Source: an optimization exercise on an open RTL-to-GDS flow (aim: small area, a short achievable clock period and few clock cycles per item). Production flows keep margins and buffers that such runs may drop. At most, simulation tests tie the RTL to the original design; equivalence was not proved. Not every run is shown, and edits may drop behaviour that the tests do not exercise. Function not checked in runs 5 to 7: the RTL went through the layout flow alone. Power and IR drop assume default switching activity.

**Run 1: metal 1**

Scale: 1 px per um.
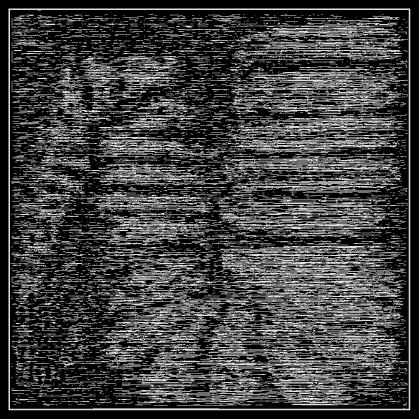
**Run 1: M2 wires**

Scale: 1.5 px per um.
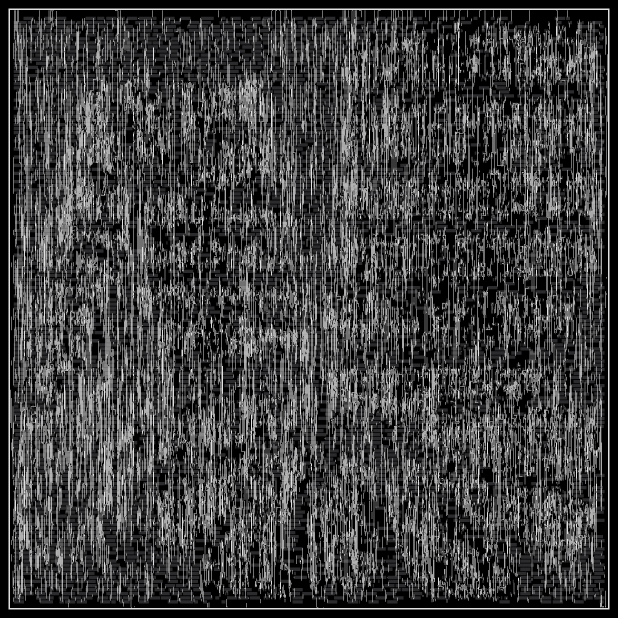
**Run 1: metal 3**

Scale: 2 px per um.
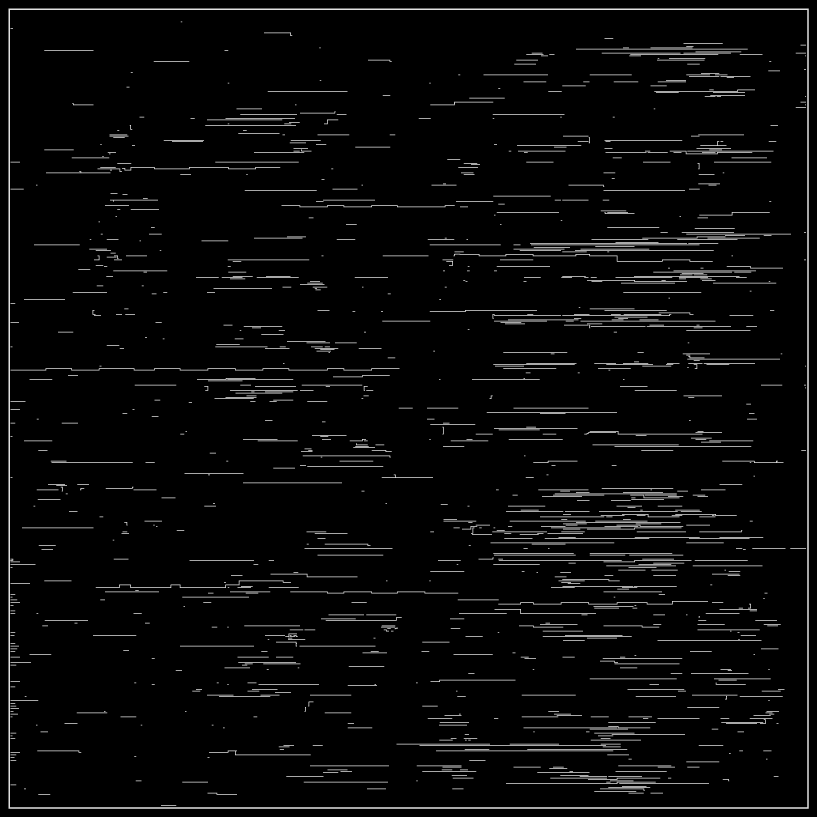
**Run 1: metal 4**

Scale: 1.5 px per um.
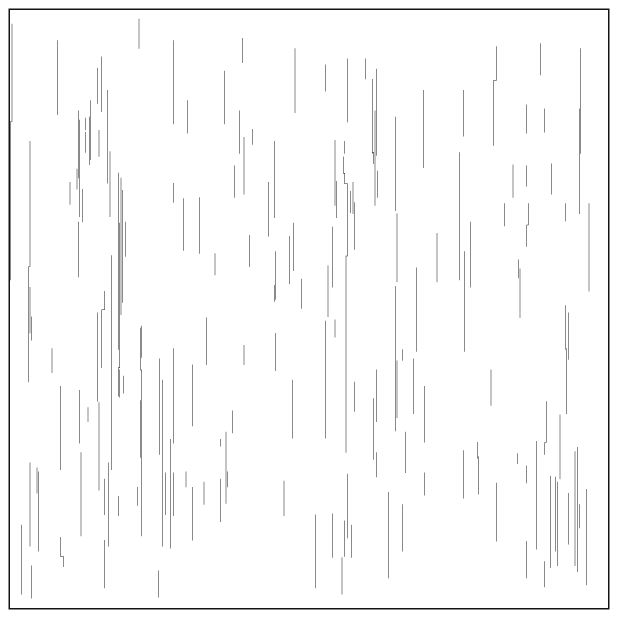
## flow/run.sh

```bash
#!/bin/bash
# synth_recipe.tcl (not shown) runs the flow's synth.tcl, then flattens the netlist and writes it again
# the make line also repeats each setting of config.mk as NAME=value (left out here)
make -C /OpenROAD-flow-scripts/flow DESIGN_CONFIG=/design/flow/config.mk WORK_HOME=/design/flow/orfs CLKGATE_MAP_FILE= SYNTH_SCRIPT=/design/flow/synth_recipe.tcl finish
```

## flow/config.mk

```make
export PLATFORM = sky130hd
export DESIGN_NAME = divider
export DESIGN_NICKNAME = divider
export VERILOG_FILES = /design/flow/design.v
export SDC_FILE = /design/flow/constraint.sdc
export NUM_CORES = 4
export LEC_CHECK = 0
export ABC_AREA = 1
export CAP_MARGIN = 20
export CORE_MARGIN = 2
export CORE_UTILIZATION = 60
export CTS_CLUSTER_SIZE = 30
export SETUP_SLACK_MARGIN = 2.0
export SLEW_MARGIN = 20
```

## flow/constraint.sdc

```tcl
create_clock -name core_clock -period 4.5 [get_ports {clk}]
set_input_delay 0.9000 -clock core_clock [delete_from_list [all_inputs] [get_ports {clk}]]
set_output_delay 0.9000 -clock core_clock [all_outputs]
set_load 0.01 [all_outputs]
```

## flow/design.v

```verilog
module divider #
(
    parameter N = 32
)
(
    input wire [N-1:0] dividend,
    input wire [N-1:0] divisor,
    input wire start,
    input wire rst,
    input wire clk,
    output wire [N-1:0] quotient,
    output wire [N-1:0] remainder,
    output wire done
);
    wire [N-1:0] xq0 = dividend;
    wire [N-1:0] d0 = divisor;
    wire v0 = start;
    wire [0:0] c0 = xq0[N-1];
    wire [1:0] s0 = {1'b0, c0} - {1'b0, d0[0:0]};
    wire ge0 = ~s0[1] & ~|d0[N-1:1];
    wire [0:0] r1 = ge0 ? s0[0:0] : c0;
    wire [N-1:0] xq1 = {xq0[N-2:0], ge0};
    wire [N-1:0] d1 = d0;
    wire v1 = v0;
    reg [0:0] r1_q;
    reg [N-1:0] xq1_q;
    reg [N-1:0] d1_q;
    reg v1_q;
    always @(posedge clk) begin
        r1_q <= r1;
        xq1_q <= xq1;
        d1_q <= d1;
    end
    always @(posedge clk, posedge rst) begin
        if (rst) v1_q <= 1'b0;
        else v1_q <= v1;
    end
    wire [1:0] c1 = {r1_q, xq1_q[N-1]};
    wire [2:0] s1 = {1'b0, c1} - {1'b0, d1_q[1:0]};
    wire ge1 = ~s1[2] & ~|d1_q[N-1:2];
    wire [1:0] r2 = ge1 ? s1[1:0] : c1;
    wire [N-1:0] xq2 = {xq1_q[N-2:0], ge1};
    wire [N-1:0] d2 = d1_q;
    wire v2 = v1_q;
    reg [1:0] r2_q;
    reg [N-1:0] xq2_q;
    reg [N-1:0] d2_q;
    reg v2_q;
    always @(posedge clk) begin
        r2_q <= r2;
        xq2_q <= xq2;
        d2_q <= d2;
    end
    always @(posedge clk, posedge rst) begin
        if (rst) v2_q <= 1'b0;
        else v2_q <= v2;
    end
    wire [2:0] c2 = {r2_q, xq2_q[N-1]};
    wire [3:0] s2 = {1'b0, c2} - {1'b0, d2_q[2:0]};
    wire ge2 = ~s2[3] & ~|d2_q[N-1:3];
    wire [2:0] r3 = ge2 ? s2[2:0] : c2;
    wire [N-1:0] xq3 = {xq2_q[N-2:0], ge2};
    wire [N-1:0] d3 = d2_q;
    wire v3 = v2_q;
    reg [2:0] r3_q;
    reg [N-1:0] xq3_q;
    reg [N-1:0] d3_q;
    reg v3_q;
    always @(posedge clk) begin
        r3_q <= r3;
        xq3_q <= xq3;
        d3_q <= d3;
    end
    always @(posedge clk, posedge rst) begin
        if (rst) v3_q <= 1'b0;
        else v3_q <= v3;
    end
    wire [3:0] c3 = {r3_q, xq3_q[N-1]};
    wire [4:0] s3 = {1'b0, c3} - {1'b0, d3_q[3:0]};
    wire ge3 = ~s3[4] & ~|d3_q[N-1:4];
    wire [3:0] r4 = ge3 ? s3[3:0] : c3;
    wire [N-1:0] xq4 = {xq3_q[N-2:0], ge3};
    wire [N-1:0] d4 = d3_q;
    wire v4 = v3_q;
    reg [3:0] r4_q;
    reg [N-1:0] xq4_q;
    reg [N-1:0] d4_q;
    reg v4_q;
    always @(posedge clk) begin
        r4_q <= r4;
        xq4_q <= xq4;
        d4_q <= d4;
    end
    always @(posedge clk, posedge rst) begin
        if (rst) v4_q <= 1'b0;
        else v4_q <= v4;
    end
    wire [4:0] c4 = {r4_q, xq4_q[N-1]};
    wire [5:0] s4 = {1'b0, c4} - {1'b0, d4_q[4:0]};
    wire ge4 = ~s4[5] & ~|d4_q[N-1:5];
    wire [4:0] r5 = ge4 ? s4[4:0] : c4;
    wire [N-1:0] xq5 = {xq4_q[N-2:0], ge4};
    wire [N-1:0] d5 = d4_q;
    wire v5 = v4_q;
    reg [4:0] r5_q;
    reg [N-1:0] xq5_q;
    reg [N-1:0] d5_q;
    reg v5_q;
    always @(posedge clk) begin
        r5_q <= r5;
        xq5_q <= xq5;
        d5_q <= d5;
    end
    always @(posedge clk, posedge rst) begin
        if (rst) v5_q <= 1'b0;
        else v5_q <= v5;
    end
    wire [5:0] c5 = {r5_q, xq5_q[N-1]};
    wire [6:0] s5 = {1'b0, c5} - {1'b0, d5_q[5:0]};
    wire ge5 = ~s5[6] & ~|d5_q[N-1:6];
    wire [5:0] r6 = ge5 ? s5[5:0] : c5;
    wire [N-1:0] xq6 = {xq5_q[N-2:0], ge5};
    wire [N-1:0] d6 = d5_q;
    wire v6 = v5_q;
    reg [5:0] r6_q;
    reg [N-1:0] xq6_q;
    reg [N-1:0] d6_q;
    reg v6_q;
    always @(posedge clk) begin
        r6_q <= r6;
        xq6_q <= xq6;
        d6_q <= d6;
    end
    always @(posedge clk, posedge rst) begin
        if (rst) v6_q <= 1'b0;
        else v6_q <= v6;
    end
    wire [6:0] c6 = {r6_q, xq6_q[N-1]};
    wire [7:0] s6 = {1'b0, c6} - {1'b0, d6_q[6:0]};
    wire ge6 = ~s6[7] & ~|d6_q[N-1:7];
    wire [6:0] r7 = ge6 ? s6[6:0] : c6;
    wire [N-1:0] xq7 = {xq6_q[N-2:0], ge6};
    wire [N-1:0] d7 = d6_q;
    wire v7 = v6_q;
    reg [6:0] r7_q;
    reg [N-1:0] xq7_q;
    reg [N-1:0] d7_q;
    reg v7_q;
    always @(posedge clk) begin
        r7_q <= r7;
        xq7_q <= xq7;
        d7_q <= d7;
    end
    always @(posedge clk, posedge rst) begin
        if (rst) v7_q <= 1'b0;
        else v7_q <= v7;
    end
    wire [7:0] c7 = {r7_q, xq7_q[N-1]};
    wire [8:0] s7 = {1'b0, c7} - {1'b0, d7_q[7:0]};
    wire ge7 = ~s7[8] & ~|d7_q[N-1:8];
    wire [7:0] r8 = ge7 ? s7[7:0] : c7;
    wire [N-1:0] xq8 = {xq7_q[N-2:0], ge7};
    wire [N-1:0] d8 = d7_q;
    wire v8 = v7_q;
    reg [7:0] r8_q;
    reg [N-1:0] xq8_q;
    reg [N-1:0] d8_q;
    reg v8_q;
    always @(posedge clk) begin
        r8_q <= r8;
        xq8_q <= xq8;
        d8_q <= d8;
    end
    always @(posedge clk, posedge rst) begin
        if (rst) v8_q <= 1'b0;
        else v8_q <= v8;
    end
    wire [8:0] c8 = {r8_q, xq8_q[N-1]};
    wire [9:0] s8 = {1'b0, c8} - {1'b0, d8_q[8:0]};
    wire ge8 = ~s8[9] & ~|d8_q[N-1:9];
    wire [8:0] r9 = ge8 ? s8[8:0] : c8;
    wire [N-1:0] xq9 = {xq8_q[N-2:0], ge8};
    wire [N-1:0] d9 = d8_q;
    wire v9 = v8_q;
    reg [8:0] r9_q;
    reg [N-1:0] xq9_q;
    reg [N-1:0] d9_q;
    reg v9_q;
    always @(posedge clk) begin
        r9_q <= r9;
        xq9_q <= xq9;
        d9_q <= d9;
    end
    always @(posedge clk, posedge rst) begin
        if (rst) v9_q <= 1'b0;
        else v9_q <= v9;
    end
    wire [9:0] c9 = {r9_q, xq9_q[N-1]};
    wire [10:0] s9 = {1'b0, c9} - {1'b0, d9_q[9:0]};
    wire ge9 = ~s9[10] & ~|d9_q[N-1:10];
    wire [9:0] r10 = ge9 ? s9[9:0] : c9;
    wire [N-1:0] xq10 = {xq9_q[N-2:0], ge9};
    wire [N-1:0] d10 = d9_q;
    wire v10 = v9_q;
    reg [9:0] r10_q;
    reg [N-1:0] xq10_q;
    reg [N-1:0] d10_q;
    reg v10_q;
    always @(posedge clk) begin
        r10_q <= r10;
        xq10_q <= xq10;
        d10_q <= d10;
    end
    always @(posedge clk, posedge rst) begin
        if (rst) v10_q <= 1'b0;
        else v10_q <= v10;
    end
    wire [10:0] c10 = {r10_q, xq10_q[N-1]};
    wire [11:0] s10 = {1'b0, c10} - {1'b0, d10_q[10:0]};
    wire ge10 = ~s10[11] & ~|d10_q[N-1:11];
    wire [10:0] r11 = ge10 ? s10[10:0] : c10;
    wire [N-1:0] xq11 = {xq10_q[N-2:0], ge10};
    wire [N-1:0] d11 = d10_q;
    wire v11 = v10_q;
    reg [10:0] r11_q;
    reg [N-1:0] xq11_q;
    reg [N-1:0] d11_q;
    reg v11_q;
    always @(posedge clk) begin
        r11_q <= r11;
        xq11_q <= xq11;
        d11_q <= d11;
    end
    always @(posedge clk, posedge rst) begin
        if (rst) v11_q <= 1'b0;
        else v11_q <= v11;
    end
    wire [11:0] c11 = {r11_q, xq11_q[N-1]};
    wire [12:0] s11 = {1'b0, c11} - {1'b0, d11_q[11:0]};
    wire ge11 = ~s11[12] & ~|d11_q[N-1:12];
    wire [11:0] r12 = ge11 ? s11[11:0] : c11;
    wire [N-1:0] xq12 = {xq11_q[N-2:0], ge11};
    wire [N-1:0] d12 = d11_q;
    wire v12 = v11_q;
    reg [11:0] r12_q;
    reg [N-1:0] xq12_q;
    reg [N-1:0] d12_q;
    reg v12_q;
    always @(posedge clk) begin
        r12_q <= r12;
        xq12_q <= xq12;
        d12_q <= d12;
    end
    always @(posedge clk, posedge rst) begin
        if (rst) v12_q <= 1'b0;
        else v12_q <= v12;
    end
    wire [12:0] c12 = {r12_q, xq12_q[N-1]};
    wire [13:0] s12 = {1'b0, c12} - {1'b0, d12_q[12:0]};
    wire ge12 = ~s12[13] & ~|d12_q[N-1:13];
    wire [12:0] r13 = ge12 ? s12[12:0] : c12;
    wire [N-1:0] xq13 = {xq12_q[N-2:0], ge12};
    wire [N-1:0] d13 = d12_q;
    wire v13 = v12_q;
    reg [12:0] r13_q;
    reg [N-1:0] xq13_q;
    reg [N-1:0] d13_q;
    reg v13_q;
    always @(posedge clk) begin
        r13_q <= r13;
        xq13_q <= xq13;
        d13_q <= d13;
    end
    always @(posedge clk, posedge rst) begin
        if (rst) v13_q <= 1'b0;
        else v13_q <= v13;
    end
    wire [13:0] c13 = {r13_q, xq13_q[N-1]};
    wire [14:0] s13 = {1'b0, c13} - {1'b0, d13_q[13:0]};
    wire ge13 = ~s13[14] & ~|d13_q[N-1:14];
    wire [13:0] r14 = ge13 ? s13[13:0] : c13;
    wire [N-1:0] xq14 = {xq13_q[N-2:0], ge13};
    wire [N-1:0] d14 = d13_q;
    wire v14 = v13_q;
    reg [13:0] r14_q;
    reg [N-1:0] xq14_q;
    reg [N-1:0] d14_q;
    reg v14_q;
    always @(posedge clk) begin
        r14_q <= r14;
        xq14_q <= xq14;
        d14_q <= d14;
    end
    always @(posedge clk, posedge rst) begin
        if (rst) v14_q <= 1'b0;
        else v14_q <= v14;
    end
    wire [14:0] c14 = {r14_q, xq14_q[N-1]};
    wire [15:0] s14 = {1'b0, c14} - {1'b0, d14_q[14:0]};
    wire ge14 = ~s14[15] & ~|d14_q[N-1:15];
    wire [14:0] r15 = ge14 ? s14[14:0] : c14;
    wire [N-1:0] xq15 = {xq14_q[N-2:0], ge14};
    wire [N-1:0] d15 = d14_q;
    wire v15 = v14_q;
    reg [14:0] r15_q;
    reg [N-1:0] xq15_q;
    reg [N-1:0] d15_q;
    reg v15_q;
    always @(posedge clk) begin
        r15_q <= r15;
        xq15_q <= xq15;
        d15_q <= d15;
    end
    always @(posedge clk, posedge rst) begin
        if (rst) v15_q <= 1'b0;
        else v15_q <= v15;
    end
    wire [15:0] c15 = {r15_q, xq15_q[N-1]};
    wire [16:0] s15 = {1'b0, c15} - {1'b0, d15_q[15:0]};
    wire ge15 = ~s15[16] & ~|d15_q[N-1:16];
    wire [15:0] r16 = ge15 ? s15[15:0] : c15;
    wire [N-1:0] xq16 = {xq15_q[N-2:0], ge15};
    wire [N-1:0] d16 = d15_q;
    wire v16 = v15_q;
    reg [15:0] r16_q;
    reg [N-1:0] xq16_q;
    reg [N-1:0] d16_q;
    reg v16_q;
    always @(posedge clk) begin
        r16_q <= r16;
        xq16_q <= xq16;
        d16_q <= d16;
    end
    always @(posedge clk, posedge rst) begin
        if (rst) v16_q <= 1'b0;
        else v16_q <= v16;
    end
    wire [16:0] c16 = {r16_q, xq16_q[N-1]};
    wire [17:0] s16 = {1'b0, c16} - {1'b0, d16_q[16:0]};
    wire ge16 = ~s16[17] & ~|d16_q[N-1:17];
    wire [16:0] r17 = ge16 ? s16[16:0] : c16;
    wire [N-1:0] xq17 = {xq16_q[N-2:0], ge16};
    wire [N-1:0] d17 = d16_q;
    wire v17 = v16_q;
    reg [16:0] r17_q;
    reg [N-1:0] xq17_q;
    reg [N-1:0] d17_q;
    reg v17_q;
    always @(posedge clk) begin
        r17_q <= r17;
        xq17_q <= xq17;
        d17_q <= d17;
    end
    always @(posedge clk, posedge rst) begin
        if (rst) v17_q <= 1'b0;
        else v17_q <= v17;
    end
    wire [17:0] c17 = {r17_q, xq17_q[N-1]};
    wire [18:0] s17 = {1'b0, c17} - {1'b0, d17_q[17:0]};
    wire ge17 = ~s17[18] & ~|d17_q[N-1:18];
    wire [17:0] r18 = ge17 ? s17[17:0] : c17;
    wire [N-1:0] xq18 = {xq17_q[N-2:0], ge17};
    wire [N-1:0] d18 = d17_q;
    wire v18 = v17_q;
    reg [17:0] r18_q;
    reg [N-1:0] xq18_q;
    reg [N-1:0] d18_q;
    reg v18_q;
    always @(posedge clk) begin
        r18_q <= r18;
        xq18_q <= xq18;
        d18_q <= d18;
    end
    always @(posedge clk, posedge rst) begin
        if (rst) v18_q <= 1'b0;
        else v18_q <= v18;
    end
    wire [18:0] c18 = {r18_q, xq18_q[N-1]};
    wire [19:0] s18 = {1'b0, c18} - {1'b0, d18_q[18:0]};
    wire ge18 = ~s18[19] & ~|d18_q[N-1:19];
    wire [18:0] r19 = ge18 ? s18[18:0] : c18;
    wire [N-1:0] xq19 = {xq18_q[N-2:0], ge18};
    wire [N-1:0] d19 = d18_q;
    wire v19 = v18_q;
    reg [18:0] r19_q;
    reg [N-1:0] xq19_q;
    reg [N-1:0] d19_q;
    reg v19_q;
    always @(posedge clk) begin
        r19_q <= r19;
        xq19_q <= xq19;
        d19_q <= d19;
    end
    always @(posedge clk, posedge rst) begin
        if (rst) v19_q <= 1'b0;
        else v19_q <= v19;
    end
    wire [19:0] c19 = {r19_q, xq19_q[N-1]};
    wire [20:0] s19 = {1'b0, c19} - {1'b0, d19_q[19:0]};
    wire ge19 = ~s19[20] & ~|d19_q[N-1:20];
    wire [19:0] r20 = ge19 ? s19[19:0] : c19;
    wire [N-1:0] xq20 = {xq19_q[N-2:0], ge19};
    wire [N-1:0] d20 = d19_q;
    wire v20 = v19_q;
    reg [19:0] r20_q;
    reg [N-1:0] xq20_q;
    reg [N-1:0] d20_q;
    reg v20_q;
    always @(posedge clk) begin
        r20_q <= r20;
        xq20_q <= xq20;
        d20_q <= d20;
    end
    always @(posedge clk, posedge rst) begin
        if (rst) v20_q <= 1'b0;
        else v20_q <= v20;
    end
    wire [20:0] c20 = {r20_q, xq20_q[N-1]};
    wire [21:0] s20 = {1'b0, c20} - {1'b0, d20_q[20:0]};
    wire ge20 = ~s20[21] & ~|d20_q[N-1:21];
    wire [20:0] r21 = ge20 ? s20[20:0] : c20;
    wire [N-1:0] xq21 = {xq20_q[N-2:0], ge20};
    wire [N-1:0] d21 = d20_q;
    wire v21 = v20_q;
    reg [20:0] r21_q;
    reg [N-1:0] xq21_q;
    reg [N-1:0] d21_q;
    reg v21_q;
    always @(posedge clk) begin
        r21_q <= r21;
        xq21_q <= xq21;
        d21_q <= d21;
    end
    always @(posedge clk, posedge rst) begin
        if (rst) v21_q <= 1'b0;
        else v21_q <= v21;
    end
    wire [21:0] c21 = {r21_q, xq21_q[N-1]};
    wire [22:0] s21 = {1'b0, c21} - {1'b0, d21_q[21:0]};
    wire ge21 = ~s21[22] & ~|d21_q[N-1:22];
    wire [21:0] r22 = ge21 ? s21[21:0] : c21;
    wire [N-1:0] xq22 = {xq21_q[N-2:0], ge21};
    wire [N-1:0] d22 = d21_q;
    wire v22 = v21_q;
    reg [21:0] r22_q;
    reg [N-1:0] xq22_q;
    reg [N-1:0] d22_q;
    reg v22_q;
    always @(posedge clk) begin
        r22_q <= r22;
        xq22_q <= xq22;
        d22_q <= d22;
    end
    always @(posedge clk, posedge rst) begin
        if (rst) v22_q <= 1'b0;
        else v22_q <= v22;
    end
    wire [22:0] c22 = {r22_q, xq22_q[N-1]};
    wire [23:0] s22 = {1'b0, c22} - {1'b0, d22_q[22:0]};
    wire ge22 = ~s22[23] & ~|d22_q[N-1:23];
    wire [22:0] r23 = ge22 ? s22[22:0] : c22;
    wire [N-1:0] xq23 = {xq22_q[N-2:0], ge22};
    wire [N-1:0] d23 = d22_q;
    wire v23 = v22_q;
    reg [22:0] r23_q;
    reg [N-1:0] xq23_q;
    reg [N-1:0] d23_q;
    reg v23_q;
    always @(posedge clk) begin
        r23_q <= r23;
        xq23_q <= xq23;
        d23_q <= d23;
    end
    always @(posedge clk, posedge rst) begin
        if (rst) v23_q <= 1'b0;
        else v23_q <= v23;
    end
    wire [23:0] c23 = {r23_q, xq23_q[N-1]};
    wire [24:0] s23 = {1'b0, c23} - {1'b0, d23_q[23:0]};
    wire ge23 = ~s23[24] & ~|d23_q[N-1:24];
    wire [23:0] r24 = ge23 ? s23[23:0] : c23;
    wire [N-1:0] xq24 = {xq23_q[N-2:0], ge23};
    wire [N-1:0] d24 = d23_q;
    wire v24 = v23_q;
    reg [23:0] r24_q;
    reg [N-1:0] xq24_q;
    reg [N-1:0] d24_q;
    reg v24_q;
    always @(posedge clk) begin
        r24_q <= r24;
        xq24_q <= xq24;
        d24_q <= d24;
    end
    always @(posedge clk, posedge rst) begin
        if (rst) v24_q <= 1'b0;
        else v24_q <= v24;
    end
    wire [24:0] c24 = {r24_q, xq24_q[N-1]};
    wire [25:0] s24 = {1'b0, c24} - {1'b0, d24_q[24:0]};
    wire ge24 = ~s24[25] & ~|d24_q[N-1:25];
    wire [24:0] r25 = ge24 ? s24[24:0] : c24;
    wire [N-1:0] xq25 = {xq24_q[N-2:0], ge24};
    wire [N-1:0] d25 = d24_q;
    wire v25 = v24_q;
    reg [24:0] r25_q;
    reg [N-1:0] xq25_q;
    reg [N-1:0] d25_q;
    reg v25_q;
    always @(posedge clk) begin
        r25_q <= r25;
        xq25_q <= xq25;
        d25_q <= d25;
    end
    always @(posedge clk, posedge rst) begin
        if (rst) v25_q <= 1'b0;
        else v25_q <= v25;
    end
    wire [25:0] c25 = {r25_q, xq25_q[N-1]};
    wire [26:0] s25 = {1'b0, c25} - {1'b0, d25_q[25:0]};
    wire ge25 = ~s25[26] & ~|d25_q[N-1:26];
    wire [25:0] r26 = ge25 ? s25[25:0] : c25;
    wire [N-1:0] xq26 = {xq25_q[N-2:0], ge25};
    wire [N-1:0] d26 = d25_q;
    wire v26 = v25_q;
    reg [25:0] r26_q;
    reg [N-1:0] xq26_q;
    reg [N-1:0] d26_q;
    reg v26_q;
    always @(posedge clk) begin
        r26_q <= r26;
        xq26_q <= xq26;
        d26_q <= d26;
    end
    always @(posedge clk, posedge rst) begin
        if (rst) v26_q <= 1'b0;
        else v26_q <= v26;
    end
    wire [26:0] c26 = {r26_q, xq26_q[N-1]};
    wire [27:0] s26 = {1'b0, c26} - {1'b0, d26_q[26:0]};
    wire ge26 = ~s26[27] & ~|d26_q[N-1:27];
    wire [26:0] r27 = ge26 ? s26[26:0] : c26;
    wire [N-1:0] xq27 = {xq26_q[N-2:0], ge26};
    wire [N-1:0] d27 = d26_q;
    wire v27 = v26_q;
    reg [26:0] r27_q;
    reg [N-1:0] xq27_q;
    reg [N-1:0] d27_q;
    reg v27_q;
    always @(posedge clk) begin
        r27_q <= r27;
        xq27_q <= xq27;
        d27_q <= d27;
    end
    always @(posedge clk, posedge rst) begin
        if (rst) v27_q <= 1'b0;
        else v27_q <= v27;
    end
    wire [27:0] c27 = {r27_q, xq27_q[N-1]};
    wire [28:0] s27 = {1'b0, c27} - {1'b0, d27_q[27:0]};
    wire ge27 = ~s27[28] & ~|d27_q[N-1:28];
    wire [27:0] r28 = ge27 ? s27[27:0] : c27;
    wire [N-1:0] xq28 = {xq27_q[N-2:0], ge27};
    wire [N-1:0] d28 = d27_q;
    wire v28 = v27_q;
    reg [27:0] r28_q;
    reg [N-1:0] xq28_q;
    reg [N-1:0] d28_q;
    reg v28_q;
    always @(posedge clk) begin
        r28_q <= r28;
        xq28_q <= xq28;
        d28_q <= d28;
    end
    always @(posedge clk, posedge rst) begin
        if (rst) v28_q <= 1'b0;
        else v28_q <= v28;
    end
    wire [28:0] c28 = {r28_q, xq28_q[N-1]};
    wire [29:0] s28 = {1'b0, c28} - {1'b0, d28_q[28:0]};
    wire ge28 = ~s28[29] & ~|d28_q[N-1:29];
    wire [28:0] r29 = ge28 ? s28[28:0] : c28;
    wire [N-1:0] xq29 = {xq28_q[N-2:0], ge28};
    wire [N-1:0] d29 = d28_q;
    wire v29 = v28_q;
    reg [28:0] r29_q;
    reg [N-1:0] xq29_q;
    reg [N-1:0] d29_q;
    reg v29_q;
    always @(posedge clk) begin
        r29_q <= r29;
        xq29_q <= xq29;
        d29_q <= d29;
    end
    always @(posedge clk, posedge rst) begin
        if (rst) v29_q <= 1'b0;
        else v29_q <= v29;
    end
    wire [29:0] c29 = {r29_q, xq29_q[N-1]};
    wire [30:0] s29 = {1'b0, c29} - {1'b0, d29_q[29:0]};
    wire ge29 = ~s29[30] & ~|d29_q[N-1:30];
    wire [29:0] r30 = ge29 ? s29[29:0] : c29;
    wire [N-1:0] xq30 = {xq29_q[N-2:0], ge29};
    wire [N-1:0] d30 = d29_q;
    wire v30 = v29_q;
    reg [29:0] r30_q;
    reg [N-1:0] xq30_q;
    reg [N-1:0] d30_q;
    reg v30_q;
    always @(posedge clk) begin
        r30_q <= r30;
        xq30_q <= xq30;
        d30_q <= d30;
    end
    always @(posedge clk, posedge rst) begin
        if (rst) v30_q <= 1'b0;
        else v30_q <= v30;
    end
    wire [30:0] c30 = {r30_q, xq30_q[N-1]};
    wire [31:0] s30 = {1'b0, c30} - {1'b0, d30_q[30:0]};
    wire ge30 = ~s30[31] & ~|d30_q[N-1:31];
    wire [30:0] r31 = ge30 ? s30[30:0] : c30;
    wire [N-1:0] xq31 = {xq30_q[N-2:0], ge30};
    wire [N-1:0] d31 = d30_q;
    wire v31 = v30_q;
    reg [30:0] r31_q;
    reg [N-1:0] xq31_q;
    reg [N-1:0] d31_q;
    reg v31_q;
    always @(posedge clk) begin
        r31_q <= r31;
        xq31_q <= xq31;
        d31_q <= d31;
    end
    always @(posedge clk, posedge rst) begin
        if (rst) v31_q <= 1'b0;
        else v31_q <= v31;
    end
    wire [31:0] c31 = {r31_q, xq31_q[N-1]};
    wire [32:0] s31 = {1'b0, c31} - {1'b0, d31_q[31:0]};
    wire ge31 = ~s31[32];
    wire [31:0] r32 = ge31 ? s31[31:0] : c31;
    wire [N-1:0] xq32 = {xq31_q[N-2:0], ge31};
    wire [N-1:0] d32 = d31_q;
    wire v32 = v31_q;
    reg [31:0] r32_q;
    reg [N-1:0] xq32_q;
    reg v32_q;
    always @(posedge clk) begin
        r32_q <= r32;
        xq32_q <= xq32;
    end
    always @(posedge clk, posedge rst) begin
        if (rst) v32_q <= 1'b0;
        else v32_q <= v32;
    end
    assign quotient = xq32_q;
    assign remainder = r32_q;
    assign done = v32_q;
endmodule
```

==> results_dict.tcl, run 1 <==
set metrics [dict create \
    crit_family "simple AND/OR/NAND/NOR gates" \
    path_max_fanout 23 \
    syn_area_sq_um 93460 \
    hold_violations 0 \
    power_leakage_nw 54.47 \
    final_area_sq_um 106100 \
    core_area_sq_um 154400 \
    pre_cts_slack_ps 1614 \
    slew_violations 0 \
    clock_sinks 2576 \
    detail-route-antenna-nets 0 \
    gp_congestion 1.010 \
    ys.flop_type "dfxtp_1" \
    synth-edff-count 0 \
    fin_crit_sh_pct 54.25 \
    hp-class "flop to flop" \
    grt_max_degree 44 \
    layout_commonest_cell "nand2_1" \
    holdBufCountCts 0 \
    setup_viol 0 \
    ys_ff_latch 2576 \
    largest_class "flip-flops and latches" \
    port_buffers 131 \
    seq_share_pct 48.77 \
    met1Wirelength_um 102800 \
    n_all_inverters 1728 \
    drt_iter0_drc 5384 \
    initial_core_util_pct 60.53 \
    dp_cells 13200 \
    r2r_slack_ps 2060 \
    routed_via_density 5.075 \
    critPathMaxStageDelay_ps 400 \
    synth_top_family_by_area "simple AND/OR/NAND/NOR gates" \
    cts_buffer_depth 3 \
    postSynthCellCount 11100 \
    grt_first_pass_wirelength_um 360300 \
    power.density_nw_per_um2 499.4 \
    dieArea_sq_um 158900 \
    rows 144 \
    status "finished clean" \
    cts-root-buf "clkbuf_16" \
]
Testbench counts for the RTL of run 1, summed over its fixed seeds: cycles 2,296, items 2,048.
About 'metal 1':
The wires run mostly horizontal. 11720 nets have wire on it. The layer carries 103 mm of wire. The layer holds 44% of the routed length.
vias after detailed routing: 69390
final wirelength: 231000 um
GR Util met1: 38.08%

About 'M2 wires':
The wires run mostly vertical. The longest straight run is 157 um. The layer carries 107 mm of wire. The layer holds 47% of the routed length.
global-route met2 utilization: 48.20%

About 'metal 3':
The longest straight run is 92.9 um. The layer carries 13800 um of wire.
GR met3 Demand/Resource: 4.180%

About 'metal 4':
The longest straight run is 143 um. The wires run mostly vertical. The layer carries 7000 um of wire. 117 nets have wire on it. The layer holds 3.0% of the routed length.

==> run 1: Yosys cell counts, types with 3 or more instances <==
master | n | area, sq um
nand2_1 | 3527 | 13240
dfxtp_1 | 2544 | 50930
inv_1 | 1709 | 6415
nor2_1 | 603 | 2263
ha_1 | 527 | 6594
nand3_1 | 491 | 2457
a21oi_1 | 398 | 1992
o21ai_0 | 233 | 1166
xnor2_1 | 154 | 1349
o21ai_1 | 120 | 600.6
xor2_1 | 119 | 1042
nand4_1 | 109 | 681.9
nor4_1 | 82 | 513.0
nor3_1 | 71 | 355.3
o21bai_1 | 50 | 375.4
buf_2 | 41 | 205.2
dfrtp_1 | 32 | 800.8
nand3b_1 | 32 | 240.2
fa_1 | 31 | 620.6
a21o_1 | 29 | 217.7
nand2_2 | 28 | 175.2
and2_1 | 26 | 162.7
inv_2 | 17 | 63.81
buf_6 | 16 | 180.2
clkbuf_1 | 13 | 48.80
nor2_2 | 13 | 81.33
buf_4 | 12 | 90.09
o21a_1 | 9 | 67.56
or2_2 | 9 | 56.30
a31oi_1 | 8 | 50.05
and3_1 | 7 | 43.79
a21boi_0 | 4 | 30.03
a21oi_2 | 3 | 26.28
nor2_4 | 3 | 33.78
==> run 1: worst paths after layout <==
path	to	start	depth (start not counted)
min in group asynchronous	v2_q$_DFF_PP0_	rst	2
setup reg to reg	r30_q[1]$_DFF_P_	xq29_q[31]$_DFF_P_	12
hold reg to reg	xq20_q[5]$_DFF_P_	xq19_q[4]$_DFF_P_	0
hold / removal	xq20_q[5]$_DFF_P_	xq19_q[4]$_DFF_P_	0
max in group asynchronous	v32_q$_DFF_PP0_	rst	2
setup / recovery	r30_q[1]$_DFF_P_	xq29_q[31]$_DFF_P_	12
==> run 1: repair_timing <==
action,CTS,global route
pin swaps,5,12
buffers inserted,10,18
gates cloned,3,10
resized for setup,120,92
endpoints found under the setup margin,454,372
==> run 1: where the power goes <==
group	switching (W)	internal [W]	total, W
registers	0.000803	0.0241	0.0249
clock network	0.00891	0.0120	0.0209
logic	0.00461	0.00262	0.00723
==> run 1: worst register-to-register path: stages (launching register included) <==
cell and delay, ps:
dfxtp_1 360, inv_1 60, ha_1 230, fa_2 400
inv_1 100, nand2_1 70, nand3_2 130, nand2_1 80
nand2_2 130, nand2_2 140, nand2_8 160, nand2_8 160
o21ai_1 310
==> inputs of run 2 (changes only) <==
--- a/flow/config.mk
+++ b/flow/config.mk
@@ -10,4 +10,3 @@
 export CORE_MARGIN = 2
-export CORE_UTILIZATION = 60
-export CTS_CLUSTER_SIZE = 30
+export CORE_UTILIZATION = 40
 export SETUP_SLACK_MARGIN = 2.0
==> results_dict.tcl, run 2 <==
set metrics [dict create \
    die_h_um 487.4 \
    ys.flop_type "dfxtp_1" \
    port_buffers 131 \
    cp.arrival_ps 3190 \
    area_delta_synth_final_pct 16.95 \
    die_width_um 487.4 \
    core_area_sq_um 232500 \
    tightest_slew_ps 1098 \
    fin_crit_sh_pct 53.83 \
    layout_setup_ws_ps 2077 \
    synth_top_family_by_area "simple AND/OR/NAND/NOR gates" \
    drive_above_1_share_pct 6.808 \
    synthAdderAreaFrac_pct 7.720 \
    routed_via_density 4.668 \
    max_cap_viol_count 0 \
    dp_cells 14200 \
    grt-ovfl-total 0 \
    synth_commonest_cells "nand2_1 (3527), dfxtp_1 (2544), inv_1 (1709)" \
    critPathMaxStageDelay_ps 530 \
    postSynthCellCount 11100 \
    route.detailed.drc 0 \
    synthMuxAreaShare_pct 0 \
    cts_tree "built" \
    worstSetupPathType "flop to flop" \
    rows 177 \
    slew_headroom_pct 26.26 \
    io_pins 132 \
    period_minus_slack_ps 2423 \
    syn_area_sq_um 93460 \
    cts-resized-gates 184 \
    dieArea_sq_um 237500 \
    nNetsFinal 12150 \
    initial_core_util_pct 40.19 \
    crit_path_end_kind "flop" \
    cts_buffer_depth 4 \
    yosys.area.top_type "dfxtp_1" \
    clk_latency_ps 940 \
    ys_seq_area_share_pct 55.35 \
    yosysMostFrequentCell "nand2_1" \
    status "finished clean" \
    layout_commonest_cell "nand2_1" \
    syn_nets 11730 \
    synth_compound_area_share_pct 5.017 \
    synth_top_cell_area_share_pct 54.50 \
    final_area_sq_um 109300 \
    layoutNonFillerInstCount 14770 \
    htree_levels 5 \
    place_area_sq_um 98100 \
    cpMaxStageDelayCell "dfxtp_1" \
    wl_per_cell_um 17.38 \
    rsz0062_at_grt "yes" \
    cp_cell_sequence "ha_2 > nand2_1 > nand2_1 > nand2_1 > nand2_1 > a21oi_1 > nand3_2 > nand2_4 > nand2_8 > buf_4 > nand3_1 > nand2_1" \
    synth.area.top_cells "dfxtp_1 (54%), nand2_1 (14%), ha_1 (7.1%), inv_1 (6.9%), nand3_1 (2.6%)" \
    tns_ps 0 \
    holdBufCountCts 0 \
    firstDrtPassIters 9 \
    synth-xor-area-share_pct 2.558 \
    path_max_fanout 10 \
    synthArstFlopShare_pct 1.242 \
    path_buf_inv 1 \
    power_leakage_nw 55.32 \
    pre_cts_slack_ps 1254 \
    cts_setup_buffers 27 \
    grt_first_pass_wirelength_um 392900 \
    postSynthAreaPerCell_sq_um 8.419 \
    ys_warn_count 1 \
    mostFrequentLayoutCells "nand2_1 (3497), dfxtp_1 (2505), inv_1 (1705)" \
    power.density_nw_per_um2 510.5 \
    ys_ff_latch 2576 \
    fin_total_pwr_w 0.05580 \
    dpl.hpwl_um 200600 \
    path_common_cell "nand2_1" \
    drt_iter0_drc 4567 \
    setup_viol 0 \
    clkTransAtPathRegs_ps 60 \
    antenna_found_initial 10 \
    hp-class "flop to flop" \
    detail-route-antenna-nets 0 \
    hold_violations 0 \
    track_usage_pct 21.32 \
    irDropWorstVdd_uv 419.4 \
    slew_violations 0 \
    gp_congestion 0.9372 \
    cts-root-buf "clkbuf_16" \
    grt_max_degree 44 \
    critPathRequiredTime_ps 5270 \
    synth-edff-count 0 \
    synthSimpleGateAreaFrac_pct 21.85 \
    synth_cell_type_count 56 \
    crit_family "simple AND/OR/NAND/NOR gates" \
]
## run 2: changes by cell type in the layout (fill, tap and decap cells not counted), sizes merged, moves of 4 or more
cell / previous run / this run
buf: 33 / 72
bufinv: 31 / 21
clkbuf: 306 / 392
clkdlybuf4s15: 1 / 11
clkinv: 69 / 57
clkinvlp: 21 / 17
diode: 1 / 5
dlygate4sd2: 64 / 51
## run 2: kinds of logic after synthesis
kind of cell,after synthesis
fa+ha+maj,558
simple gates,5014
buf+inv,1811
flops,2576
compound gates,868
xor+xnor,273
## run 2: layout make-up
class                   count  area [sq um]
well taps                3043          3807
flip-flops and latches   2576         51790
clock buffers             388          8362
diodes                      5         12.51
inverters                1727          6534
fillers                 22550        123200
multi-input cells        6721         35550
clock inverters           101          1170
repair inverters            3         25.02
repair buffers            205          2043
## run 2: worst register-to-register path, delay by kind of cell (launching register included)
family                     cells  cell delay [ps]
and+or+nand+nor                9              950
DFF                            1              530
AOI/OAI and AO/OA              1              210
buffers and inverters          1              170
adders and majority gates      1              410
## run 2: power breakdown
| group | internal, W | switching, W |
|---|---|---|
| Combinational | 0.00268 | 0.00486 |
| Sequential | 0.0241 | 0.000911 |
| Clock | 0.0142 | 0.00906 |
| Total | 0.0410 | 0.0148 |
## run 2: metal layers
layer | track usage (%) | vias up | routed length, um
li1 | - | 35360 | -
met1 | 28.79 | 31720 | 122000
met2 | 35.11 | 1439 | 116400
met3 | 3.200 | 421 | 11260
met4 | 6.441 | 0 | 7040
met5 | 0 | - | 0
## run 2: final timing paths
check                                   start            endpoint  slack (ps)  cells past startpoint
setup reg to reg            r30_q[19]$_DFF_P_   r31_q[25]$_DFF_P_        2080                     12
hold reg to reg            xq29_q[14]$_DFF_P_  xq30_q[15]$_DFF_P_         290                      0
max in group asynchronous                 rst     v32_q$_DFF_PP0_        3720                      3
min in group asynchronous                 rst      v1_q$_DFF_PP0_         360                      3
hold / removal             xq29_q[14]$_DFF_P_  xq30_q[15]$_DFF_P_         290                      0
setup / recovery            r30_q[19]$_DFF_P_   r31_q[25]$_DFF_P_        2080                     12
## run 2: through the flow
stage | hold slack (ps) | utilization, %
floorplan | 309.6 | -
global placement | 309.5 | 42.19
detailed placement | 312.1 | 42.19
CTS | 282.3 | 46.57
global route | 290.2 | 47.00
finish | 286.0 | 47.00
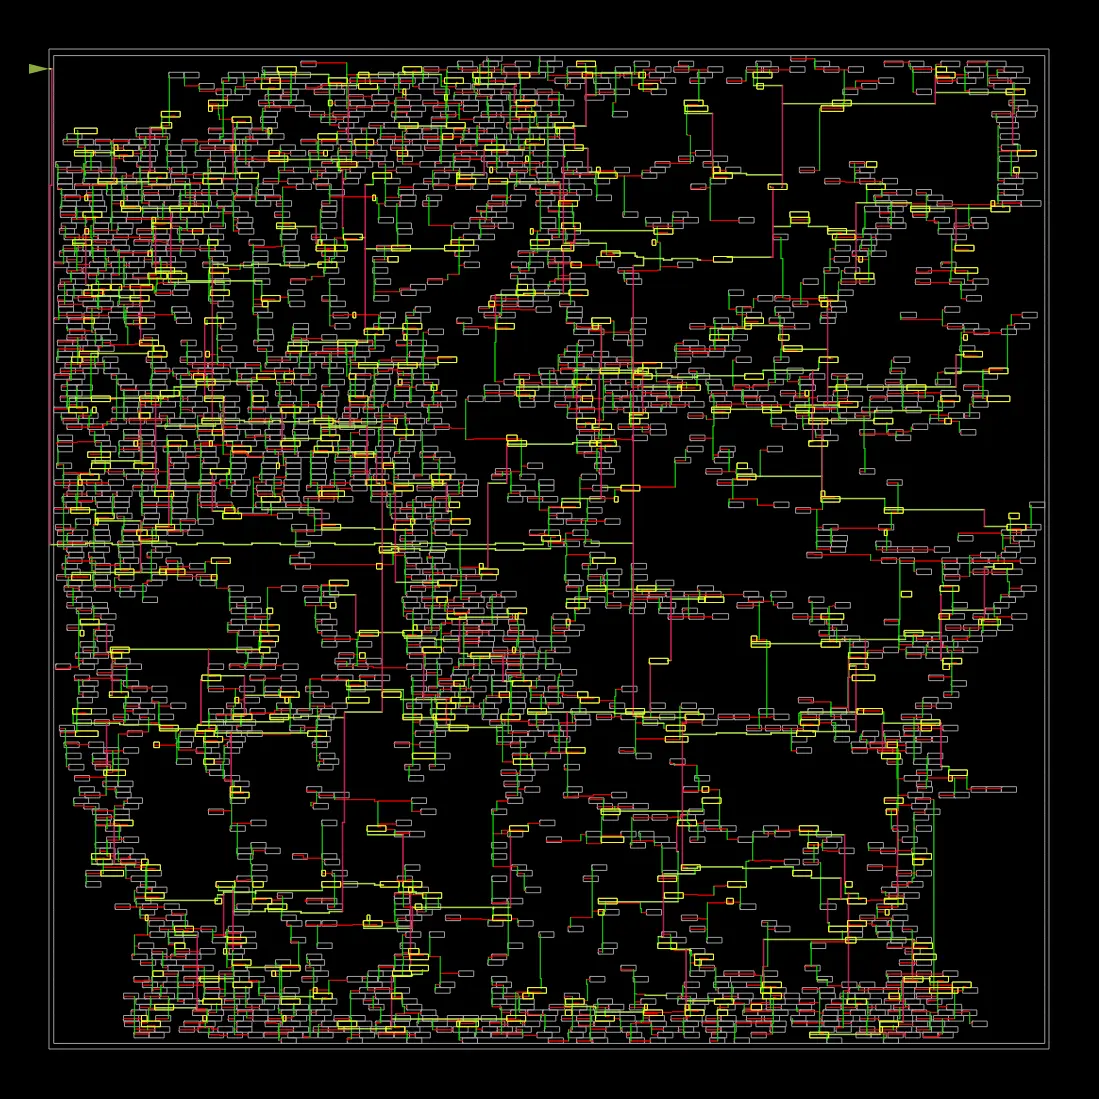
**Above:** run 2 (clock wiring as the flow saved it).
worst setup skew after layout: 98.66 ps
seq_cells: 2576
clock sinks: 2576
CTS Buf Count: 289
clock buffers: 388

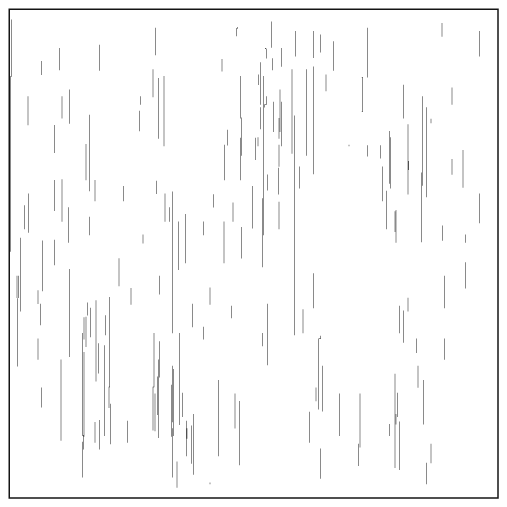
**Above:** run 2 (metal 4).
Scale: 1 px per um.
The longest straight run is 220 um. The wires run mostly vertical. 126 nets have wire on it. The layer carries 7040 um of wire. The layer holds 2.7% of the routed length.
final wirelength: 256700 um
vias after detailed routing: 68940

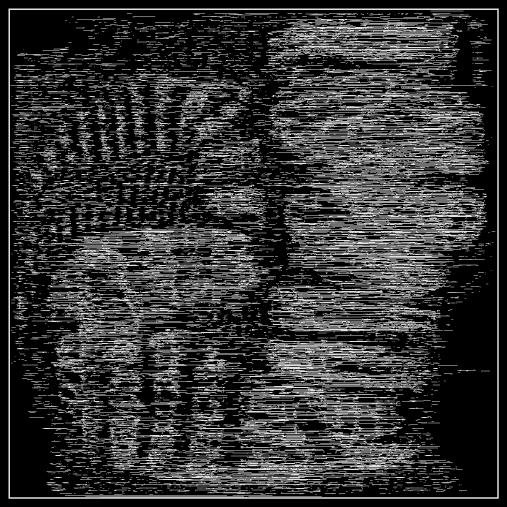
**Above:** run 2 (metal 1).
Scale: 1 px per um.
The wires run mostly horizontal. 11773 nets have wire on it. The layer holds 48% of the routed length. The longest straight run is 162 um. The layer carries 122 mm of wire.

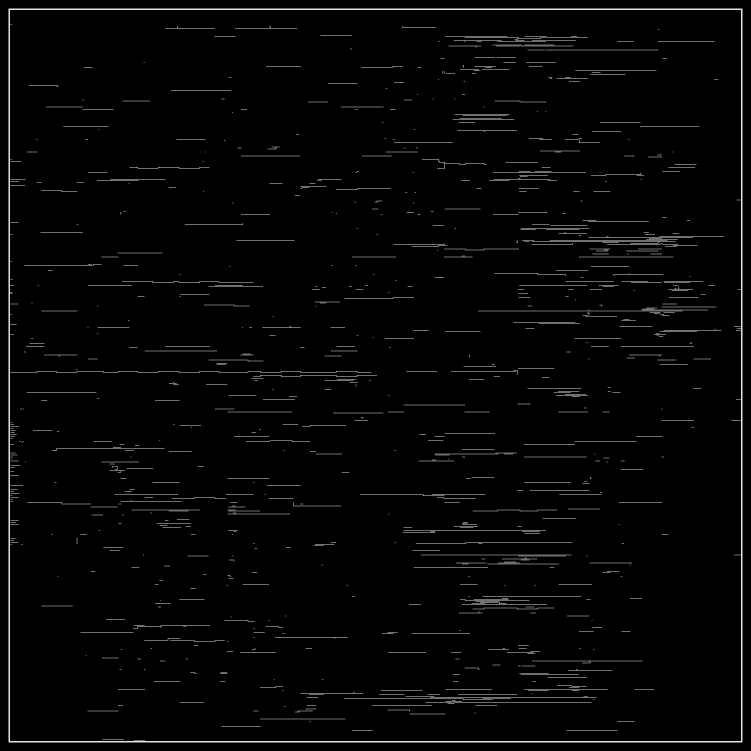
**Above:** run 2 (metal 3).
Scale: 1.5 px per um.
558 nets have wire on it. The layer holds 4.4% of the routed length. The layer carries 11300 um of wire. The longest straight run is 136 um. The wires run mostly horizontal.

==> inputs of run 3 (changes only) <==
--- a/flow/config.mk
+++ b/flow/config.mk
@@ -7,3 +7,2 @@
 export LEC_CHECK = 0
-export ABC_AREA = 1
 export CAP_MARGIN = 20
@@ -11,3 +10,2 @@
 export CORE_UTILIZATION = 40
-export SETUP_SLACK_MARGIN = 2.0
 export SLEW_MARGIN = 20
==> results_dict.tcl, run 3 <==
set metrics [dict create \
    utilization_pct 46.84 \
    reg2regPathDepth 11 \
    clkTransAtPathRegs_ps 60 \
    max_cap_viol_count 0 \
    crit_path_end_kind "flop" \
    synth.area.top_cells "dfxtp_1 (60%), ha_1 (7.8%), mux2_2 (4.1%), inv_1 (3.2%), xnor2_1 (2.6%)" \
    clock_skew_ps 70.06 \
    slew_violations 0 \
    clock_sinks 2576 \
    power.density_nw_per_um2 532.5 \
    period_minus_slack_ps 4256 \
    cts_buffer_depth 4 \
    ys_seq_area_share_pct 61.02 \
    cts-resized-gates 0 \
    port_buffers 131 \
    clk_latency_ps 910 \
    final_area_sq_um 98460 \
    postSynthAreaPerCell_sq_um 11.50 \
    syn_nets 7999 \
    die_h_um 464.4 \
    place_area_sq_um 89450 \
    min_from "xq28_q[6]$_DFF_P_" \
    core_area_sq_um 210200 \
    synthArstFlopShare_pct 1.242 \
    synth_cell_type_count 94 \
    drt_iter0_drc 1952 \
    layoutNonFillerInstCount 10730 \
    grt-ovfl-total 0 \
    hold_ws_ps 281.6 \
    die_width_um 464.4 \
    pre_cts_slack_ps 285.5 \
    grt_max_degree 60 \
    dpl.hpwl_um 104500 \
    hold_depth 0 \
    cts-root-buf "clkbuf_16" \
    hp-class "flop to flop" \
    r2r_slack_ps 240 \
    r2r_end "r30_q[4]$_DFF_P_" \
    firstDrtPassIters 7 \
    layout_setup_ws_ps 244.3 \
    multi_input_area_sq_um 30010 \
    yosysMostFrequentCell "dfxtp_1" \
    power_leakage_nw 43.67 \
    postSynthCellCount 7374 \
    ys.flop_type "dfxtp_1" \
    slew_headroom_pct 35.61 \
    mostFrequentLayoutCells "dfxtp_1 (2544), inv_1 (717), ha_1 (527)" \
    rows 168 \
    detail-route-antenna-nets 0 \
    cp.arrival_ps 4990 \
    min_to "xq29_q[7]$_DFF_P_" \
    holdBufCountCts 0 \
    drive_above_1_share_pct 10.49 \
    layout_commonest_cell "dfxtp_1" \
    initial_core_util_pct 40.33 \
    fin_total_pwr_w 0.05243 \
    routed_via_density 4.703 \
    cts_tree "built" \
    synth-edff-count 0 \
    yosys.area.top_type "dfxtp_1" \
    path_max_fanout 59 \
    nNetsFinal 8354 \
    worstSetupPathType "flop to flop" \
    status "finished clean" \
    dp_cells 10250 \
    ff_latch_area_sq_um 51730 \
    wl_per_cell_um 13.53 \
    ys_ff_latch 2576 \
    cts_setup_buffers 0 \
    gp_congestion 0.8866 \
]
==> run 3: cell count changes in the layout (fill, tap and decap cells not counted), moves of 76 or more <==
cell     change
o21ai_0    +124
xnor2_1     +99
mux2_2     +309
nand2_1   -3127
a21oi_1     -76
nor2_1     -280
o21ai_1    -107
inv_1      -988
nand3_1    -386
a21o_1     +146
==> run 3: cells by family after synthesis <==
logic type	count (synthesis)	share of synthesized area [%]
AO/OA/AOI/OAI	1341	10.22
XOR/XNOR	383	3.957
adder cells (fa/ha/maj)	558	8.511
buffers and inverters	807	3.629
flip-flops	2576	61.02
multiplexers	374	4.961
AND/OR/NAND/NOR	1335	7.697
==> run 3: worst max path at each step <==
stage                                   end  slack (ps)  depth (start not counted)               start
after detailed placement   r30_q[4]$_DFF_P_         290                         11  xq29_q[31]$_DFF_P_
after global placement     r30_q[4]$_DFF_P_         280                         11  xq29_q[31]$_DFF_P_
final                      r30_q[4]$_DFF_P_         240                         11  xq29_q[31]$_DFF_P_
after CTS                  r30_q[4]$_DFF_P_         280                         11  xq29_q[31]$_DFF_P_
after floorplan           r22_q[12]$_DFF_P_        1250                         14  xq21_q[31]$_DFF_P_
after global routing       r30_q[4]$_DFF_P_          30                         11  xq29_q[31]$_DFF_P_
==> run 3: power by group <==
group	internal (W)	switching (W)
combinational	0.00276	0.00300
sequential	0.0241	0.000584
clock	0.0133	0.00865
total	0.0402	0.0122
==> run 3: cell type report <==
class                      instances  area share, %
tap                             2805          3.564
inverter                         717          2.733
clock buffer                     402          8.417
clock inverter                    76         0.7269
antenna                            1       0.002541
sequential                      2576          52.54
multi-input combinational       3991          30.48
timing repair buffer             157          1.543
==> run 3: worst max-delay path, stage by stage, from the launching register on <==
cell	delay (ps)
dfxtp_1	320
inv_1	40
ha_1	200
fa_1	420
nor2b_1	170
o31a_1	170
o21ai_1	100
a2111oi_0	840
o311ai_1	390
a211o_1	340
a311o_2	710
mux2_2	400
==> run 3: metal layers <==
layer	vias to the layer above	wire (um)	part of all wire [%]	global-route usage (%)
li1	25910	-	-	-
met1	23210	64560	44	15.53
met2	868	69130	48	23.24
met3	447	5519	3.8	2.626
met4	0	5922	4.1	6.139
met5	-	0	0	0
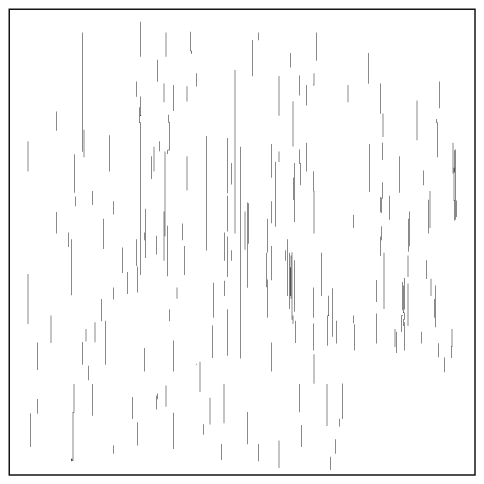
**Above:** run 3 (metal 4).
Scale: 1 px per um.
The layer carries 5920 um of wire. The wires run mostly vertical. The layer holds 4.1% of the routed length.
final wirelength: 145100 um
vias after detailed routing: 50440

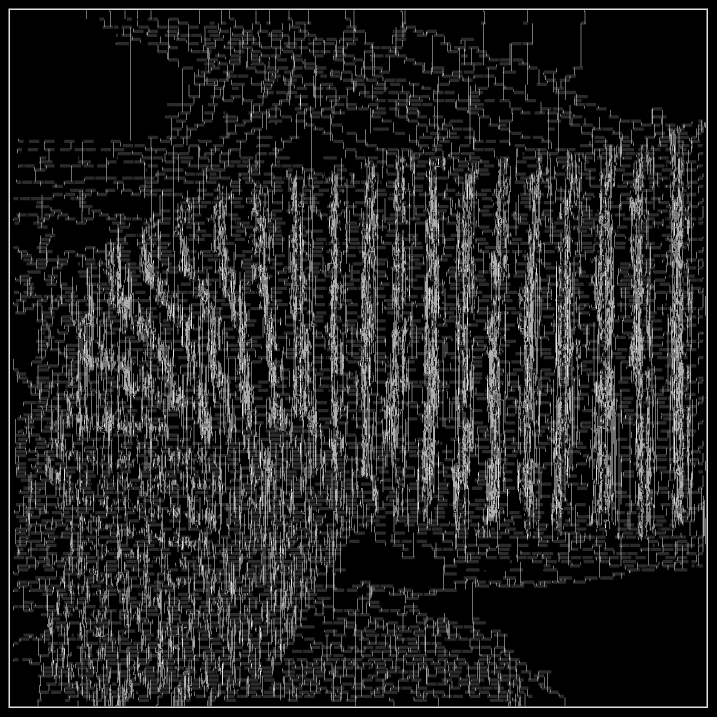
**Above:** run 3 (M2 wires).
Scale: 1.5 px per um.
The wires run mostly vertical. The layer holds 48% of the routed length.

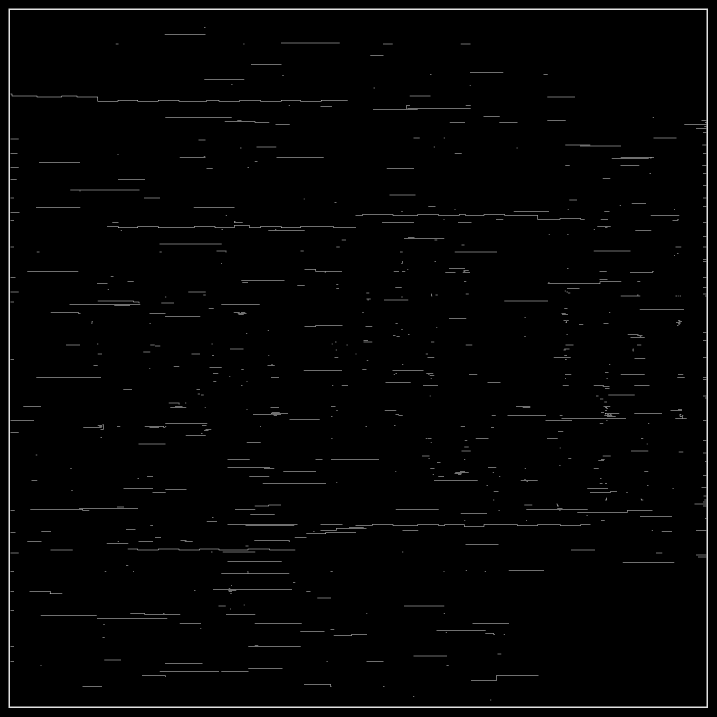
**Above:** run 3 (metal 3).
Scale: 1.5 px per um.
The longest straight run is 52.4 um. The layer holds 3.8% of the routed length.
GR met3 Demand/Resource: 2.626%

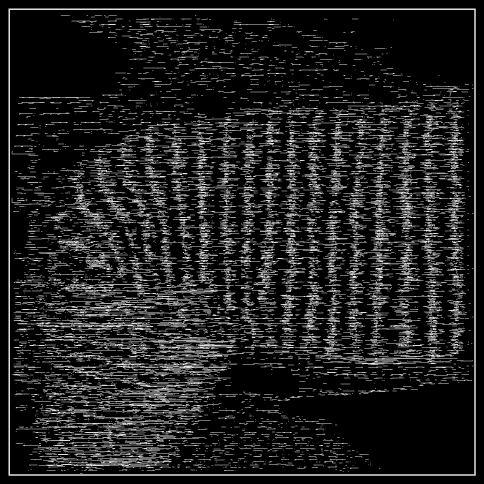
**Above:** run 3 (metal 1).
Scale: 1 px per um.
The longest straight run is 91.5 um. The layer carries 64.6 mm of wire. 8114 nets have wire on it. The layer holds 44% of the routed length. The wires run mostly horizontal.

==> inputs of run 4 (changes only) <==
--- a/flow/config.mk
+++ b/flow/config.mk
@@ -7,5 +7,9 @@
 export LEC_CHECK = 0
+export ABC_AREA = 1
 export CAP_MARGIN = 20
 export CORE_MARGIN = 2
-export CORE_UTILIZATION = 40
+export CORE_UTILIZATION = 60
+export CTS_BUF_LIST = sky130_fd_sc_hd__clkbuf_8
+export CTS_CLUSTER_SIZE = 24
+export SETUP_SLACK_MARGIN = 2.0
 export SLEW_MARGIN = 20
==> results_dict.tcl, run 4 <==
set metrics [dict create \
    yosysMostFrequentCell "nand2_1" \
    path_common_cell "nand2_1" \
    postSynthCellCount 11100 \
    routed_via_density 5.026 \
    critPathMaxStageDelay_ps 490 \
    utilization_pct 68.48 \
    path_buf_inv 1 \
    initial_core_util_pct 60.53 \
    rows 144 \
    worstSetupPathType "flop to flop" \
    syn_nets 11730 \
    power.density_nw_per_um2 487.8 \
    layout_setup_ws_ps 2033 \
    die_width_um 398.7 \
    io_pins 132 \
    fin_total_pwr_w 0.05158 \
    cts-root-buf "clkbuf_8" \
    period_minus_slack_ps 2467 \
    cpMaxStageDelayCell "o21ai_0" \
    wl_per_cell_um 16.45 \
    cp_cell_sequence "inv_1 > ha_1 > nand2_1 > nand2_1 > nor2_1 > nor2_1 > o21ai_0 > nand3_1 > nand2_1 > nand2_1 > nand2_1 > nand2_1" \
    grt-ovfl-total 0 \
    yosys.area.top_type "dfxtp_1" \
    cp-start-kind "flop" \
    hold_ws_ps 253.2 \
    firstDrtPassIters 9 \
    ys_ff_latch 2576 \
    cp.arrival_ps 3360 \
    clock_sinks 2576 \
    nNetsFinal 12210 \
    slew_violations 1 \
    core_area_sq_um 154400 \
    synth-edff-count 0 \
    syn_area_sq_um 93460 \
    dpl.hpwl_um 171700 \
    crit_path_end_kind "flop" \
    port_buffers 131 \
    postSynthAreaPerCell_sq_um 8.419 \
    die_h_um 398.7 \
    violatedChecks "max-capacitance violations, max-slew violations" \
    clkTransAtPathRegs_ps 70 \
    synth_cell_type_count 56 \
    place_area_sq_um 96830 \
    drive_above_1_share_pct 7.278 \
    grt_pass1_vias 68980 \
    gp_congestion 1.010 \
    dp_cells 13200 \
    drt_iter0_drc 5255 \
    hp-class "flop to flop" \
    crit_family "simple AND/OR/NAND/NOR gates" \
    status "finished with violations" \
    mostFrequentLayoutCells "nand2_1 (3505), dfxtp_1 (2525), inv_1 (1803)" \
    power_leakage_nw 54.88 \
    max_cap_viol_count 1 \
    grt_max_degree 44 \
    ys_warn_count 1 \
    pre_cts_slack_ps 1614 \
    synthArstFlopShare_pct 1.242 \
    ys.flop_type "dfxtp_1" \
    layoutNonFillerInstCount 13920 \
    layout_commonest_cell "nand2_1" \
    ys_seq_area_share_pct 55.35 \
    path_max_fanout 5 \
]
run 4: cell types whose count changed after synthesis, sizes merged, moves of 55 or more:
cell   previous run  this run
nand2           370      3556
inv             717      1726
nand3            95       492
mux2            324         0
nor2            300       619
a21o            175        29
xnor2           253       154
a21oi           313       401
nor2b            76         2
o21a             70         9
nand4            54       109
run 4: final cells by class:
class | count | area (sq um) | share of cell area, %
flip-flops and latches | 2576 | 51750 | 48.95
multi-input cells | 6724 | 35280 | 33.37
clock buffers | 484 | 6661 | 6.300
inverters | 1727 | 6529 | 6.175
well taps | 2044 | 2557 | 2.419
repair buffers | 168 | 1536 | 1.453
clock inverters | 192 | 1391 | 1.316
diodes | 7 | 17.52 | 0.01657
repair inverters | 1 | 7.507 | 0.007100
run 4: logic make-up (layout without fill, tap and decap cells):
logic type                 Yosys count  count (layout)  synth area share, %
AOI/OAI and AO/OA                  868             870                5.017
xor gates and xnor gates           273             273                2.558
adders and majority gates          558             558                7.720
buffers and inverters             1811            2572                7.508
DFF                               2576            2576                55.35
other                                0               7                    0
and+or+nand+nor                   5014            5023                21.85
run 4: worst paths after layout:
kind	endpoint	slack (ps)	start	depth (start not counted)
max	r26_q[23]$_DFF_P_	2030	d25_q[2]$_DFF_P_	12
min	xq31_q[14]$_DFF_P_	250	xq30_q[13]$_DFF_P_	0
min in group asynchronous	v20_q$_DFF_PP0_	270	rst	2
max in group asynchronous	v2_q$_DFF_PP0_	3760	rst	2
min reg2reg	xq31_q[14]$_DFF_P_	250	xq30_q[13]$_DFF_P_	0
max reg2reg	r26_q[23]$_DFF_P_	2030	d25_q[2]$_DFF_P_	12
run 4: metal layers:
layer / GRT usage (%) / wire length (um) / up-vias
li1: - / - / 35500
met1: 37.12 / 101400 / 31930
met2: 47.25 / 105400 / 2084
met3: 4.743 / 14580 / 470
met4: 10.55 / 7693 / 0
met5: 0 / 0 / -
run 4: power by group:
part | internal (W) | switching (W)
Combinational | 0.00257 | 0.00459
Clock | 0.0108 | 0.00874
Sequential | 0.0241 | 0.000796
Total | 0.0375 | 0.0141
run 4: what timing repair did:
item                       in CTS  in global routing
buffers inserted                9                 21
hold buffers                    0                  0
pin swaps                       4                 11
setup endpoints to repair     424                376
cloned                          2                 12
resized for setup             284                110
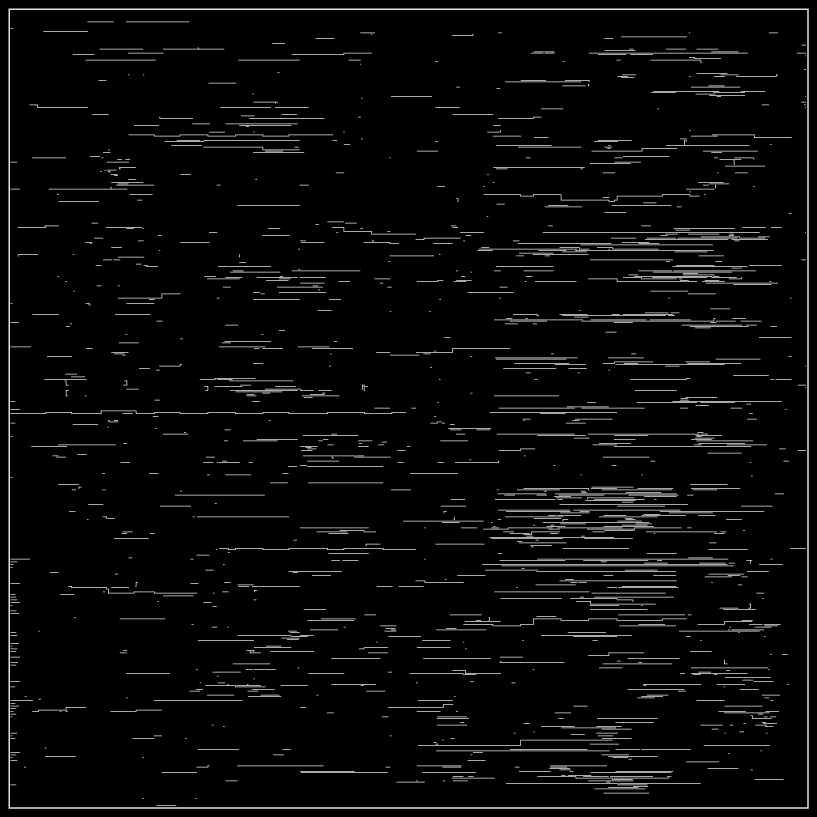
**Above:** run 4 (metal 3).
Scale: 2 px per um.
The layer holds 6.4% of the routed length. 818 nets have wire on it.
vias after detailed routing: 69980
GR met3 Demand/Resource: 4.743%
final wirelength: 229000 um

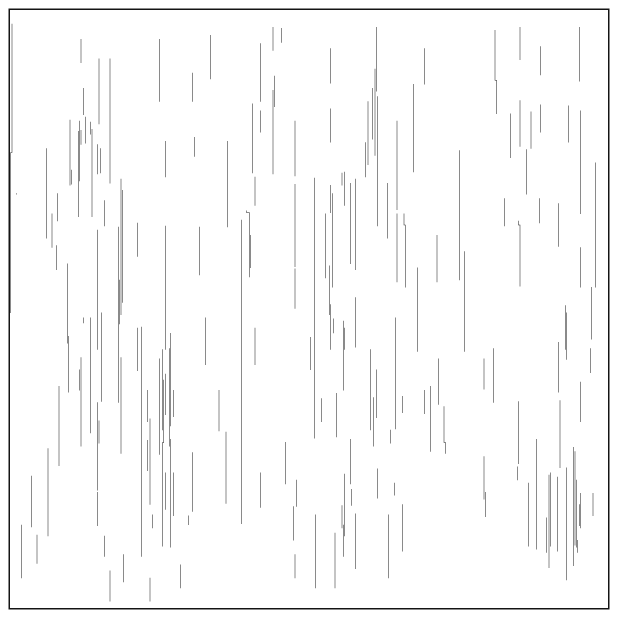
**Above:** run 4 (metal 4).
Scale: 1.5 px per um.
The layer carries 7690 um of wire. The layer holds 3.4% of the routed length. The longest straight run is 203 um.

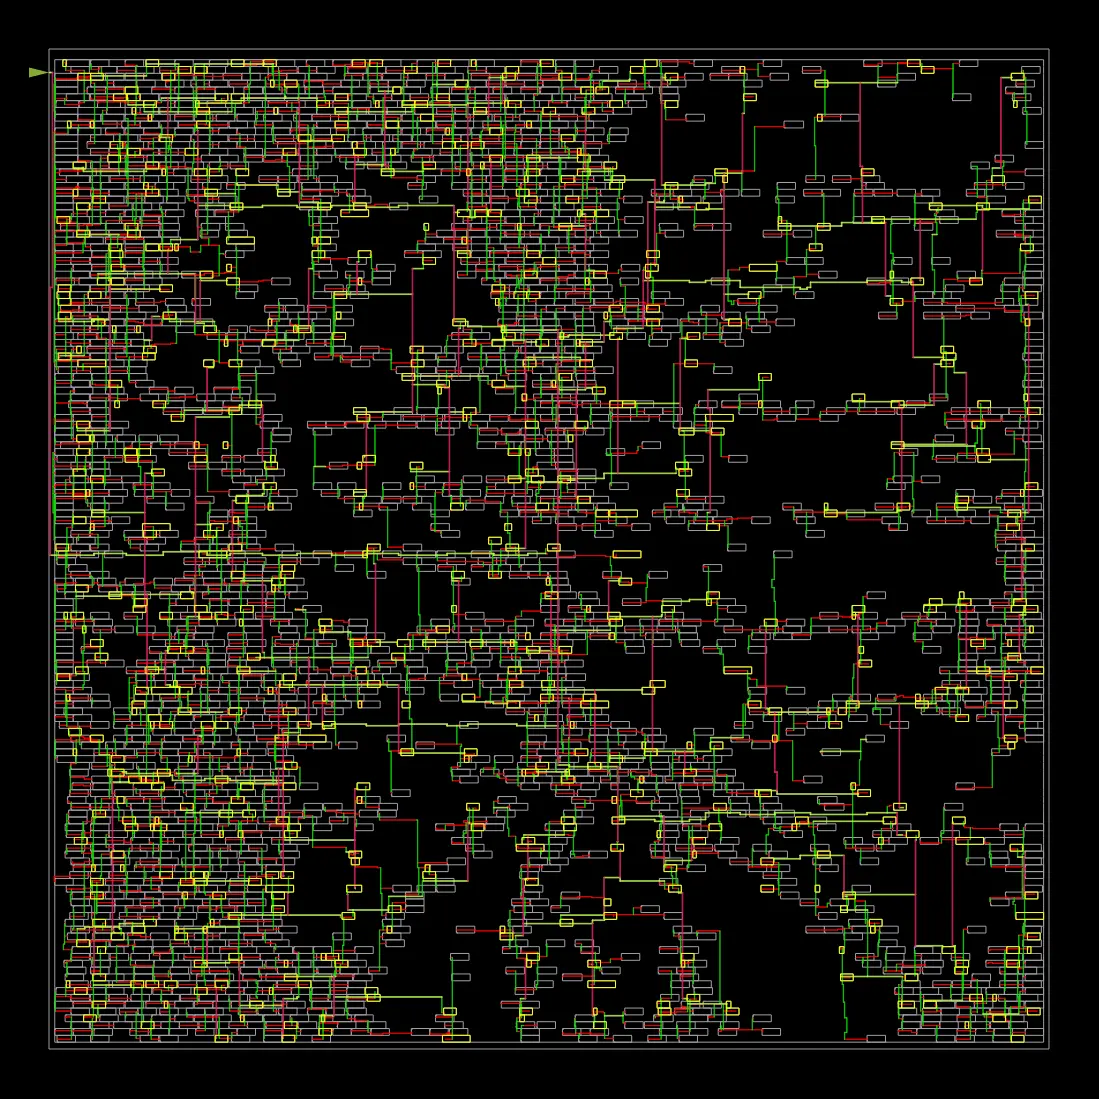
**Above:** run 4 (clock wiring as the flow saved it).
clock buffers: 484
worst setup skew after layout: 99.20 ps
worst-skew pair later-pin latency: 1090 ps
CTS Buf Count: 390

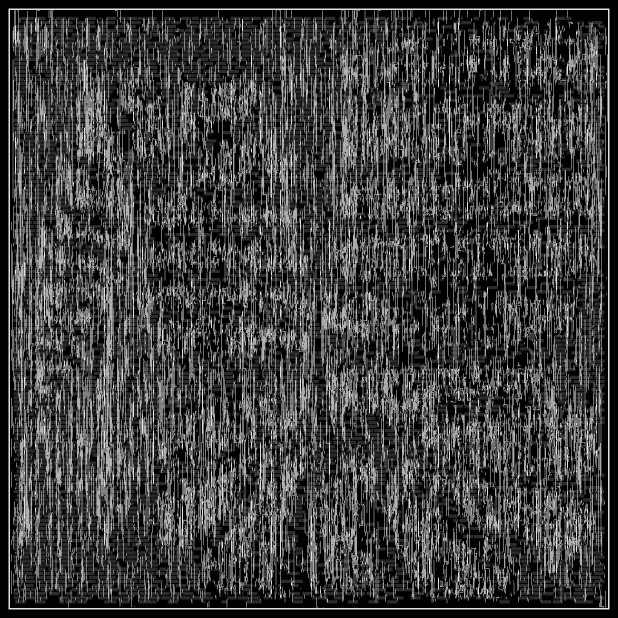
**Above:** run 4 (M2 wires).
Scale: 1.5 px per um.
9968 nets have wire on it. The longest straight run is 146 um.

==> inputs of run 5 (changes only) <==
--- a/flow/design.v
+++ b/flow/design.v
@@ -24,22 +24,9 @@
     wire v1 = v0;
-    reg [0:0] r1_q;
-    reg [N-1:0] xq1_q;
-    reg [N-1:0] d1_q;
-    reg v1_q;
-    always @(posedge clk) begin
-        r1_q <= r1;
-        xq1_q <= xq1;
-        d1_q <= d1;
-    end
-    always @(posedge clk, posedge rst) begin
-        if (rst) v1_q <= 1'b0;
-        else v1_q <= v1;
-    end
-    wire [1:0] c1 = {r1_q, xq1_q[N-1]};
-    wire [2:0] s1 = {1'b0, c1} - {1'b0, d1_q[1:0]};
-    wire ge1 = ~s1[2] & ~|d1_q[N-1:2];
+    wire [1:0] c1 = {r1, xq1[N-1]};
+    wire [2:0] s1 = {1'b0, c1} - {1'b0, d1[1:0]};
+    wire ge1 = ~s1[2] & ~|d1[N-1:2];
     wire [1:0] r2 = ge1 ? s1[1:0] : c1;
-    wire [N-1:0] xq2 = {xq1_q[N-2:0], ge1};
-    wire [N-1:0] d2 = d1_q;
-    wire v2 = v1_q;
+    wire [N-1:0] xq2 = {xq1[N-2:0], ge1};
+    wire [N-1:0] d2 = d1;
+    wire v2 = v1;
     reg [1:0] r2_q;
@@ -64,22 +51,9 @@
     wire v3 = v2_q;
-    reg [2:0] r3_q;
-    reg [N-1:0] xq3_q;
-    reg [N-1:0] d3_q;
-    reg v3_q;
-    always @(posedge clk) begin
-        r3_q <= r3;
-        xq3_q <= xq3;
-        d3_q <= d3;
-    end
-    always @(posedge clk, posedge rst) begin
-        if (rst) v3_q <= 1'b0;
-        else v3_q <= v3;
-    end
-    wire [3:0] c3 = {r3_q, xq3_q[N-1]};
-    wire [4:0] s3 = {1'b0, c3} - {1'b0, d3_q[3:0]};
-    wire ge3 = ~s3[4] & ~|d3_q[N-1:4];
+    wire [3:0] c3 = {r3, xq3[N-1]};
+    wire [4:0] s3 = {1'b0, c3} - {1'b0, d3[3:0]};
+    wire ge3 = ~s3[4] & ~|d3[N-1:4];
     wire [3:0] r4 = ge3 ? s3[3:0] : c3;
-    wire [N-1:0] xq4 = {xq3_q[N-2:0], ge3};
-    wire [N-1:0] d4 = d3_q;
-    wire v4 = v3_q;
+    wire [N-1:0] xq4 = {xq3[N-2:0], ge3};
+    wire [N-1:0] d4 = d3;
+    wire v4 = v3;
     reg [3:0] r4_q;
@@ -104,22 +78,9 @@
     wire v5 = v4_q;
-    reg [4:0] r5_q;
-    reg [N-1:0] xq5_q;
-    reg [N-1:0] d5_q;
-    reg v5_q;
-    always @(posedge clk) begin
-        r5_q <= r5;
-        xq5_q <= xq5;
-        d5_q <= d5;
-    end
-    always @(posedge clk, posedge rst) begin
-        if (rst) v5_q <= 1'b0;
-        else v5_q <= v5;
-    end
-    wire [5:0] c5 = {r5_q, xq5_q[N-1]};
-    wire [6:0] s5 = {1'b0, c5} - {1'b0, d5_q[5:0]};
-    wire ge5 = ~s5[6] & ~|d5_q[N-1:6];
+    wire [5:0] c5 = {r5, xq5[N-1]};
+    wire [6:0] s5 = {1'b0, c5} - {1'b0, d5[5:0]};
+    wire ge5 = ~s5[6] & ~|d5[N-1:6];
     wire [5:0] r6 = ge5 ? s5[5:0] : c5;
-    wire [N-1:0] xq6 = {xq5_q[N-2:0], ge5};
-    wire [N-1:0] d6 = d5_q;
-    wire v6 = v5_q;
+    wire [N-1:0] xq6 = {xq5[N-2:0], ge5};
+    wire [N-1:0] d6 = d5;
+    wire v6 = v5;
     reg [5:0] r6_q;
@@ -144,22 +105,9 @@
     wire v7 = v6_q;
-    reg [6:0] r7_q;
-    reg [N-1:0] xq7_q;
-    reg [N-1:0] d7_q;
-    reg v7_q;
-    always @(posedge clk) begin
-        r7_q <= r7;
-        xq7_q <= xq7;
-        d7_q <= d7;
-    end
-    always @(posedge clk, posedge rst) begin
-        if (rst) v7_q <= 1'b0;
-        else v7_q <= v7;
-    end
-    wire [7:0] c7 = {r7_q, xq7_q[N-1]};
-    wire [8:0] s7 = {1'b0, c7} - {1'b0, d7_q[7:0]};
-    wire ge7 = ~s7[8] & ~|d7_q[N-1:8];
+    wire [7:0] c7 = {r7, xq7[N-1]};
+    wire [8:0] s7 = {1'b0, c7} - {1'b0, d7[7:0]};
+    wire ge7 = ~s7[8] & ~|d7[N-1:8];
     wire [7:0] r8 = ge7 ? s7[7:0] : c7;
-    wire [N-1:0] xq8 = {xq7_q[N-2:0], ge7};
-    wire [N-1:0] d8 = d7_q;
-    wire v8 = v7_q;
+    wire [N-1:0] xq8 = {xq7[N-2:0], ge7};
+    wire [N-1:0] d8 = d7;
+    wire v8 = v7;
     reg [7:0] r8_q;
==> flow/config.mk (replaced) <==
export PLATFORM = sky130hd
export DESIGN_NAME = divider
export DESIGN_NICKNAME = divider
export VERILOG_FILES = /design/flow/design.v
export SDC_FILE = /design/flow/constraint.sdc
export NUM_CORES = 4
export LEC_CHECK = 0
export CAP_MARGIN = 20
export CORE_MARGIN = 2
export CORE_UTILIZATION = 40
export SLEW_MARGIN = 20
==> results_dict.tcl, run 5 <==
set metrics [dict create \
    status "finished clean" \
    gp_congestion 0.8494 \
    r2r_start "xq27_q[31]$_DFF_P_" \
    route.detailed.drc 0 \
    synth_cell_type_count 84 \
    dieArea_sq_um 198300 \
    core_area_sq_um 193000 \
    worstSetupPathType "flop to flop" \
    ff_latch_area_sq_um 46180 \
    max_cap_viol_count 0 \
    synthArstFlopShare_pct 1.217 \
    ys.flop_type "dfxtp_1" \
    slew_violations 0 \
    cp-start-kind "flop" \
    hold_depth 0 \
    fill_cells 17260 \
    reg2regPathDepth 14 \
    dpl.hpwl_um 95330 \
    synth-edff-count 0 \
    detail-route-antenna-nets 0 \
    clkTransAtPathRegs_ps 60 \
    tightest_slew_ps 945.4 \
    crit_path_end_kind "flop" \
    grt_pass1_vias 48700 \
    layout_commonest_cell "dfxtp_1" \
    critPathRequiredTime_ps 5210 \
    power.density_nw_per_um2 522.9 \
    track_usage_pct 13.12 \
    synth_commonest_cells "dfxtp_1 (2272), inv_1 (674), ha_1 (527)" \
    synth_compound_area_share_pct 10.66 \
    cts_setup_buffers 0 \
    cts-resized-gates 0 \
    numCtsBuffers 229 \
    synthAdderAreaFrac_pct 9.260 \
    postSynthCellCount 6941 \
    synth_top_cell_area_share_pct 58.38 \
    nNetsFinal 7891 \
    routed_via_density 4.713 \
    period_minus_slack_ps 4157 \
    min_from "xq15_q[26]$_DFF_P_" \
    area_delta_synth_final_pct 16.30 \
    utilization_pct 46.95 \
    yosys.area.top_type "dfxtp_1" \
    grt_first_pass_wirelength_um 221600 \
    syn_nets 7566 \
    cts_buffer_depth 3 \
    grt_max_degree 52 \
    yosysMostFrequentCell "dfxtp_1" \
    initial_core_util_pct 40.37 \
    drive_above_1_share_pct 10.09 \
    clock_sinks 2300 \
    synthMuxAreaShare_pct 4.872 \
    power_leakage_nw 40.35 \
    hp-class "flop to flop" \
    die_width_um 445.3 \
    holdBufCountCts 0 \
    die_h_um 445.3 \
    ys_warn_count 1 \
    grt-ovfl-total 0 \
    mostFrequentLayoutCells "dfxtp_1 (2272), inv_1 (673), ha_1 (527)" \
    firstDrtPassIters 5 \
    clock_skew_ps 70.35 \
    ys_ff_latch 2300 \
    ys_seq_area_share_pct 59.28 \
    tns_ps 0 \
    cts-root-buf "clkbuf_16" \
    synth.area.top_cells "dfxtp_1 (58%), ha_1 (8.5%), mux2_2 (3.9%), inv_1 (3.2%), xnor2_1 (2.7%)" \
    antenna_found_initial 1 \
    fin_crit_sh_pct 92.37 \
    cp.arrival_ps 4870 \
    postSynthAreaPerCell_sq_um 11.22 \
    r2r_slack_ps 340 \
    io_pins 132 \
    multi_input_area_sq_um 28910 \
    synth_top_family_by_area "compound AO/OA/AOI/OAI gates" \
    path_max_fanout 28 \
    r2r_end "r28_q[9]$_DFF_P_" \
    htree_levels 4 \
    port_buffers 131 \
    wl_per_cell_um 13.04 \
    synthSimpleGateAreaFrac_pct 7.982 \
    drt_iter0_drc 1684 \
    rows 161 \
    synth-xor-area-share_pct 4.227 \
    cts_tree "built" \
    fmax_mhz 240.6 \
    min_to "xq16_q[27]$_DFF_P_" \
    syn_area_sq_um 77910 \
]
## run 5: cell count changes in the layout (fill, tap and decap cells not counted), sizes merged, moves of 142 or more
cell,change
nand2,-3192
inv,-1152
nand3,-412
mux2,+298
nor2,-297
dfxtp,-272
clkbuf,-164
a21o,+142
## run 5: layer usage
metal / share of wire, % / GRT usage [%] / vias up
met5: 0 / 0 / -
met3: 3.4 / 2.595 / 352
li1: - / - / 24300
met2: 53 / 25.37 / 633
met4: 3.6 / 5.876 / 0
met1: 40 / 13.47 / 21780
## run 5: worst max-delay path by stage
| stage | end | from | cells past startpoint |
|---|---|---|---|
| floorplan | r8_q[5]$_DFF_P_ | d6_q[1]$_DFF_P_ | 22 |
| global placement | r8_q[7]$_DFF_P_ | d6_q[1]$_DFF_P_ | 23 |
| detailed placement | r8_q[3]$_DFF_P_ | d6_q[1]$_DFF_P_ | 23 |
| CTS | r8_q[1]$_DFF_P_ | d6_q[1]$_DFF_P_ | 22 |
| global route | r28_q[9]$_DFF_P_ | xq27_q[31]$_DFF_P_ | 14 |
| finish | r28_q[9]$_DFF_P_ | xq27_q[31]$_DFF_P_ | 14 |
## run 5: through the flow
stage               instance area (sq um)  hold slack (ps)  setup WS [ps]  instances  power (W)
floorplan                           77910            309.6          114.6       6941    0.02669
global placement                    82480            309.8          264.3       9561    0.02807
detailed placement                  82480            312.1          182.6       9561    0.02822
CTS                                 90600            282.5          167.7       9986    0.04811
global route                        90610            292.9          58.38       9986    0.04974
finish                              90610            287.9          343.5       9987    0.04738
## run 5: final cells by class
type	count	share of cell area, %
Sequential cell	2300	50.97
Multi-Input combinational cell	3885	31.90
Antenna cell	1	0.002762
Timing Repair Buffer	176	1.889
Clock buffer	322	7.284
Tap cell	2526	3.488
Clock inverter	103	1.672
Inverter	674	2.792
## run 5: where the power goes
group | internal [W] | leakage [nW] | switching [W]
logic | 0.00276 | 17.1 | 0.00300
registers | 0.0215 | 19.3 | 0.000513
clock network | 0.0116 | 3.94 | 0.00795
total | 0.0359 | 40.3 | 0.0115
## run 5: critical path: stages, from the launching register on
cell,delay (ps)
dfxtp_1,300
inv_1,40
ha_1,200
fa_1,420
nand2b_1,160
a21boi_0,290
o21ai_1,170
a2111oi_0,440
nor2_1,210
o211ai_1,410
a21oi_1,180
nor3_1,390
a31o_2,250
buf_12,190
mux2_2,360
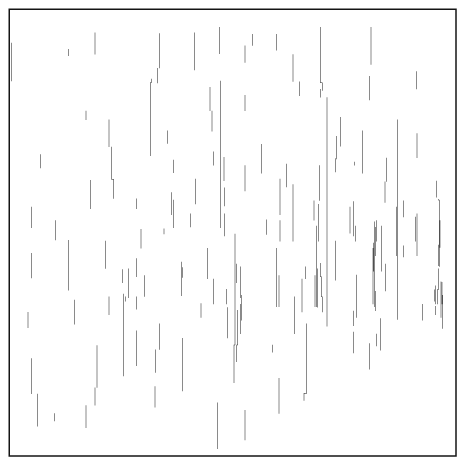
**Above:** run 5 (metal 4).
Scale: 1 px per um.
The wires run mostly vertical. The layer carries 4750 um of wire. The longest straight run is 229 um.
final wirelength: 130300 um
vias after detailed routing: 47070

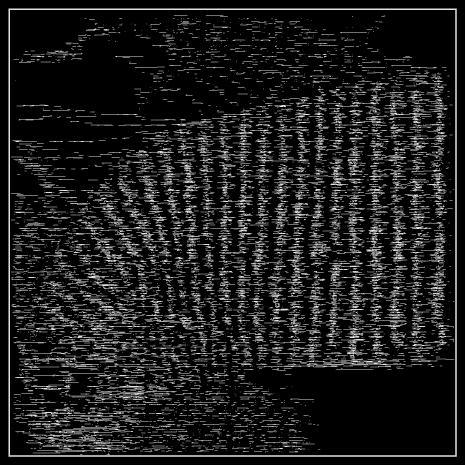
**Above:** run 5 (metal 1).
Scale: 1 px per um.
The layer carries 52.1 mm of wire. The layer holds 40% of the routed length.
GR Util met1: 13.47%

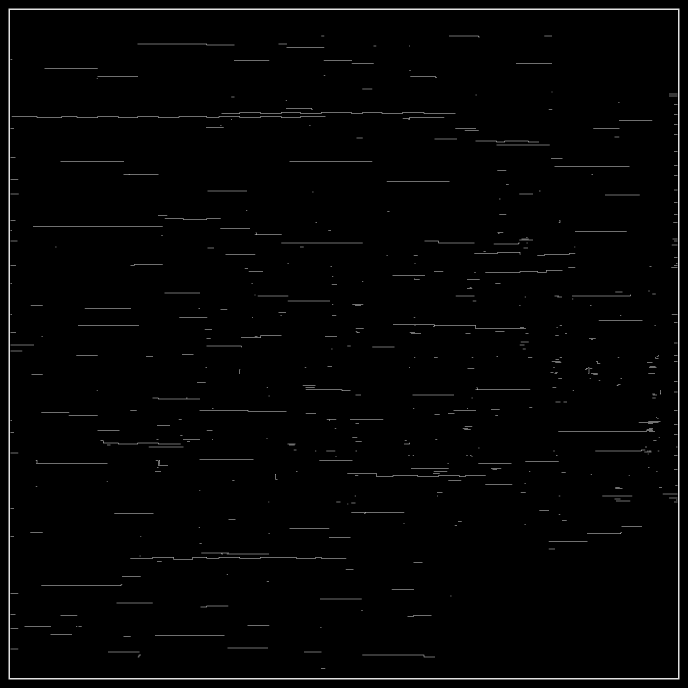
**Above:** run 5 (metal 3).
Scale: 1.5 px per um.
The wires run mostly horizontal. The layer carries 4440 um of wire. 228 nets have wire on it. The layer holds 3.4% of the routed length. The longest straight run is 86.2 um.
GR met3 Demand/Resource: 2.595%

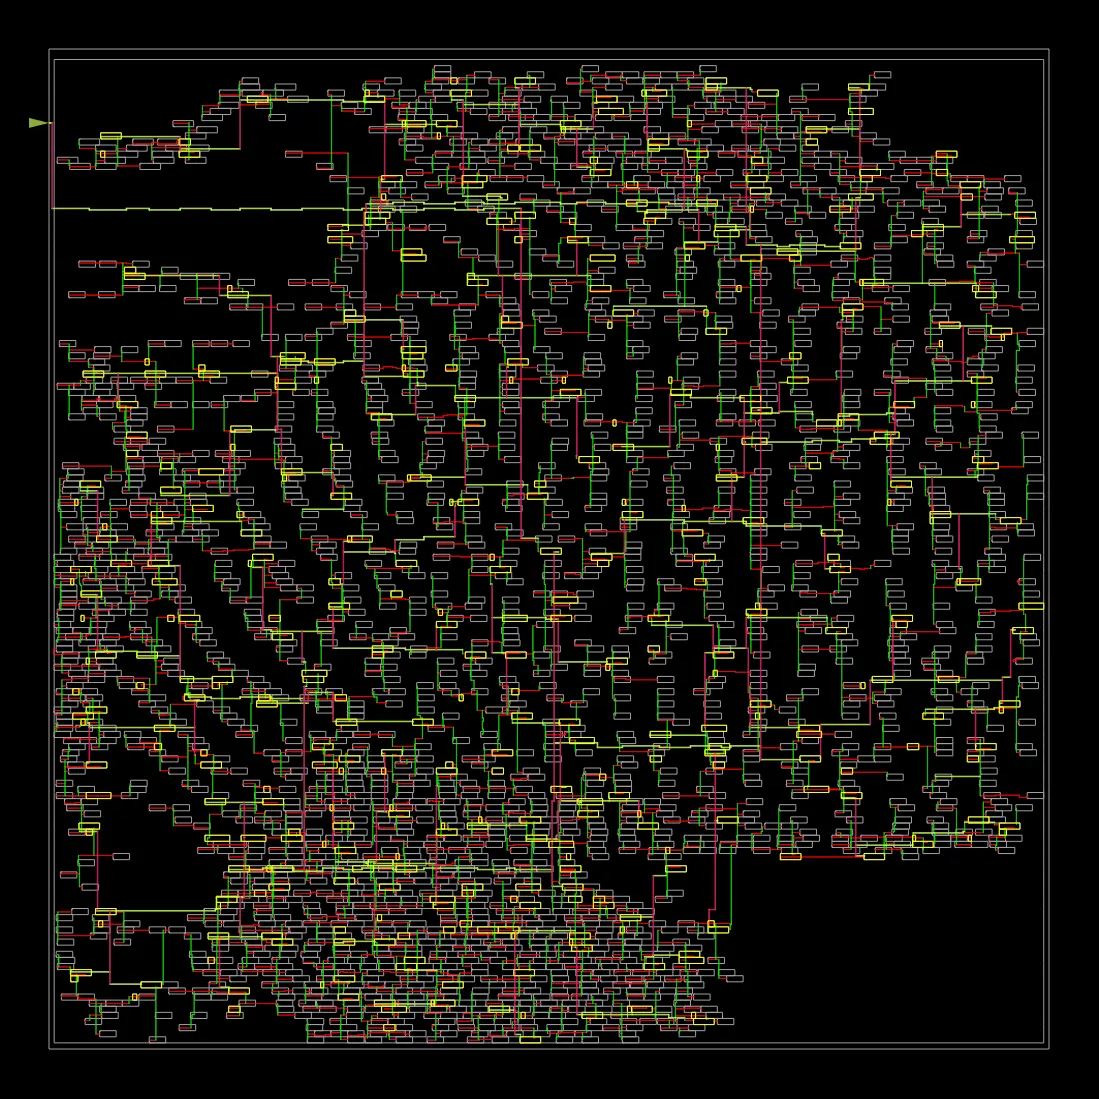
**Above:** run 5 (clock wiring as the flow saved it).
seq_cells: 2300
clock buffers: 322
worst-skew pair later-pin latency: 870 ps

==> inputs of run 6 (changes only) <==
--- a/flow/design.v
+++ b/flow/design.v
@@ -20,3 +20,4 @@
     wire ge0 = ~s0[1] & ~|d0[N-1:1];
-    wire [0:0] r1 = ge0 ? s0[0:0] : c0;
+    wire [0:0] df0 = s0[0:0];
+    wire [0:0] r1 = ge0 ? df0 : c0;
     wire [N-1:0] xq1 = {xq0[N-2:0], ge0};
@@ -24,9 +25,23 @@
     wire v1 = v0;
-    wire [1:0] c1 = {r1, xq1[N-1]};
-    wire [2:0] s1 = {1'b0, c1} - {1'b0, d1[1:0]};
-    wire ge1 = ~s1[2] & ~|d1[N-1:2];
-    wire [1:0] r2 = ge1 ? s1[1:0] : c1;
-    wire [N-1:0] xq2 = {xq1[N-2:0], ge1};
-    wire [N-1:0] d2 = d1;
-    wire v2 = v1;
+    reg [0:0] r1_q;
+    reg [N-1:0] xq1_q;
+    reg [N-1:0] d1_q;
+    reg v1_q;
+    always @(posedge clk) begin
+        r1_q <= r1;
+        xq1_q <= xq1;
+        d1_q <= d1;
+    end
+    always @(posedge clk, posedge rst) begin
+        if (rst) v1_q <= 1'b0;
+        else v1_q <= v1;
+    end
+    wire [1:0] c1 = {r1_q, xq1_q[N-1]};
+    wire [2:0] s1 = {1'b0, c1} - {1'b0, d1_q[1:0]};
+    wire ge1 = ~s1[2] & ~|d1_q[N-1:2];
+    wire [1:0] df1 = s1[1:0];
+    wire [1:0] r2 = ge1 ? df1 : c1;
+    wire [N-1:0] xq2 = {xq1_q[N-2:0], ge1};
+    wire [N-1:0] d2 = d1_q;
+    wire v2 = v1_q;
     reg [1:0] r2_q;
@@ -47,3 +62,4 @@
     wire ge2 = ~s2[3] & ~|d2_q[N-1:3];
-    wire [2:0] r3 = ge2 ? s2[2:0] : c2;
+    wire [2:0] df2 = s2[2:0];
+    wire [2:0] r3 = ge2 ? df2 : c2;
     wire [N-1:0] xq3 = {xq2_q[N-2:0], ge2};
@@ -51,9 +67,23 @@
     wire v3 = v2_q;
-    wire [3:0] c3 = {r3, xq3[N-1]};
-    wire [4:0] s3 = {1'b0, c3} - {1'b0, d3[3:0]};
-    wire ge3 = ~s3[4] & ~|d3[N-1:4];
-    wire [3:0] r4 = ge3 ? s3[3:0] : c3;
-    wire [N-1:0] xq4 = {xq3[N-2:0], ge3};
-    wire [N-1:0] d4 = d3;
-    wire v4 = v3;
+    reg [2:0] r3_q;
+    reg [N-1:0] xq3_q;
+    reg [N-1:0] d3_q;
+    reg v3_q;
+    always @(posedge clk) begin
+        r3_q <= r3;
+        xq3_q <= xq3;
+        d3_q <= d3;
+    end
+    always @(posedge clk, posedge rst) begin
+        if (rst) v3_q <= 1'b0;
+        else v3_q <= v3;
+    end
+    wire [3:0] c3 = {r3_q, xq3_q[N-1]};
+    wire [4:0] s3 = {1'b0, c3} - {1'b0, d3_q[3:0]};
+    wire ge3 = ~s3[4] & ~|d3_q[N-1:4];
+    wire [3:0] df3 = s3[3:0];
+    wire [3:0] r4 = ge3 ? df3 : c3;
+    wire [N-1:0] xq4 = {xq3_q[N-2:0], ge3};
+    wire [N-1:0] d4 = d3_q;
+    wire v4 = v3_q;
     reg [3:0] r4_q;
@@ -74,3 +104,4 @@
     wire ge4 = ~s4[5] & ~|d4_q[N-1:5];
-    wire [4:0] r5 = ge4 ? s4[4:0] : c4;
+    wire [4:0] df4 = s4[4:0];
+    wire [4:0] r5 = ge4 ? df4 : c4;
     wire [N-1:0] xq5 = {xq4_q[N-2:0], ge4};
@@ -78,9 +109,23 @@
     wire v5 = v4_q;
-    wire [5:0] c5 = {r5, xq5[N-1]};
-    wire [6:0] s5 = {1'b0, c5} - {1'b0, d5[5:0]};
-    wire ge5 = ~s5[6] & ~|d5[N-1:6];
-    wire [5:0] r6 = ge5 ? s5[5:0] : c5;
-    wire [N-1:0] xq6 = {xq5[N-2:0], ge5};
-    wire [N-1:0] d6 = d5;
-    wire v6 = v5;
+    reg [4:0] r5_q;
+    reg [N-1:0] xq5_q;
+    reg [N-1:0] d5_q;
+    reg v5_q;
+    always @(posedge clk) begin
+        r5_q <= r5;
+        xq5_q <= xq5;
+        d5_q <= d5;
+    end
+    always @(posedge clk, posedge rst) begin
+        if (rst) v5_q <= 1'b0;
+        else v5_q <= v5;
+    end
+    wire [5:0] c5 = {r5_q, xq5_q[N-1]};
+    wire [6:0] s5 = {1'b0, c5} - {1'b0, d5_q[5:0]};
+    wire ge5 = ~s5[6] & ~|d5_q[N-1:6];
+    wire [5:0] df5 = s5[5:0];
+    wire [5:0] r6 = ge5 ? df5 : c5;
+    wire [N-1:0] xq6 = {xq5_q[N-2:0], ge5};
+    wire [N-1:0] d6 = d5_q;
+    wire v6 = v5_q;
     reg [5:0] r6_q;
@@ -101,3 +146,4 @@
     wire ge6 = ~s6[7] & ~|d6_q[N-1:7];
-    wire [6:0] r7 = ge6 ? s6[6:0] : c6;
+    wire [6:0] df6 = s6[6:0];
+    wire [6:0] r7 = ge6 ? df6 : c6;
     wire [N-1:0] xq7 = {xq6_q[N-2:0], ge6};
@@ -105,9 +151,23 @@
     wire v7 = v6_q;
-    wire [7:0] c7 = {r7, xq7[N-1]};
-    wire [8:0] s7 = {1'b0, c7} - {1'b0, d7[7:0]};
-    wire ge7 = ~s7[8] & ~|d7[N-1:8];
-    wire [7:0] r8 = ge7 ? s7[7:0] : c7;
-    wire [N-1:0] xq8 = {xq7[N-2:0], ge7};
-    wire [N-1:0] d8 = d7;
-    wire v8 = v7;
+    reg [6:0] r7_q;
+    reg [N-1:0] xq7_q;
+    reg [N-1:0] d7_q;
+    reg v7_q;
+    always @(posedge clk) begin
+        r7_q <= r7;
+        xq7_q <= xq7;
+        d7_q <= d7;
+    end
+    always @(posedge clk, posedge rst) begin
+        if (rst) v7_q <= 1'b0;
+        else v7_q <= v7;
+    end
+    wire [7:0] c7 = {r7_q, xq7_q[N-1]};
+    wire [8:0] s7 = {1'b0, c7} - {1'b0, d7_q[7:0]};
+    wire ge7 = ~s7[8] & ~|d7_q[N-1:8];
+    wire [7:0] df7 = s7[7:0];
+    wire [7:0] r8 = ge7 ? df7 : c7;
+    wire [N-1:0] xq8 = {xq7_q[N-2:0], ge7};
+    wire [N-1:0] d8 = d7_q;
+    wire v8 = v7_q;
     reg [7:0] r8_q;
@@ -128,3 +188,4 @@
     wire ge8 = ~s8[9] & ~|d8_q[N-1:9];
-    wire [8:0] r9 = ge8 ? s8[8:0] : c8;
+    wire [8:0] df8 = s8[8:0];
+    wire [8:0] r9 = ge8 ? df8 : c8;
     wire [N-1:0] xq9 = {xq8_q[N-2:0], ge8};
@@ -148,3 +209,4 @@
     wire ge9 = ~s9[10] & ~|d9_q[N-1:10];
-    wire [9:0] r10 = ge9 ? s9[9:0] : c9;
+    wire [9:0] df9 = s9[9:0];
+    wire [9:0] r10 = ge9 ? df9 : c9;
     wire [N-1:0] xq10 = {xq9_q[N-2:0], ge9};
@@ -168,3 +230,4 @@
     wire ge10 = ~s10[11] & ~|d10_q[N-1:11];
-    wire [10:0] r11 = ge10 ? s10[10:0] : c10;
+    wire [10:0] df10 = s10[10:0];
+    wire [10:0] r11 = ge10 ? df10 : c10;
     wire [N-1:0] xq11 = {xq10_q[N-2:0], ge10};
@@ -188,3 +251,4 @@
     wire ge11 = ~s11[12] & ~|d11_q[N-1:12];
-    wire [11:0] r12 = ge11 ? s11[11:0] : c11;
+    wire [11:0] df11 = s11[11:0];
+    wire [11:0] r12 = ge11 ? df11 : c11;
     wire [N-1:0] xq12 = {xq11_q[N-2:0], ge11};
@@ -208,3 +272,4 @@
     wire ge12 = ~s12[13] & ~|d12_q[N-1:13];
-    wire [12:0] r13 = ge12 ? s12[12:0] : c12;
+    wire [12:0] df12 = s12[12:0];
+    wire [12:0] r13 = ge12 ? df12 : c12;
     wire [N-1:0] xq13 = {xq12_q[N-2:0], ge12};
@@ -228,3 +293,4 @@
     wire ge13 = ~s13[14] & ~|d13_q[N-1:14];
-    wire [13:0] r14 = ge13 ? s13[13:0] : c13;
+    wire [13:0] df13 = s13[13:0];
+    wire [13:0] r14 = ge13 ? df13 : c13;
     wire [N-1:0] xq14 = {xq13_q[N-2:0], ge13};
@@ -248,3 +314,4 @@
     wire ge14 = ~s14[15] & ~|d14_q[N-1:15];
-    wire [14:0] r15 = ge14 ? s14[14:0] : c14;
+    wire [14:0] df14 = s14[14:0];
+    wire [14:0] r15 = ge14 ? df14 : c14;
     wire [N-1:0] xq15 = {xq14_q[N-2:0], ge14};
@@ -268,3 +335,4 @@
     wire ge15 = ~s15[16] & ~|d15_q[N-1:16];
-    wire [15:0] r16 = ge15 ? s15[15:0] : c15;
+    wire [15:0] df15 = s15[15:0];
+    wire [15:0] r16 = ge15 ? df15 : c15;
     wire [N-1:0] xq16 = {xq15_q[N-2:0], ge15};
@@ -288,3 +356,4 @@
     wire ge16 = ~s16[17] & ~|d16_q[N-1:17];
-    wire [16:0] r17 = ge16 ? s16[16:0] : c16;
+    wire [16:0] df16 = s16[16:0];
+    wire [16:0] r17 = ge16 ? df16 : c16;
     wire [N-1:0] xq17 = {xq16_q[N-2:0], ge16};
@@ -308,3 +377,4 @@
     wire ge17 = ~s17[18] & ~|d17_q[N-1:18];
-    wire [17:0] r18 = ge17 ? s17[17:0] : c17;
+    wire [17:0] df17 = s17[17:0];
+    wire [17:0] r18 = ge17 ? df17 : c17;
     wire [N-1:0] xq18 = {xq17_q[N-2:0], ge17};
@@ -328,3 +398,4 @@
     wire ge18 = ~s18[19] & ~|d18_q[N-1:19];
-    wire [18:0] r19 = ge18 ? s18[18:0] : c18;
+    wire [18:0] df18 = s18[18:0];
+    wire [18:0] r19 = ge18 ? df18 : c18;
     wire [N-1:0] xq19 = {xq18_q[N-2:0], ge18};
@@ -348,3 +419,4 @@
     wire ge19 = ~s19[20] & ~|d19_q[N-1:20];
-    wire [19:0] r20 = ge19 ? s19[19:0] : c19;
+    wire [19:0] df19 = s19[19:0];
+    wire [19:0] r20 = ge19 ? df19 : c19;
     wire [N-1:0] xq20 = {xq19_q[N-2:0], ge19};
@@ -368,3 +440,4 @@
     wire ge20 = ~s20[21] & ~|d20_q[N-1:21];
-    wire [20:0] r21 = ge20 ? s20[20:0] : c20;
+    wire [20:0] df20 = s20[20:0];
+    wire [20:0] r21 = ge20 ? df20 : c20;
     wire [N-1:0] xq21 = {xq20_q[N-2:0], ge20};
@@ -388,3 +461,4 @@
     wire ge21 = ~s21[22] & ~|d21_q[N-1:22];
-    wire [21:0] r22 = ge21 ? s21[21:0] : c21;
+    wire [21:0] df21 = s21[21:0];
+    wire [21:0] r22 = ge21 ? df21 : c21;
     wire [N-1:0] xq22 = {xq21_q[N-2:0], ge21};
@@ -408,3 +482,4 @@
     wire ge22 = ~s22[23] & ~|d22_q[N-1:23];
-    wire [22:0] r23 = ge22 ? s22[22:0] : c22;
+    wire [22:0] df22 = s22[22:0];
+    wire [22:0] r23 = ge22 ? df22 : c22;
     wire [N-1:0] xq23 = {xq22_q[N-2:0], ge22};
@@ -428,3 +503,4 @@
     wire ge23 = ~s23[24] & ~|d23_q[N-1:24];
-    wire [23:0] r24 = ge23 ? s23[23:0] : c23;
+    wire [23:0] df23 = s23[23:0];
+    wire [23:0] r24 = ge23 ? df23 : c23;
     wire [N-1:0] xq24 = {xq23_q[N-2:0], ge23};
@@ -448,3 +524,4 @@
     wire ge24 = ~s24[25] & ~|d24_q[N-1:25];
-    wire [24:0] r25 = ge24 ? s24[24:0] : c24;
+    wire [24:0] df24 = s24[24:0];
+    wire [24:0] r25 = ge24 ? df24 : c24;
     wire [N-1:0] xq25 = {xq24_q[N-2:0], ge24};
@@ -468,3 +545,4 @@
     wire ge25 = ~s25[26] & ~|d25_q[N-1:26];
-    wire [25:0] r26 = ge25 ? s25[25:0] : c25;
+    wire [25:0] df25 = s25[25:0];
+    wire [25:0] r26 = ge25 ? df25 : c25;
     wire [N-1:0] xq26 = {xq25_q[N-2:0], ge25};
@@ -488,3 +566,4 @@
     wire ge26 = ~s26[27] & ~|d26_q[N-1:27];
-    wire [26:0] r27 = ge26 ? s26[26:0] : c26;
+    wire [26:0] df26 = s26[26:0];
+    wire [26:0] r27 = ge26 ? df26 : c26;
     wire [N-1:0] xq27 = {xq26_q[N-2:0], ge26};
@@ -508,3 +587,4 @@
     wire ge27 = ~s27[28] & ~|d27_q[N-1:28];
-    wire [27:0] r28 = ge27 ? s27[27:0] : c27;
+    wire [27:0] df27 = s27[27:0];
+    wire [27:0] r28 = ge27 ? df27 : c27;
     wire [N-1:0] xq28 = {xq27_q[N-2:0], ge27};
@@ -528,3 +608,4 @@
     wire ge28 = ~s28[29] & ~|d28_q[N-1:29];
-    wire [28:0] r29 = ge28 ? s28[28:0] : c28;
+    wire [28:0] df28 = s28[28:0];
+    wire [28:0] r29 = ge28 ? df28 : c28;
     wire [N-1:0] xq29 = {xq28_q[N-2:0], ge28};
@@ -548,3 +629,4 @@
     wire ge29 = ~s29[30] & ~|d29_q[N-1:30];
-    wire [29:0] r30 = ge29 ? s29[29:0] : c29;
+    wire [29:0] df29 = s29[29:0];
+    wire [29:0] r30 = ge29 ? df29 : c29;
     wire [N-1:0] xq30 = {xq29_q[N-2:0], ge29};
@@ -568,3 +650,4 @@
     wire ge30 = ~s30[31] & ~|d30_q[N-1:31];
-    wire [30:0] r31 = ge30 ? s30[30:0] : c30;
+    wire [30:0] df30 = s30[30:0];
+    wire [30:0] r31 = ge30 ? df30 : c30;
     wire [N-1:0] xq31 = {xq30_q[N-2:0], ge30};
@@ -588,3 +671,4 @@
     wire ge31 = ~s31[32];
-    wire [31:0] r32 = ge31 ? s31[31:0] : c31;
+    wire [31:0] df31 = s31[31:0];
+    wire [31:0] r32 = ge31 ? df31 : c31;
     wire [N-1:0] xq32 = {xq31_q[N-2:0], ge31};
--- a/flow/config.mk
+++ b/flow/config.mk
@@ -7,5 +7,9 @@
 export LEC_CHECK = 0
+export ABC_AREA = 1
 export CAP_MARGIN = 20
 export CORE_MARGIN = 2
-export CORE_UTILIZATION = 40
+export CORE_UTILIZATION = 60
+export CTS_CLUSTER_DIAMETER = 120
+export CTS_CLUSTER_SIZE = 30
+export SETUP_SLACK_MARGIN = 2.4
 export SLEW_MARGIN = 20
==> results_dict.tcl, run 6 <==
set metrics [dict create \
    fin_total_pwr_w 0.04475 \
    ys_ff_latch 2576 \
    power_leakage_nw 53.68 \
    synthArstFlopShare_pct 1.242 \
    die_h_um 398.7 \
    detail-route-antenna-nets 0 \
    rows 144 \
    tns_ps 0 \
    grt_first_pass_wirelength_um 355800 \
    layoutNonFillerInstCount 13600 \
    met1_usage_pct 38.57 \
    postSynthCellCount 11100 \
    path_buf_inv 1 \
    dieArea_sq_um 158900 \
    port_buffers 131 \
    utilization_pct 71.08 \
    ys_seq_area_share_pct 55.35 \
    grt-ovfl-total 0 \
    hp-class "flop to flop" \
    grt_max_degree 33 \
    synth_top_cell_area_share_pct 54.50 \
    postSynthAreaPerCell_sq_um 8.419 \
    multi_input_area_sq_um 41830 \
    cp-start-kind "flop" \
    fin_crit_sh_pct 48.65 \
    die_width_um 398.7 \
    worstSetupPathType "flop to output port" \
    final_area_sq_um 109800 \
    status "finished clean" \
    hold_ws_ps 307.0 \
    syn_area_sq_um 93460 \
    wl_per_cell_um 17.47 \
    layout_commonest_cell "nand2_1" \
    drive_above_1_share_pct 16.01 \
    mostFrequentLayoutCells "nand2_1 (3176), dfxtp_1 (2288), inv_1 (1672)" \
    crit_path_end_kind "output port" \
    clock_skew_ps 82.76 \
    antenna_found_initial 6 \
    nNetsFinal 12160 \
    met1Wirelength_um 104300 \
    io_pins 132 \
    met2_length_um 109900 \
    clock_sinks 2576 \
    grt_pass1_vias 67360 \
    fmax_mhz 456.8 \
    routed-wl-met3_um 15880 \
    synth-edff-count 0 \
    cts-root-buf "clkbuf_16" \
    crit_family "flip-flops" \
    ys_warn_count 1 \
    slew_headroom_pct 38.29 \
    core_area_sq_um 154400 \
    critPathMaxStageDelay_ps 380 \
    gp_congestion 1.010 \
    synth_commonest_cells "nand2_1 (3527), dfxtp_1 (2544), inv_1 (1709)" \
    route.detailed.drc 0 \
    ff_latch_area_sq_um 52190 \
    drt_iter0_drc 5757 \
    dp_cells 13200 \
    yosysMostFrequentCell "nand2_1" \
    pre_cts_slack_ps 1614 \
    max_cap_viol_count 0 \
    layout_setup_ws_ps 2311 \
    cts_tree "built" \
    busiest_layer "met2" \
    critPathRequiredTime_ps 3600 \
    period_minus_slack_ps 2189 \
    fill_cells 11870 \
    synth.area.top_cells "dfxtp_1 (54%), nand2_1 (14%), ha_1 (7.1%), inv_1 (6.9%), nand3_1 (2.6%)" \
    area_delta_synth_final_pct 17.44 \
    tightest_slew_ps 923.4 \
    cp.arrival_ps 1290 \
    syn_nets 11730 \
    cpMaxStageDelayCell "dfrtp_1" \
    path_max_fanout 1 \
    ys.flop_type "dfxtp_1" \
    yosys.area.top_type "dfxtp_1" \
    htree_levels 3 \
    cp_cell_sequence "buf_2" \
    clkTransAtPathRegs_ps 120 \
    initial_core_util_pct 60.53 \
    power.density_nw_per_um2 407.8 \
    use_met3_pct 3.408 \
    top_layer "met5" \
    cts_buffer_depth 3 \
    dpl.hpwl_um 171700 \
    slew_violations 0 \
]
run 6: cell types whose count changed after synthesis, sizes merged, moves of 44 or more:
cell / change
a21o: -142
a21oi: +57
dfxtp: +272
inv: +1052
mux2: -298
mux2i: -44
nand2: +3184
nand2b: -76
nand3: +412
nand4: +80
nor2: +296
nor2b: -80
o21a: -81
xnor2: -86
run 6: repair_timing:
item / in CTS / in global routing
cloned: 44 / 26
endpoints found under the setup margin: 609 / 602
gates resized for setup: 902 / 1179
pin swaps: 102 / 223
hold buffers: 0 / 0
buffers inserted: 99 / 119
run 6: layout make-up:
type,instances,area share [%]
diodes,1,0.002280
clock buffers,106,2.261
clock inverters,13,0.2291
inverters,1727,6.025
multi-input cells,6758,38.12
flip-flops and latches,2576,47.55
well taps,2044,2.330
repair buffers,374,3.420
repair inverters,5,0.06840
run 6: logic make-up (layout without fill, tap and decap cells):
| logic type | after synthesis | after routing | share of synthesized area [%] |
|---|---|---|---|
| adder cells (fa/ha/maj) | 558 | 558 | 7.720 |
| AO/OA/AOI/OAI | 868 | 872 | 5.017 |
| buffers and inverters | 1811 | 2225 | 7.508 |
| XOR/XNOR | 273 | 273 | 2.558 |
| AND/OR/NAND/NOR | 5014 | 5055 | 21.85 |
| other | 0 | 1 | 0 |
| flip-flops | 2576 | 2576 | 55.35 |
run 6: worst paths after layout:
| path | from | depth (start not counted) | slack, ps | endpoint |
|---|---|---|---|---|
| max in group asynchronous | rst | 2 | 3560 | v25_q$_DFF_PP0_ |
| min in group asynchronous | rst | 2 | 520 | v2_q$_DFF_PP0_ |
| worst min register to register | d17_q[26]$_DFF_P_ | 0 | 310 | d18_q[26]$_DFF_P_ |
| worst max-delay path | v32_q$_DFF_PP0_ | 1 | 2310 | done |
| worst min-delay path | d17_q[26]$_DFF_P_ | 0 | 310 | d18_q[26]$_DFF_P_ |
| worst max register to register | xq25_q[31]$_DFF_P_ | 13 | 2320 | r26_q[7]$_DFF_P_ |
run 6: where the power goes:
part | switching, W | total, W | internal [W]
logic | 0.00534 | 0.00897 | 0.00362
clock network | 0.00672 | 0.0108 | 0.00406
registers | 0.000925 | 0.0250 | 0.0241
total | 0.0130 | 0.0448 | 0.0318
run 6: worst reg2reg max path, delay by kind of cell (launching register included):
kind	cells	cell delay, ps
AO/OA/AOI/OAI	1	190
adder cells (fa/ha/maj)	2	590
AND/OR/NAND/NOR	5	540
flip-flops	1	340
buffers and inverters	5	450
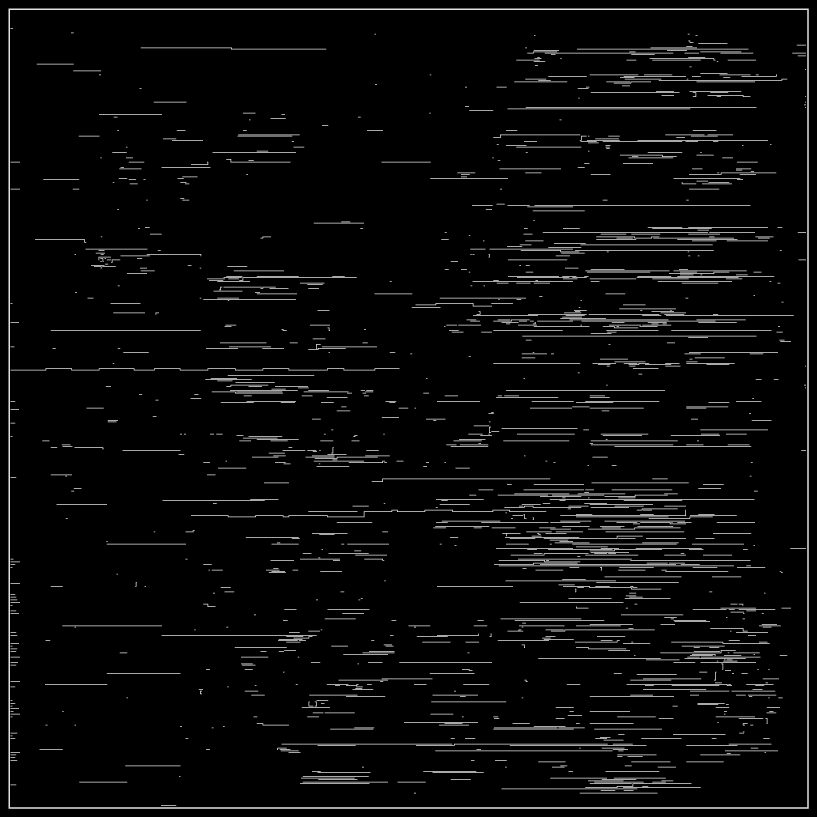
**Above:** run 6 (metal 3).
Scale: 2 px per um.
950 nets have wire on it. The wires run mostly horizontal. The layer carries 15900 um of wire. The longest straight run is 117 um.

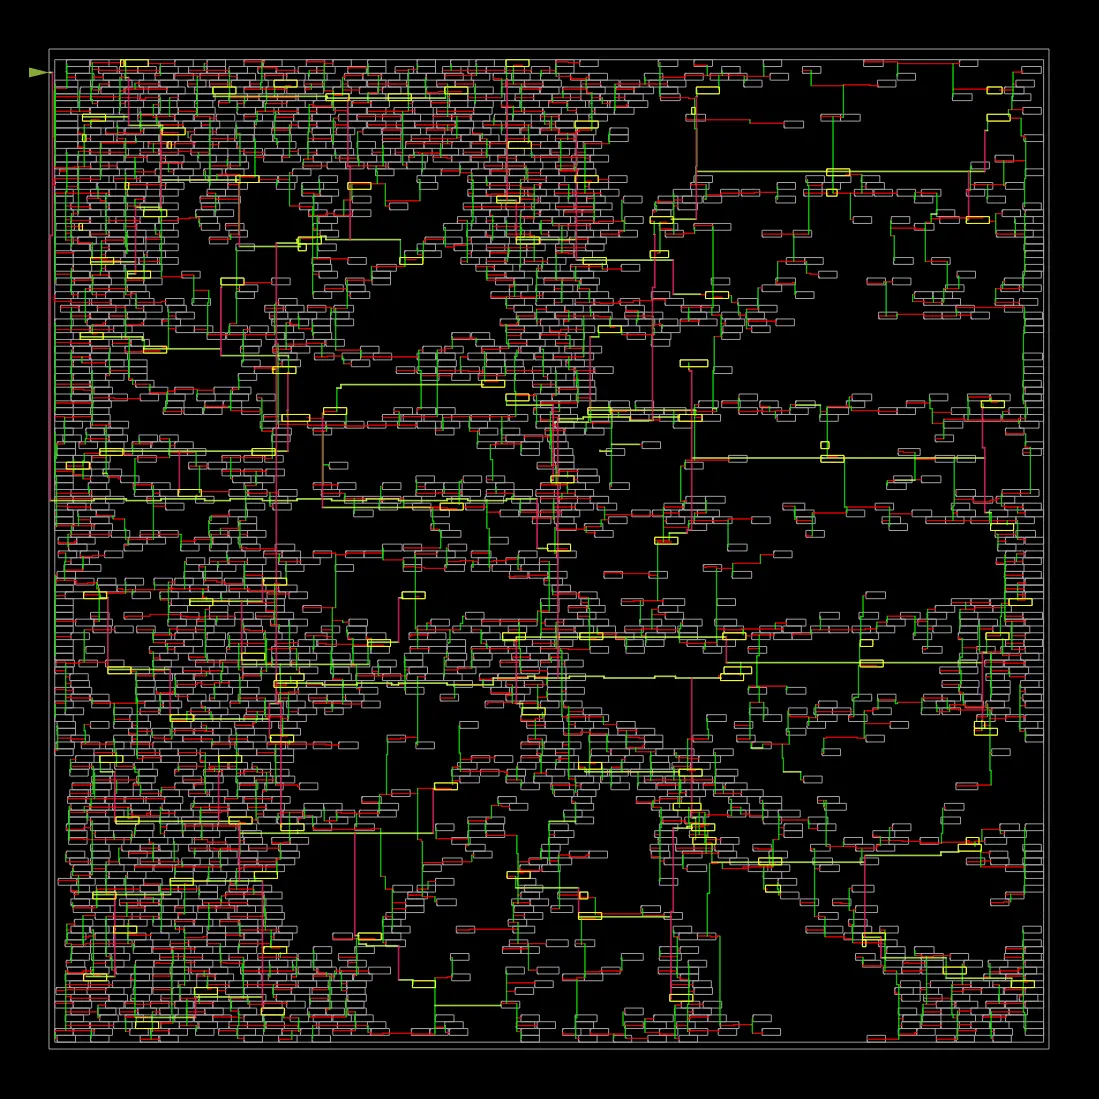
**Above:** run 6 (clock wiring as the flow saved it).
seq_cells: 2576
clock buffers: 106
CTS Buf Count: 97
worst-skew pair later-pin latency: 810 ps

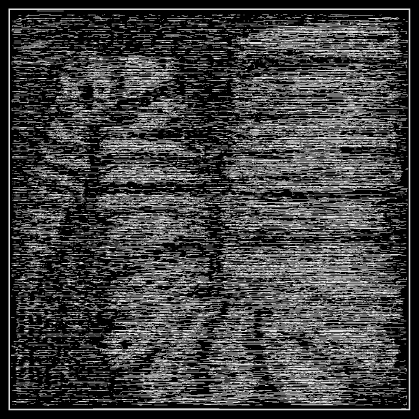
**Above:** run 6 (metal 1).
Scale: 1 px per um.
The wires run mostly horizontal. The longest straight run is 126 um. 11826 nets have wire on it. The layer holds 44% of the routed length. The layer carries 104 mm of wire.

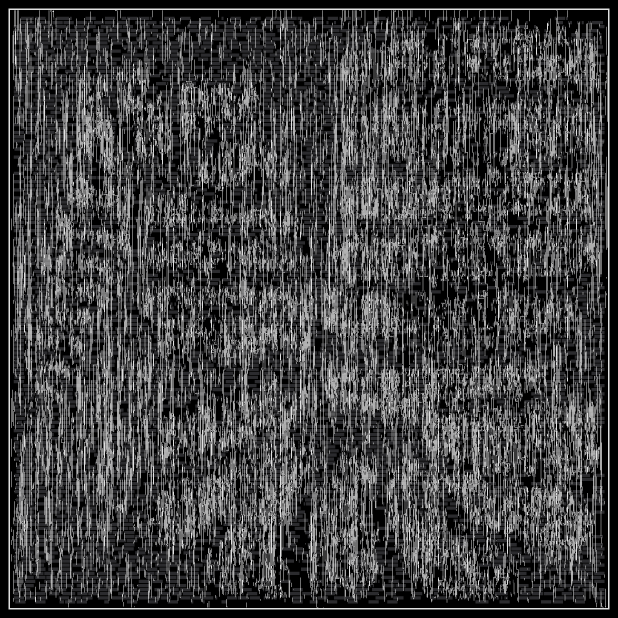
**Above:** run 6 (M2 wires).
Scale: 1.5 px per um.
The layer carries 110 mm of wire. The wires run mostly vertical.
global-route met2 utilization: 47.05%
final wirelength: 237600 um
vias after detailed routing: 70590

==> inputs of run 7 (changes only) <==
--- a/flow/config.mk
+++ b/flow/config.mk
@@ -11,4 +11,4 @@
 export CORE_UTILIZATION = 60
-export CTS_CLUSTER_DIAMETER = 120
-export CTS_CLUSTER_SIZE = 30
+export CTS_CLUSTER_DIAMETER = 100
+export CTS_CLUSTER_SIZE = 25
 export SETUP_SLACK_MARGIN = 2.4
==> results_dict.tcl, run 7 <==
set metrics [dict create \
    status "finished clean" \
    cts_setup_buffers 99 \
    grt_pass1_vias 67370 \
    ys_ff_latch 2576 \
    max_cap_viol_count 0 \
    min_from "d30_q[15]$_DFF_P_" \
    ys_seq_area_share_pct 55.35 \
    crit_end "r32_q[21]$_DFF_P_" \
    slew_headroom_pct 41.05 \
    synth_commonest_cells "nand2_1 (3527), dfxtp_1 (2544), inv_1 (1709)" \
    ys.flop_type "dfxtp_1" \
    wl_per_cell_um 17.54 \
    cts-root-buf "clkbuf_16" \
    crit_path_end_kind "flop" \
    p_seq_w 0.0250 \
    antenna_cells 0 \
    io_pins 132 \
    slew_violations 0 \
    p_seq_share_pct 54.6 \
    fill_cells 11730 \
    fin_total_pwr_w 0.04578 \
    yosysMostFrequentCell "nand2_1" \
    ys_warn_count 1 \
    met2_length_um 111300 \
    initial_core_util_pct 60.53 \
]
-- run 7: cell types whose count changed in the layout (fill, tap and decap cells not counted), moves of 9 or more --
cell	change
ha_1	-13
a21oi_1	+11
ha_4	+11
clkbuf_16	+16
nand2_4	+15
o21ai_0	+10
o21ai_1	-9
a21oi_2	-11
-- run 7: final cells by class --
type | instances | share of cell area (%)
clock buffer | 123 | 2.663
clock inverter | 18 | 0.2936
inverter | 1727 | 5.985
multi-input combinational | 6761 | 38.09
sequential | 2576 | 47.26
tap | 2044 | 2.317
timing repair buffer | 364 | 3.302
timing repair inverter | 8 | 0.08389
-- run 7: logic make-up after synthesis --
family | after synthesis | share of synthesized area, %
xor+xnor | 273 | 2.558
simple gates | 5014 | 21.85
flops | 2576 | 55.35
buf+inv | 1811 | 7.508
compound gates | 868 | 5.017
fa+ha+maj | 558 | 7.720
-- run 7: per-stage QoR --
stage	utilization (%)	cell area (sq um)	std cells	hold slack, ps
after CTS	67.41	104100	13480	314.4
after global placement	62.71	96830	13200	309.6
final	71.48	110400	13620	307.7
after detailed placement	62.71	96830	13200	312.1
after floorplan	-	93460	11100	309.6
after global routing	71.48	110400	13620	323.3
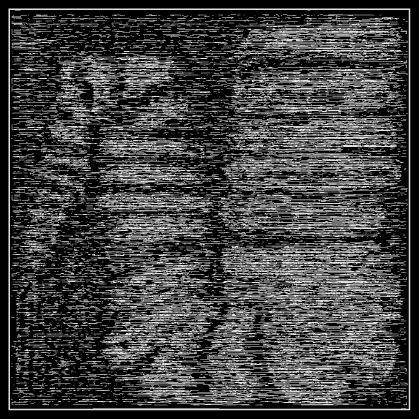
**Above:** run 7 (metal 1).
Scale: 1 px per um.
The layer holds 44% of the routed length. 11837 nets have wire on it. The longest straight run is 126 um.

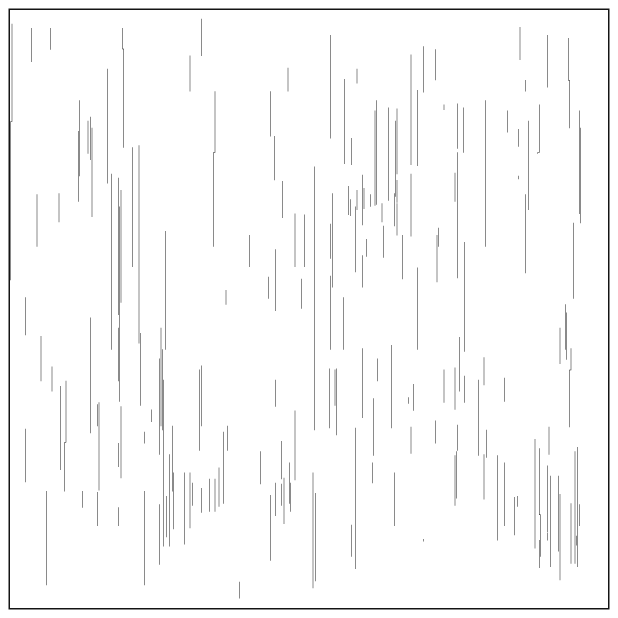
**Above:** run 7 (metal 4).
Scale: 1.5 px per um.
The longest straight run is 175 um. 142 nets have wire on it. The layer holds 3.2% of the routed length. The layer carries 7630 um of wire. The wires run mostly vertical.

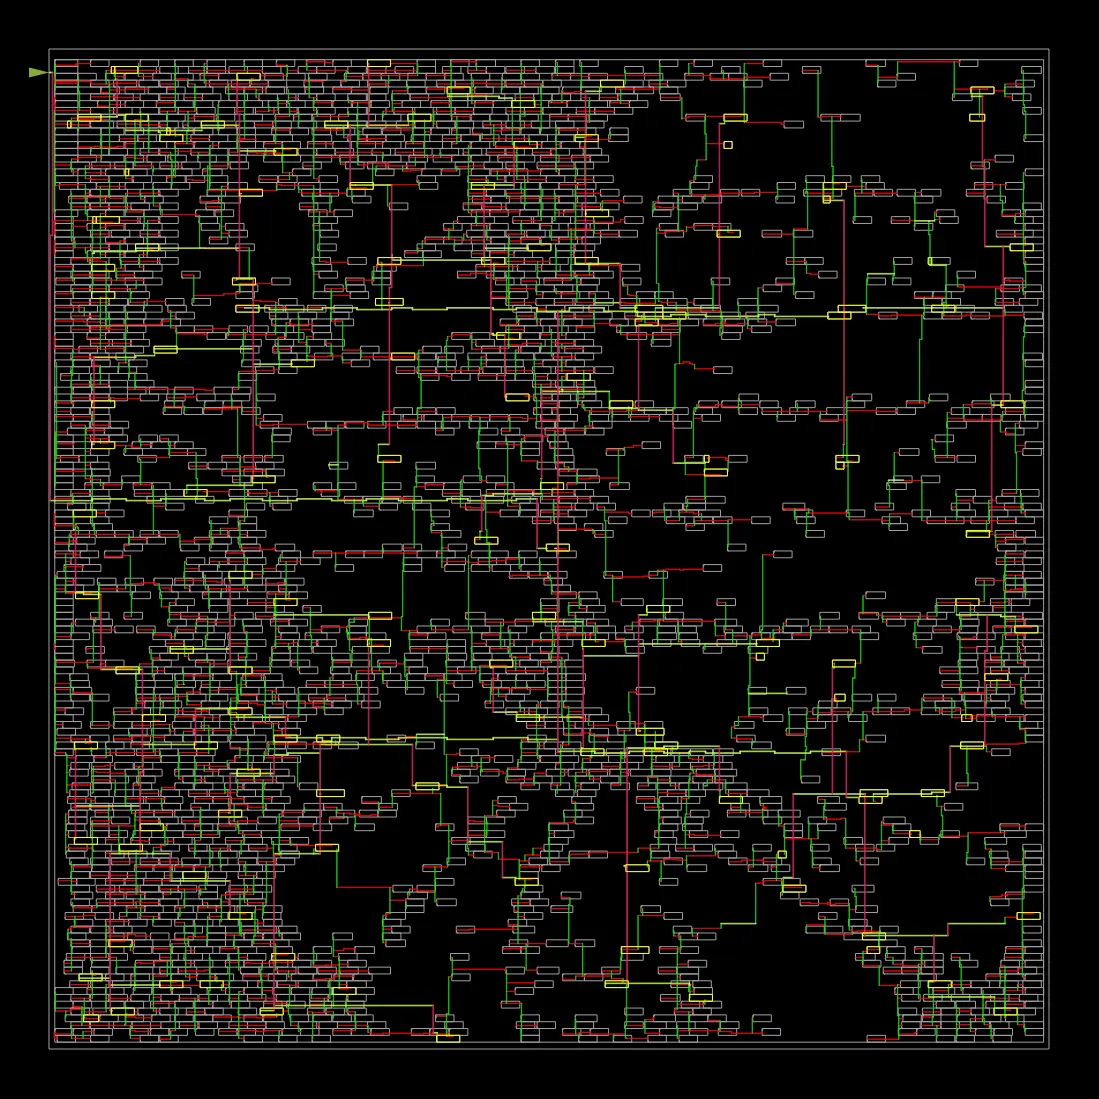
**Above:** run 7 (clock wiring as the flow saved it).
clock buffers: 123
worst setup skew after layout: 62.72 ps
clk pwr: 0.0118 W
worst-skew pair later-pin latency: 780 ps

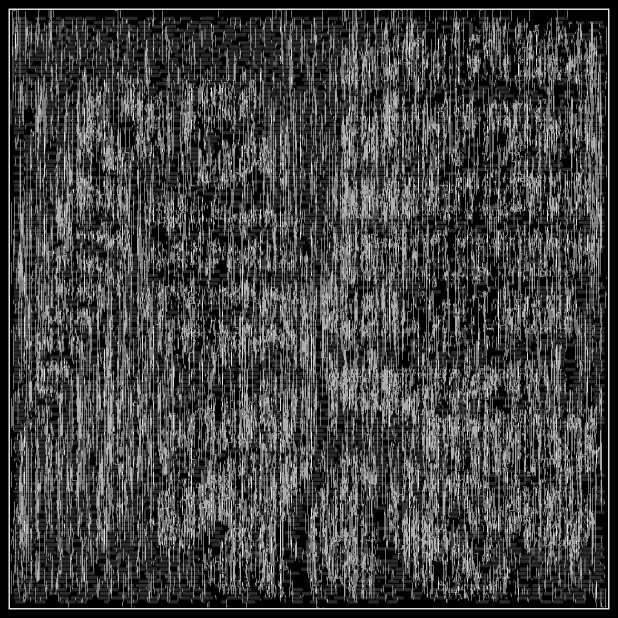
**Above:** run 7 (M2 wires).
Scale: 1.5 px per um.
The layer holds 47% of the routed length. The longest straight run is 129 um. 10126 nets have wire on it. The wires run mostly vertical.
vias after detailed routing: 70800
final wirelength: 238900 um

[static timing again, ports no longer ideal]
How much do the figures lean on ideal ports? The routed layouts below were timed once more, with nothing changed but the port constraints.
Step 1 assumes that a clkbuf_16 drives the clock port and a buf_2 every other input.
Step 2 also shifts input and output timing later by t, the mid clock arrival at the registers, as if the neighbouring blocks saw the same clock.
a / b / c = ideal / step 1 / step 2; a / b = the first two.
| run | t (ns) | slack for setup (ns) | clock arrival spread, ns |
|---|---|---|---|
| run 1 | 0.926 | 2.059 / 2.022 / 1.987 | 0.135 / 0.135 |
| run 2 | 0.987 | 2.077 / 1.997 / 1.946 | 0.108 / 0.108 |
| run 3 | 0.950 | 0.244 / 0.244 / 0.244 | 0.100 / 0.101 |
| run 4 | 1.106 | 2.033 / 1.983 / 2.033 | 0.132 / 0.132 |
| run 5 | 0.915 | 0.343 / 0.343 / 0.343 | 0.081 / 0.081 |
| run 6 | 0.848 | 2.311 / 2.230 / 2.066 | 0.087 / 0.086 |
| run 7 | 0.841 | 2.285 / 2.210 / 2.068 | 0.084 / 0.084 |
For run 6, which loses most, drivers alone change the setup slack by -0.081 ns; drivers and shift together by -0.245 ns.
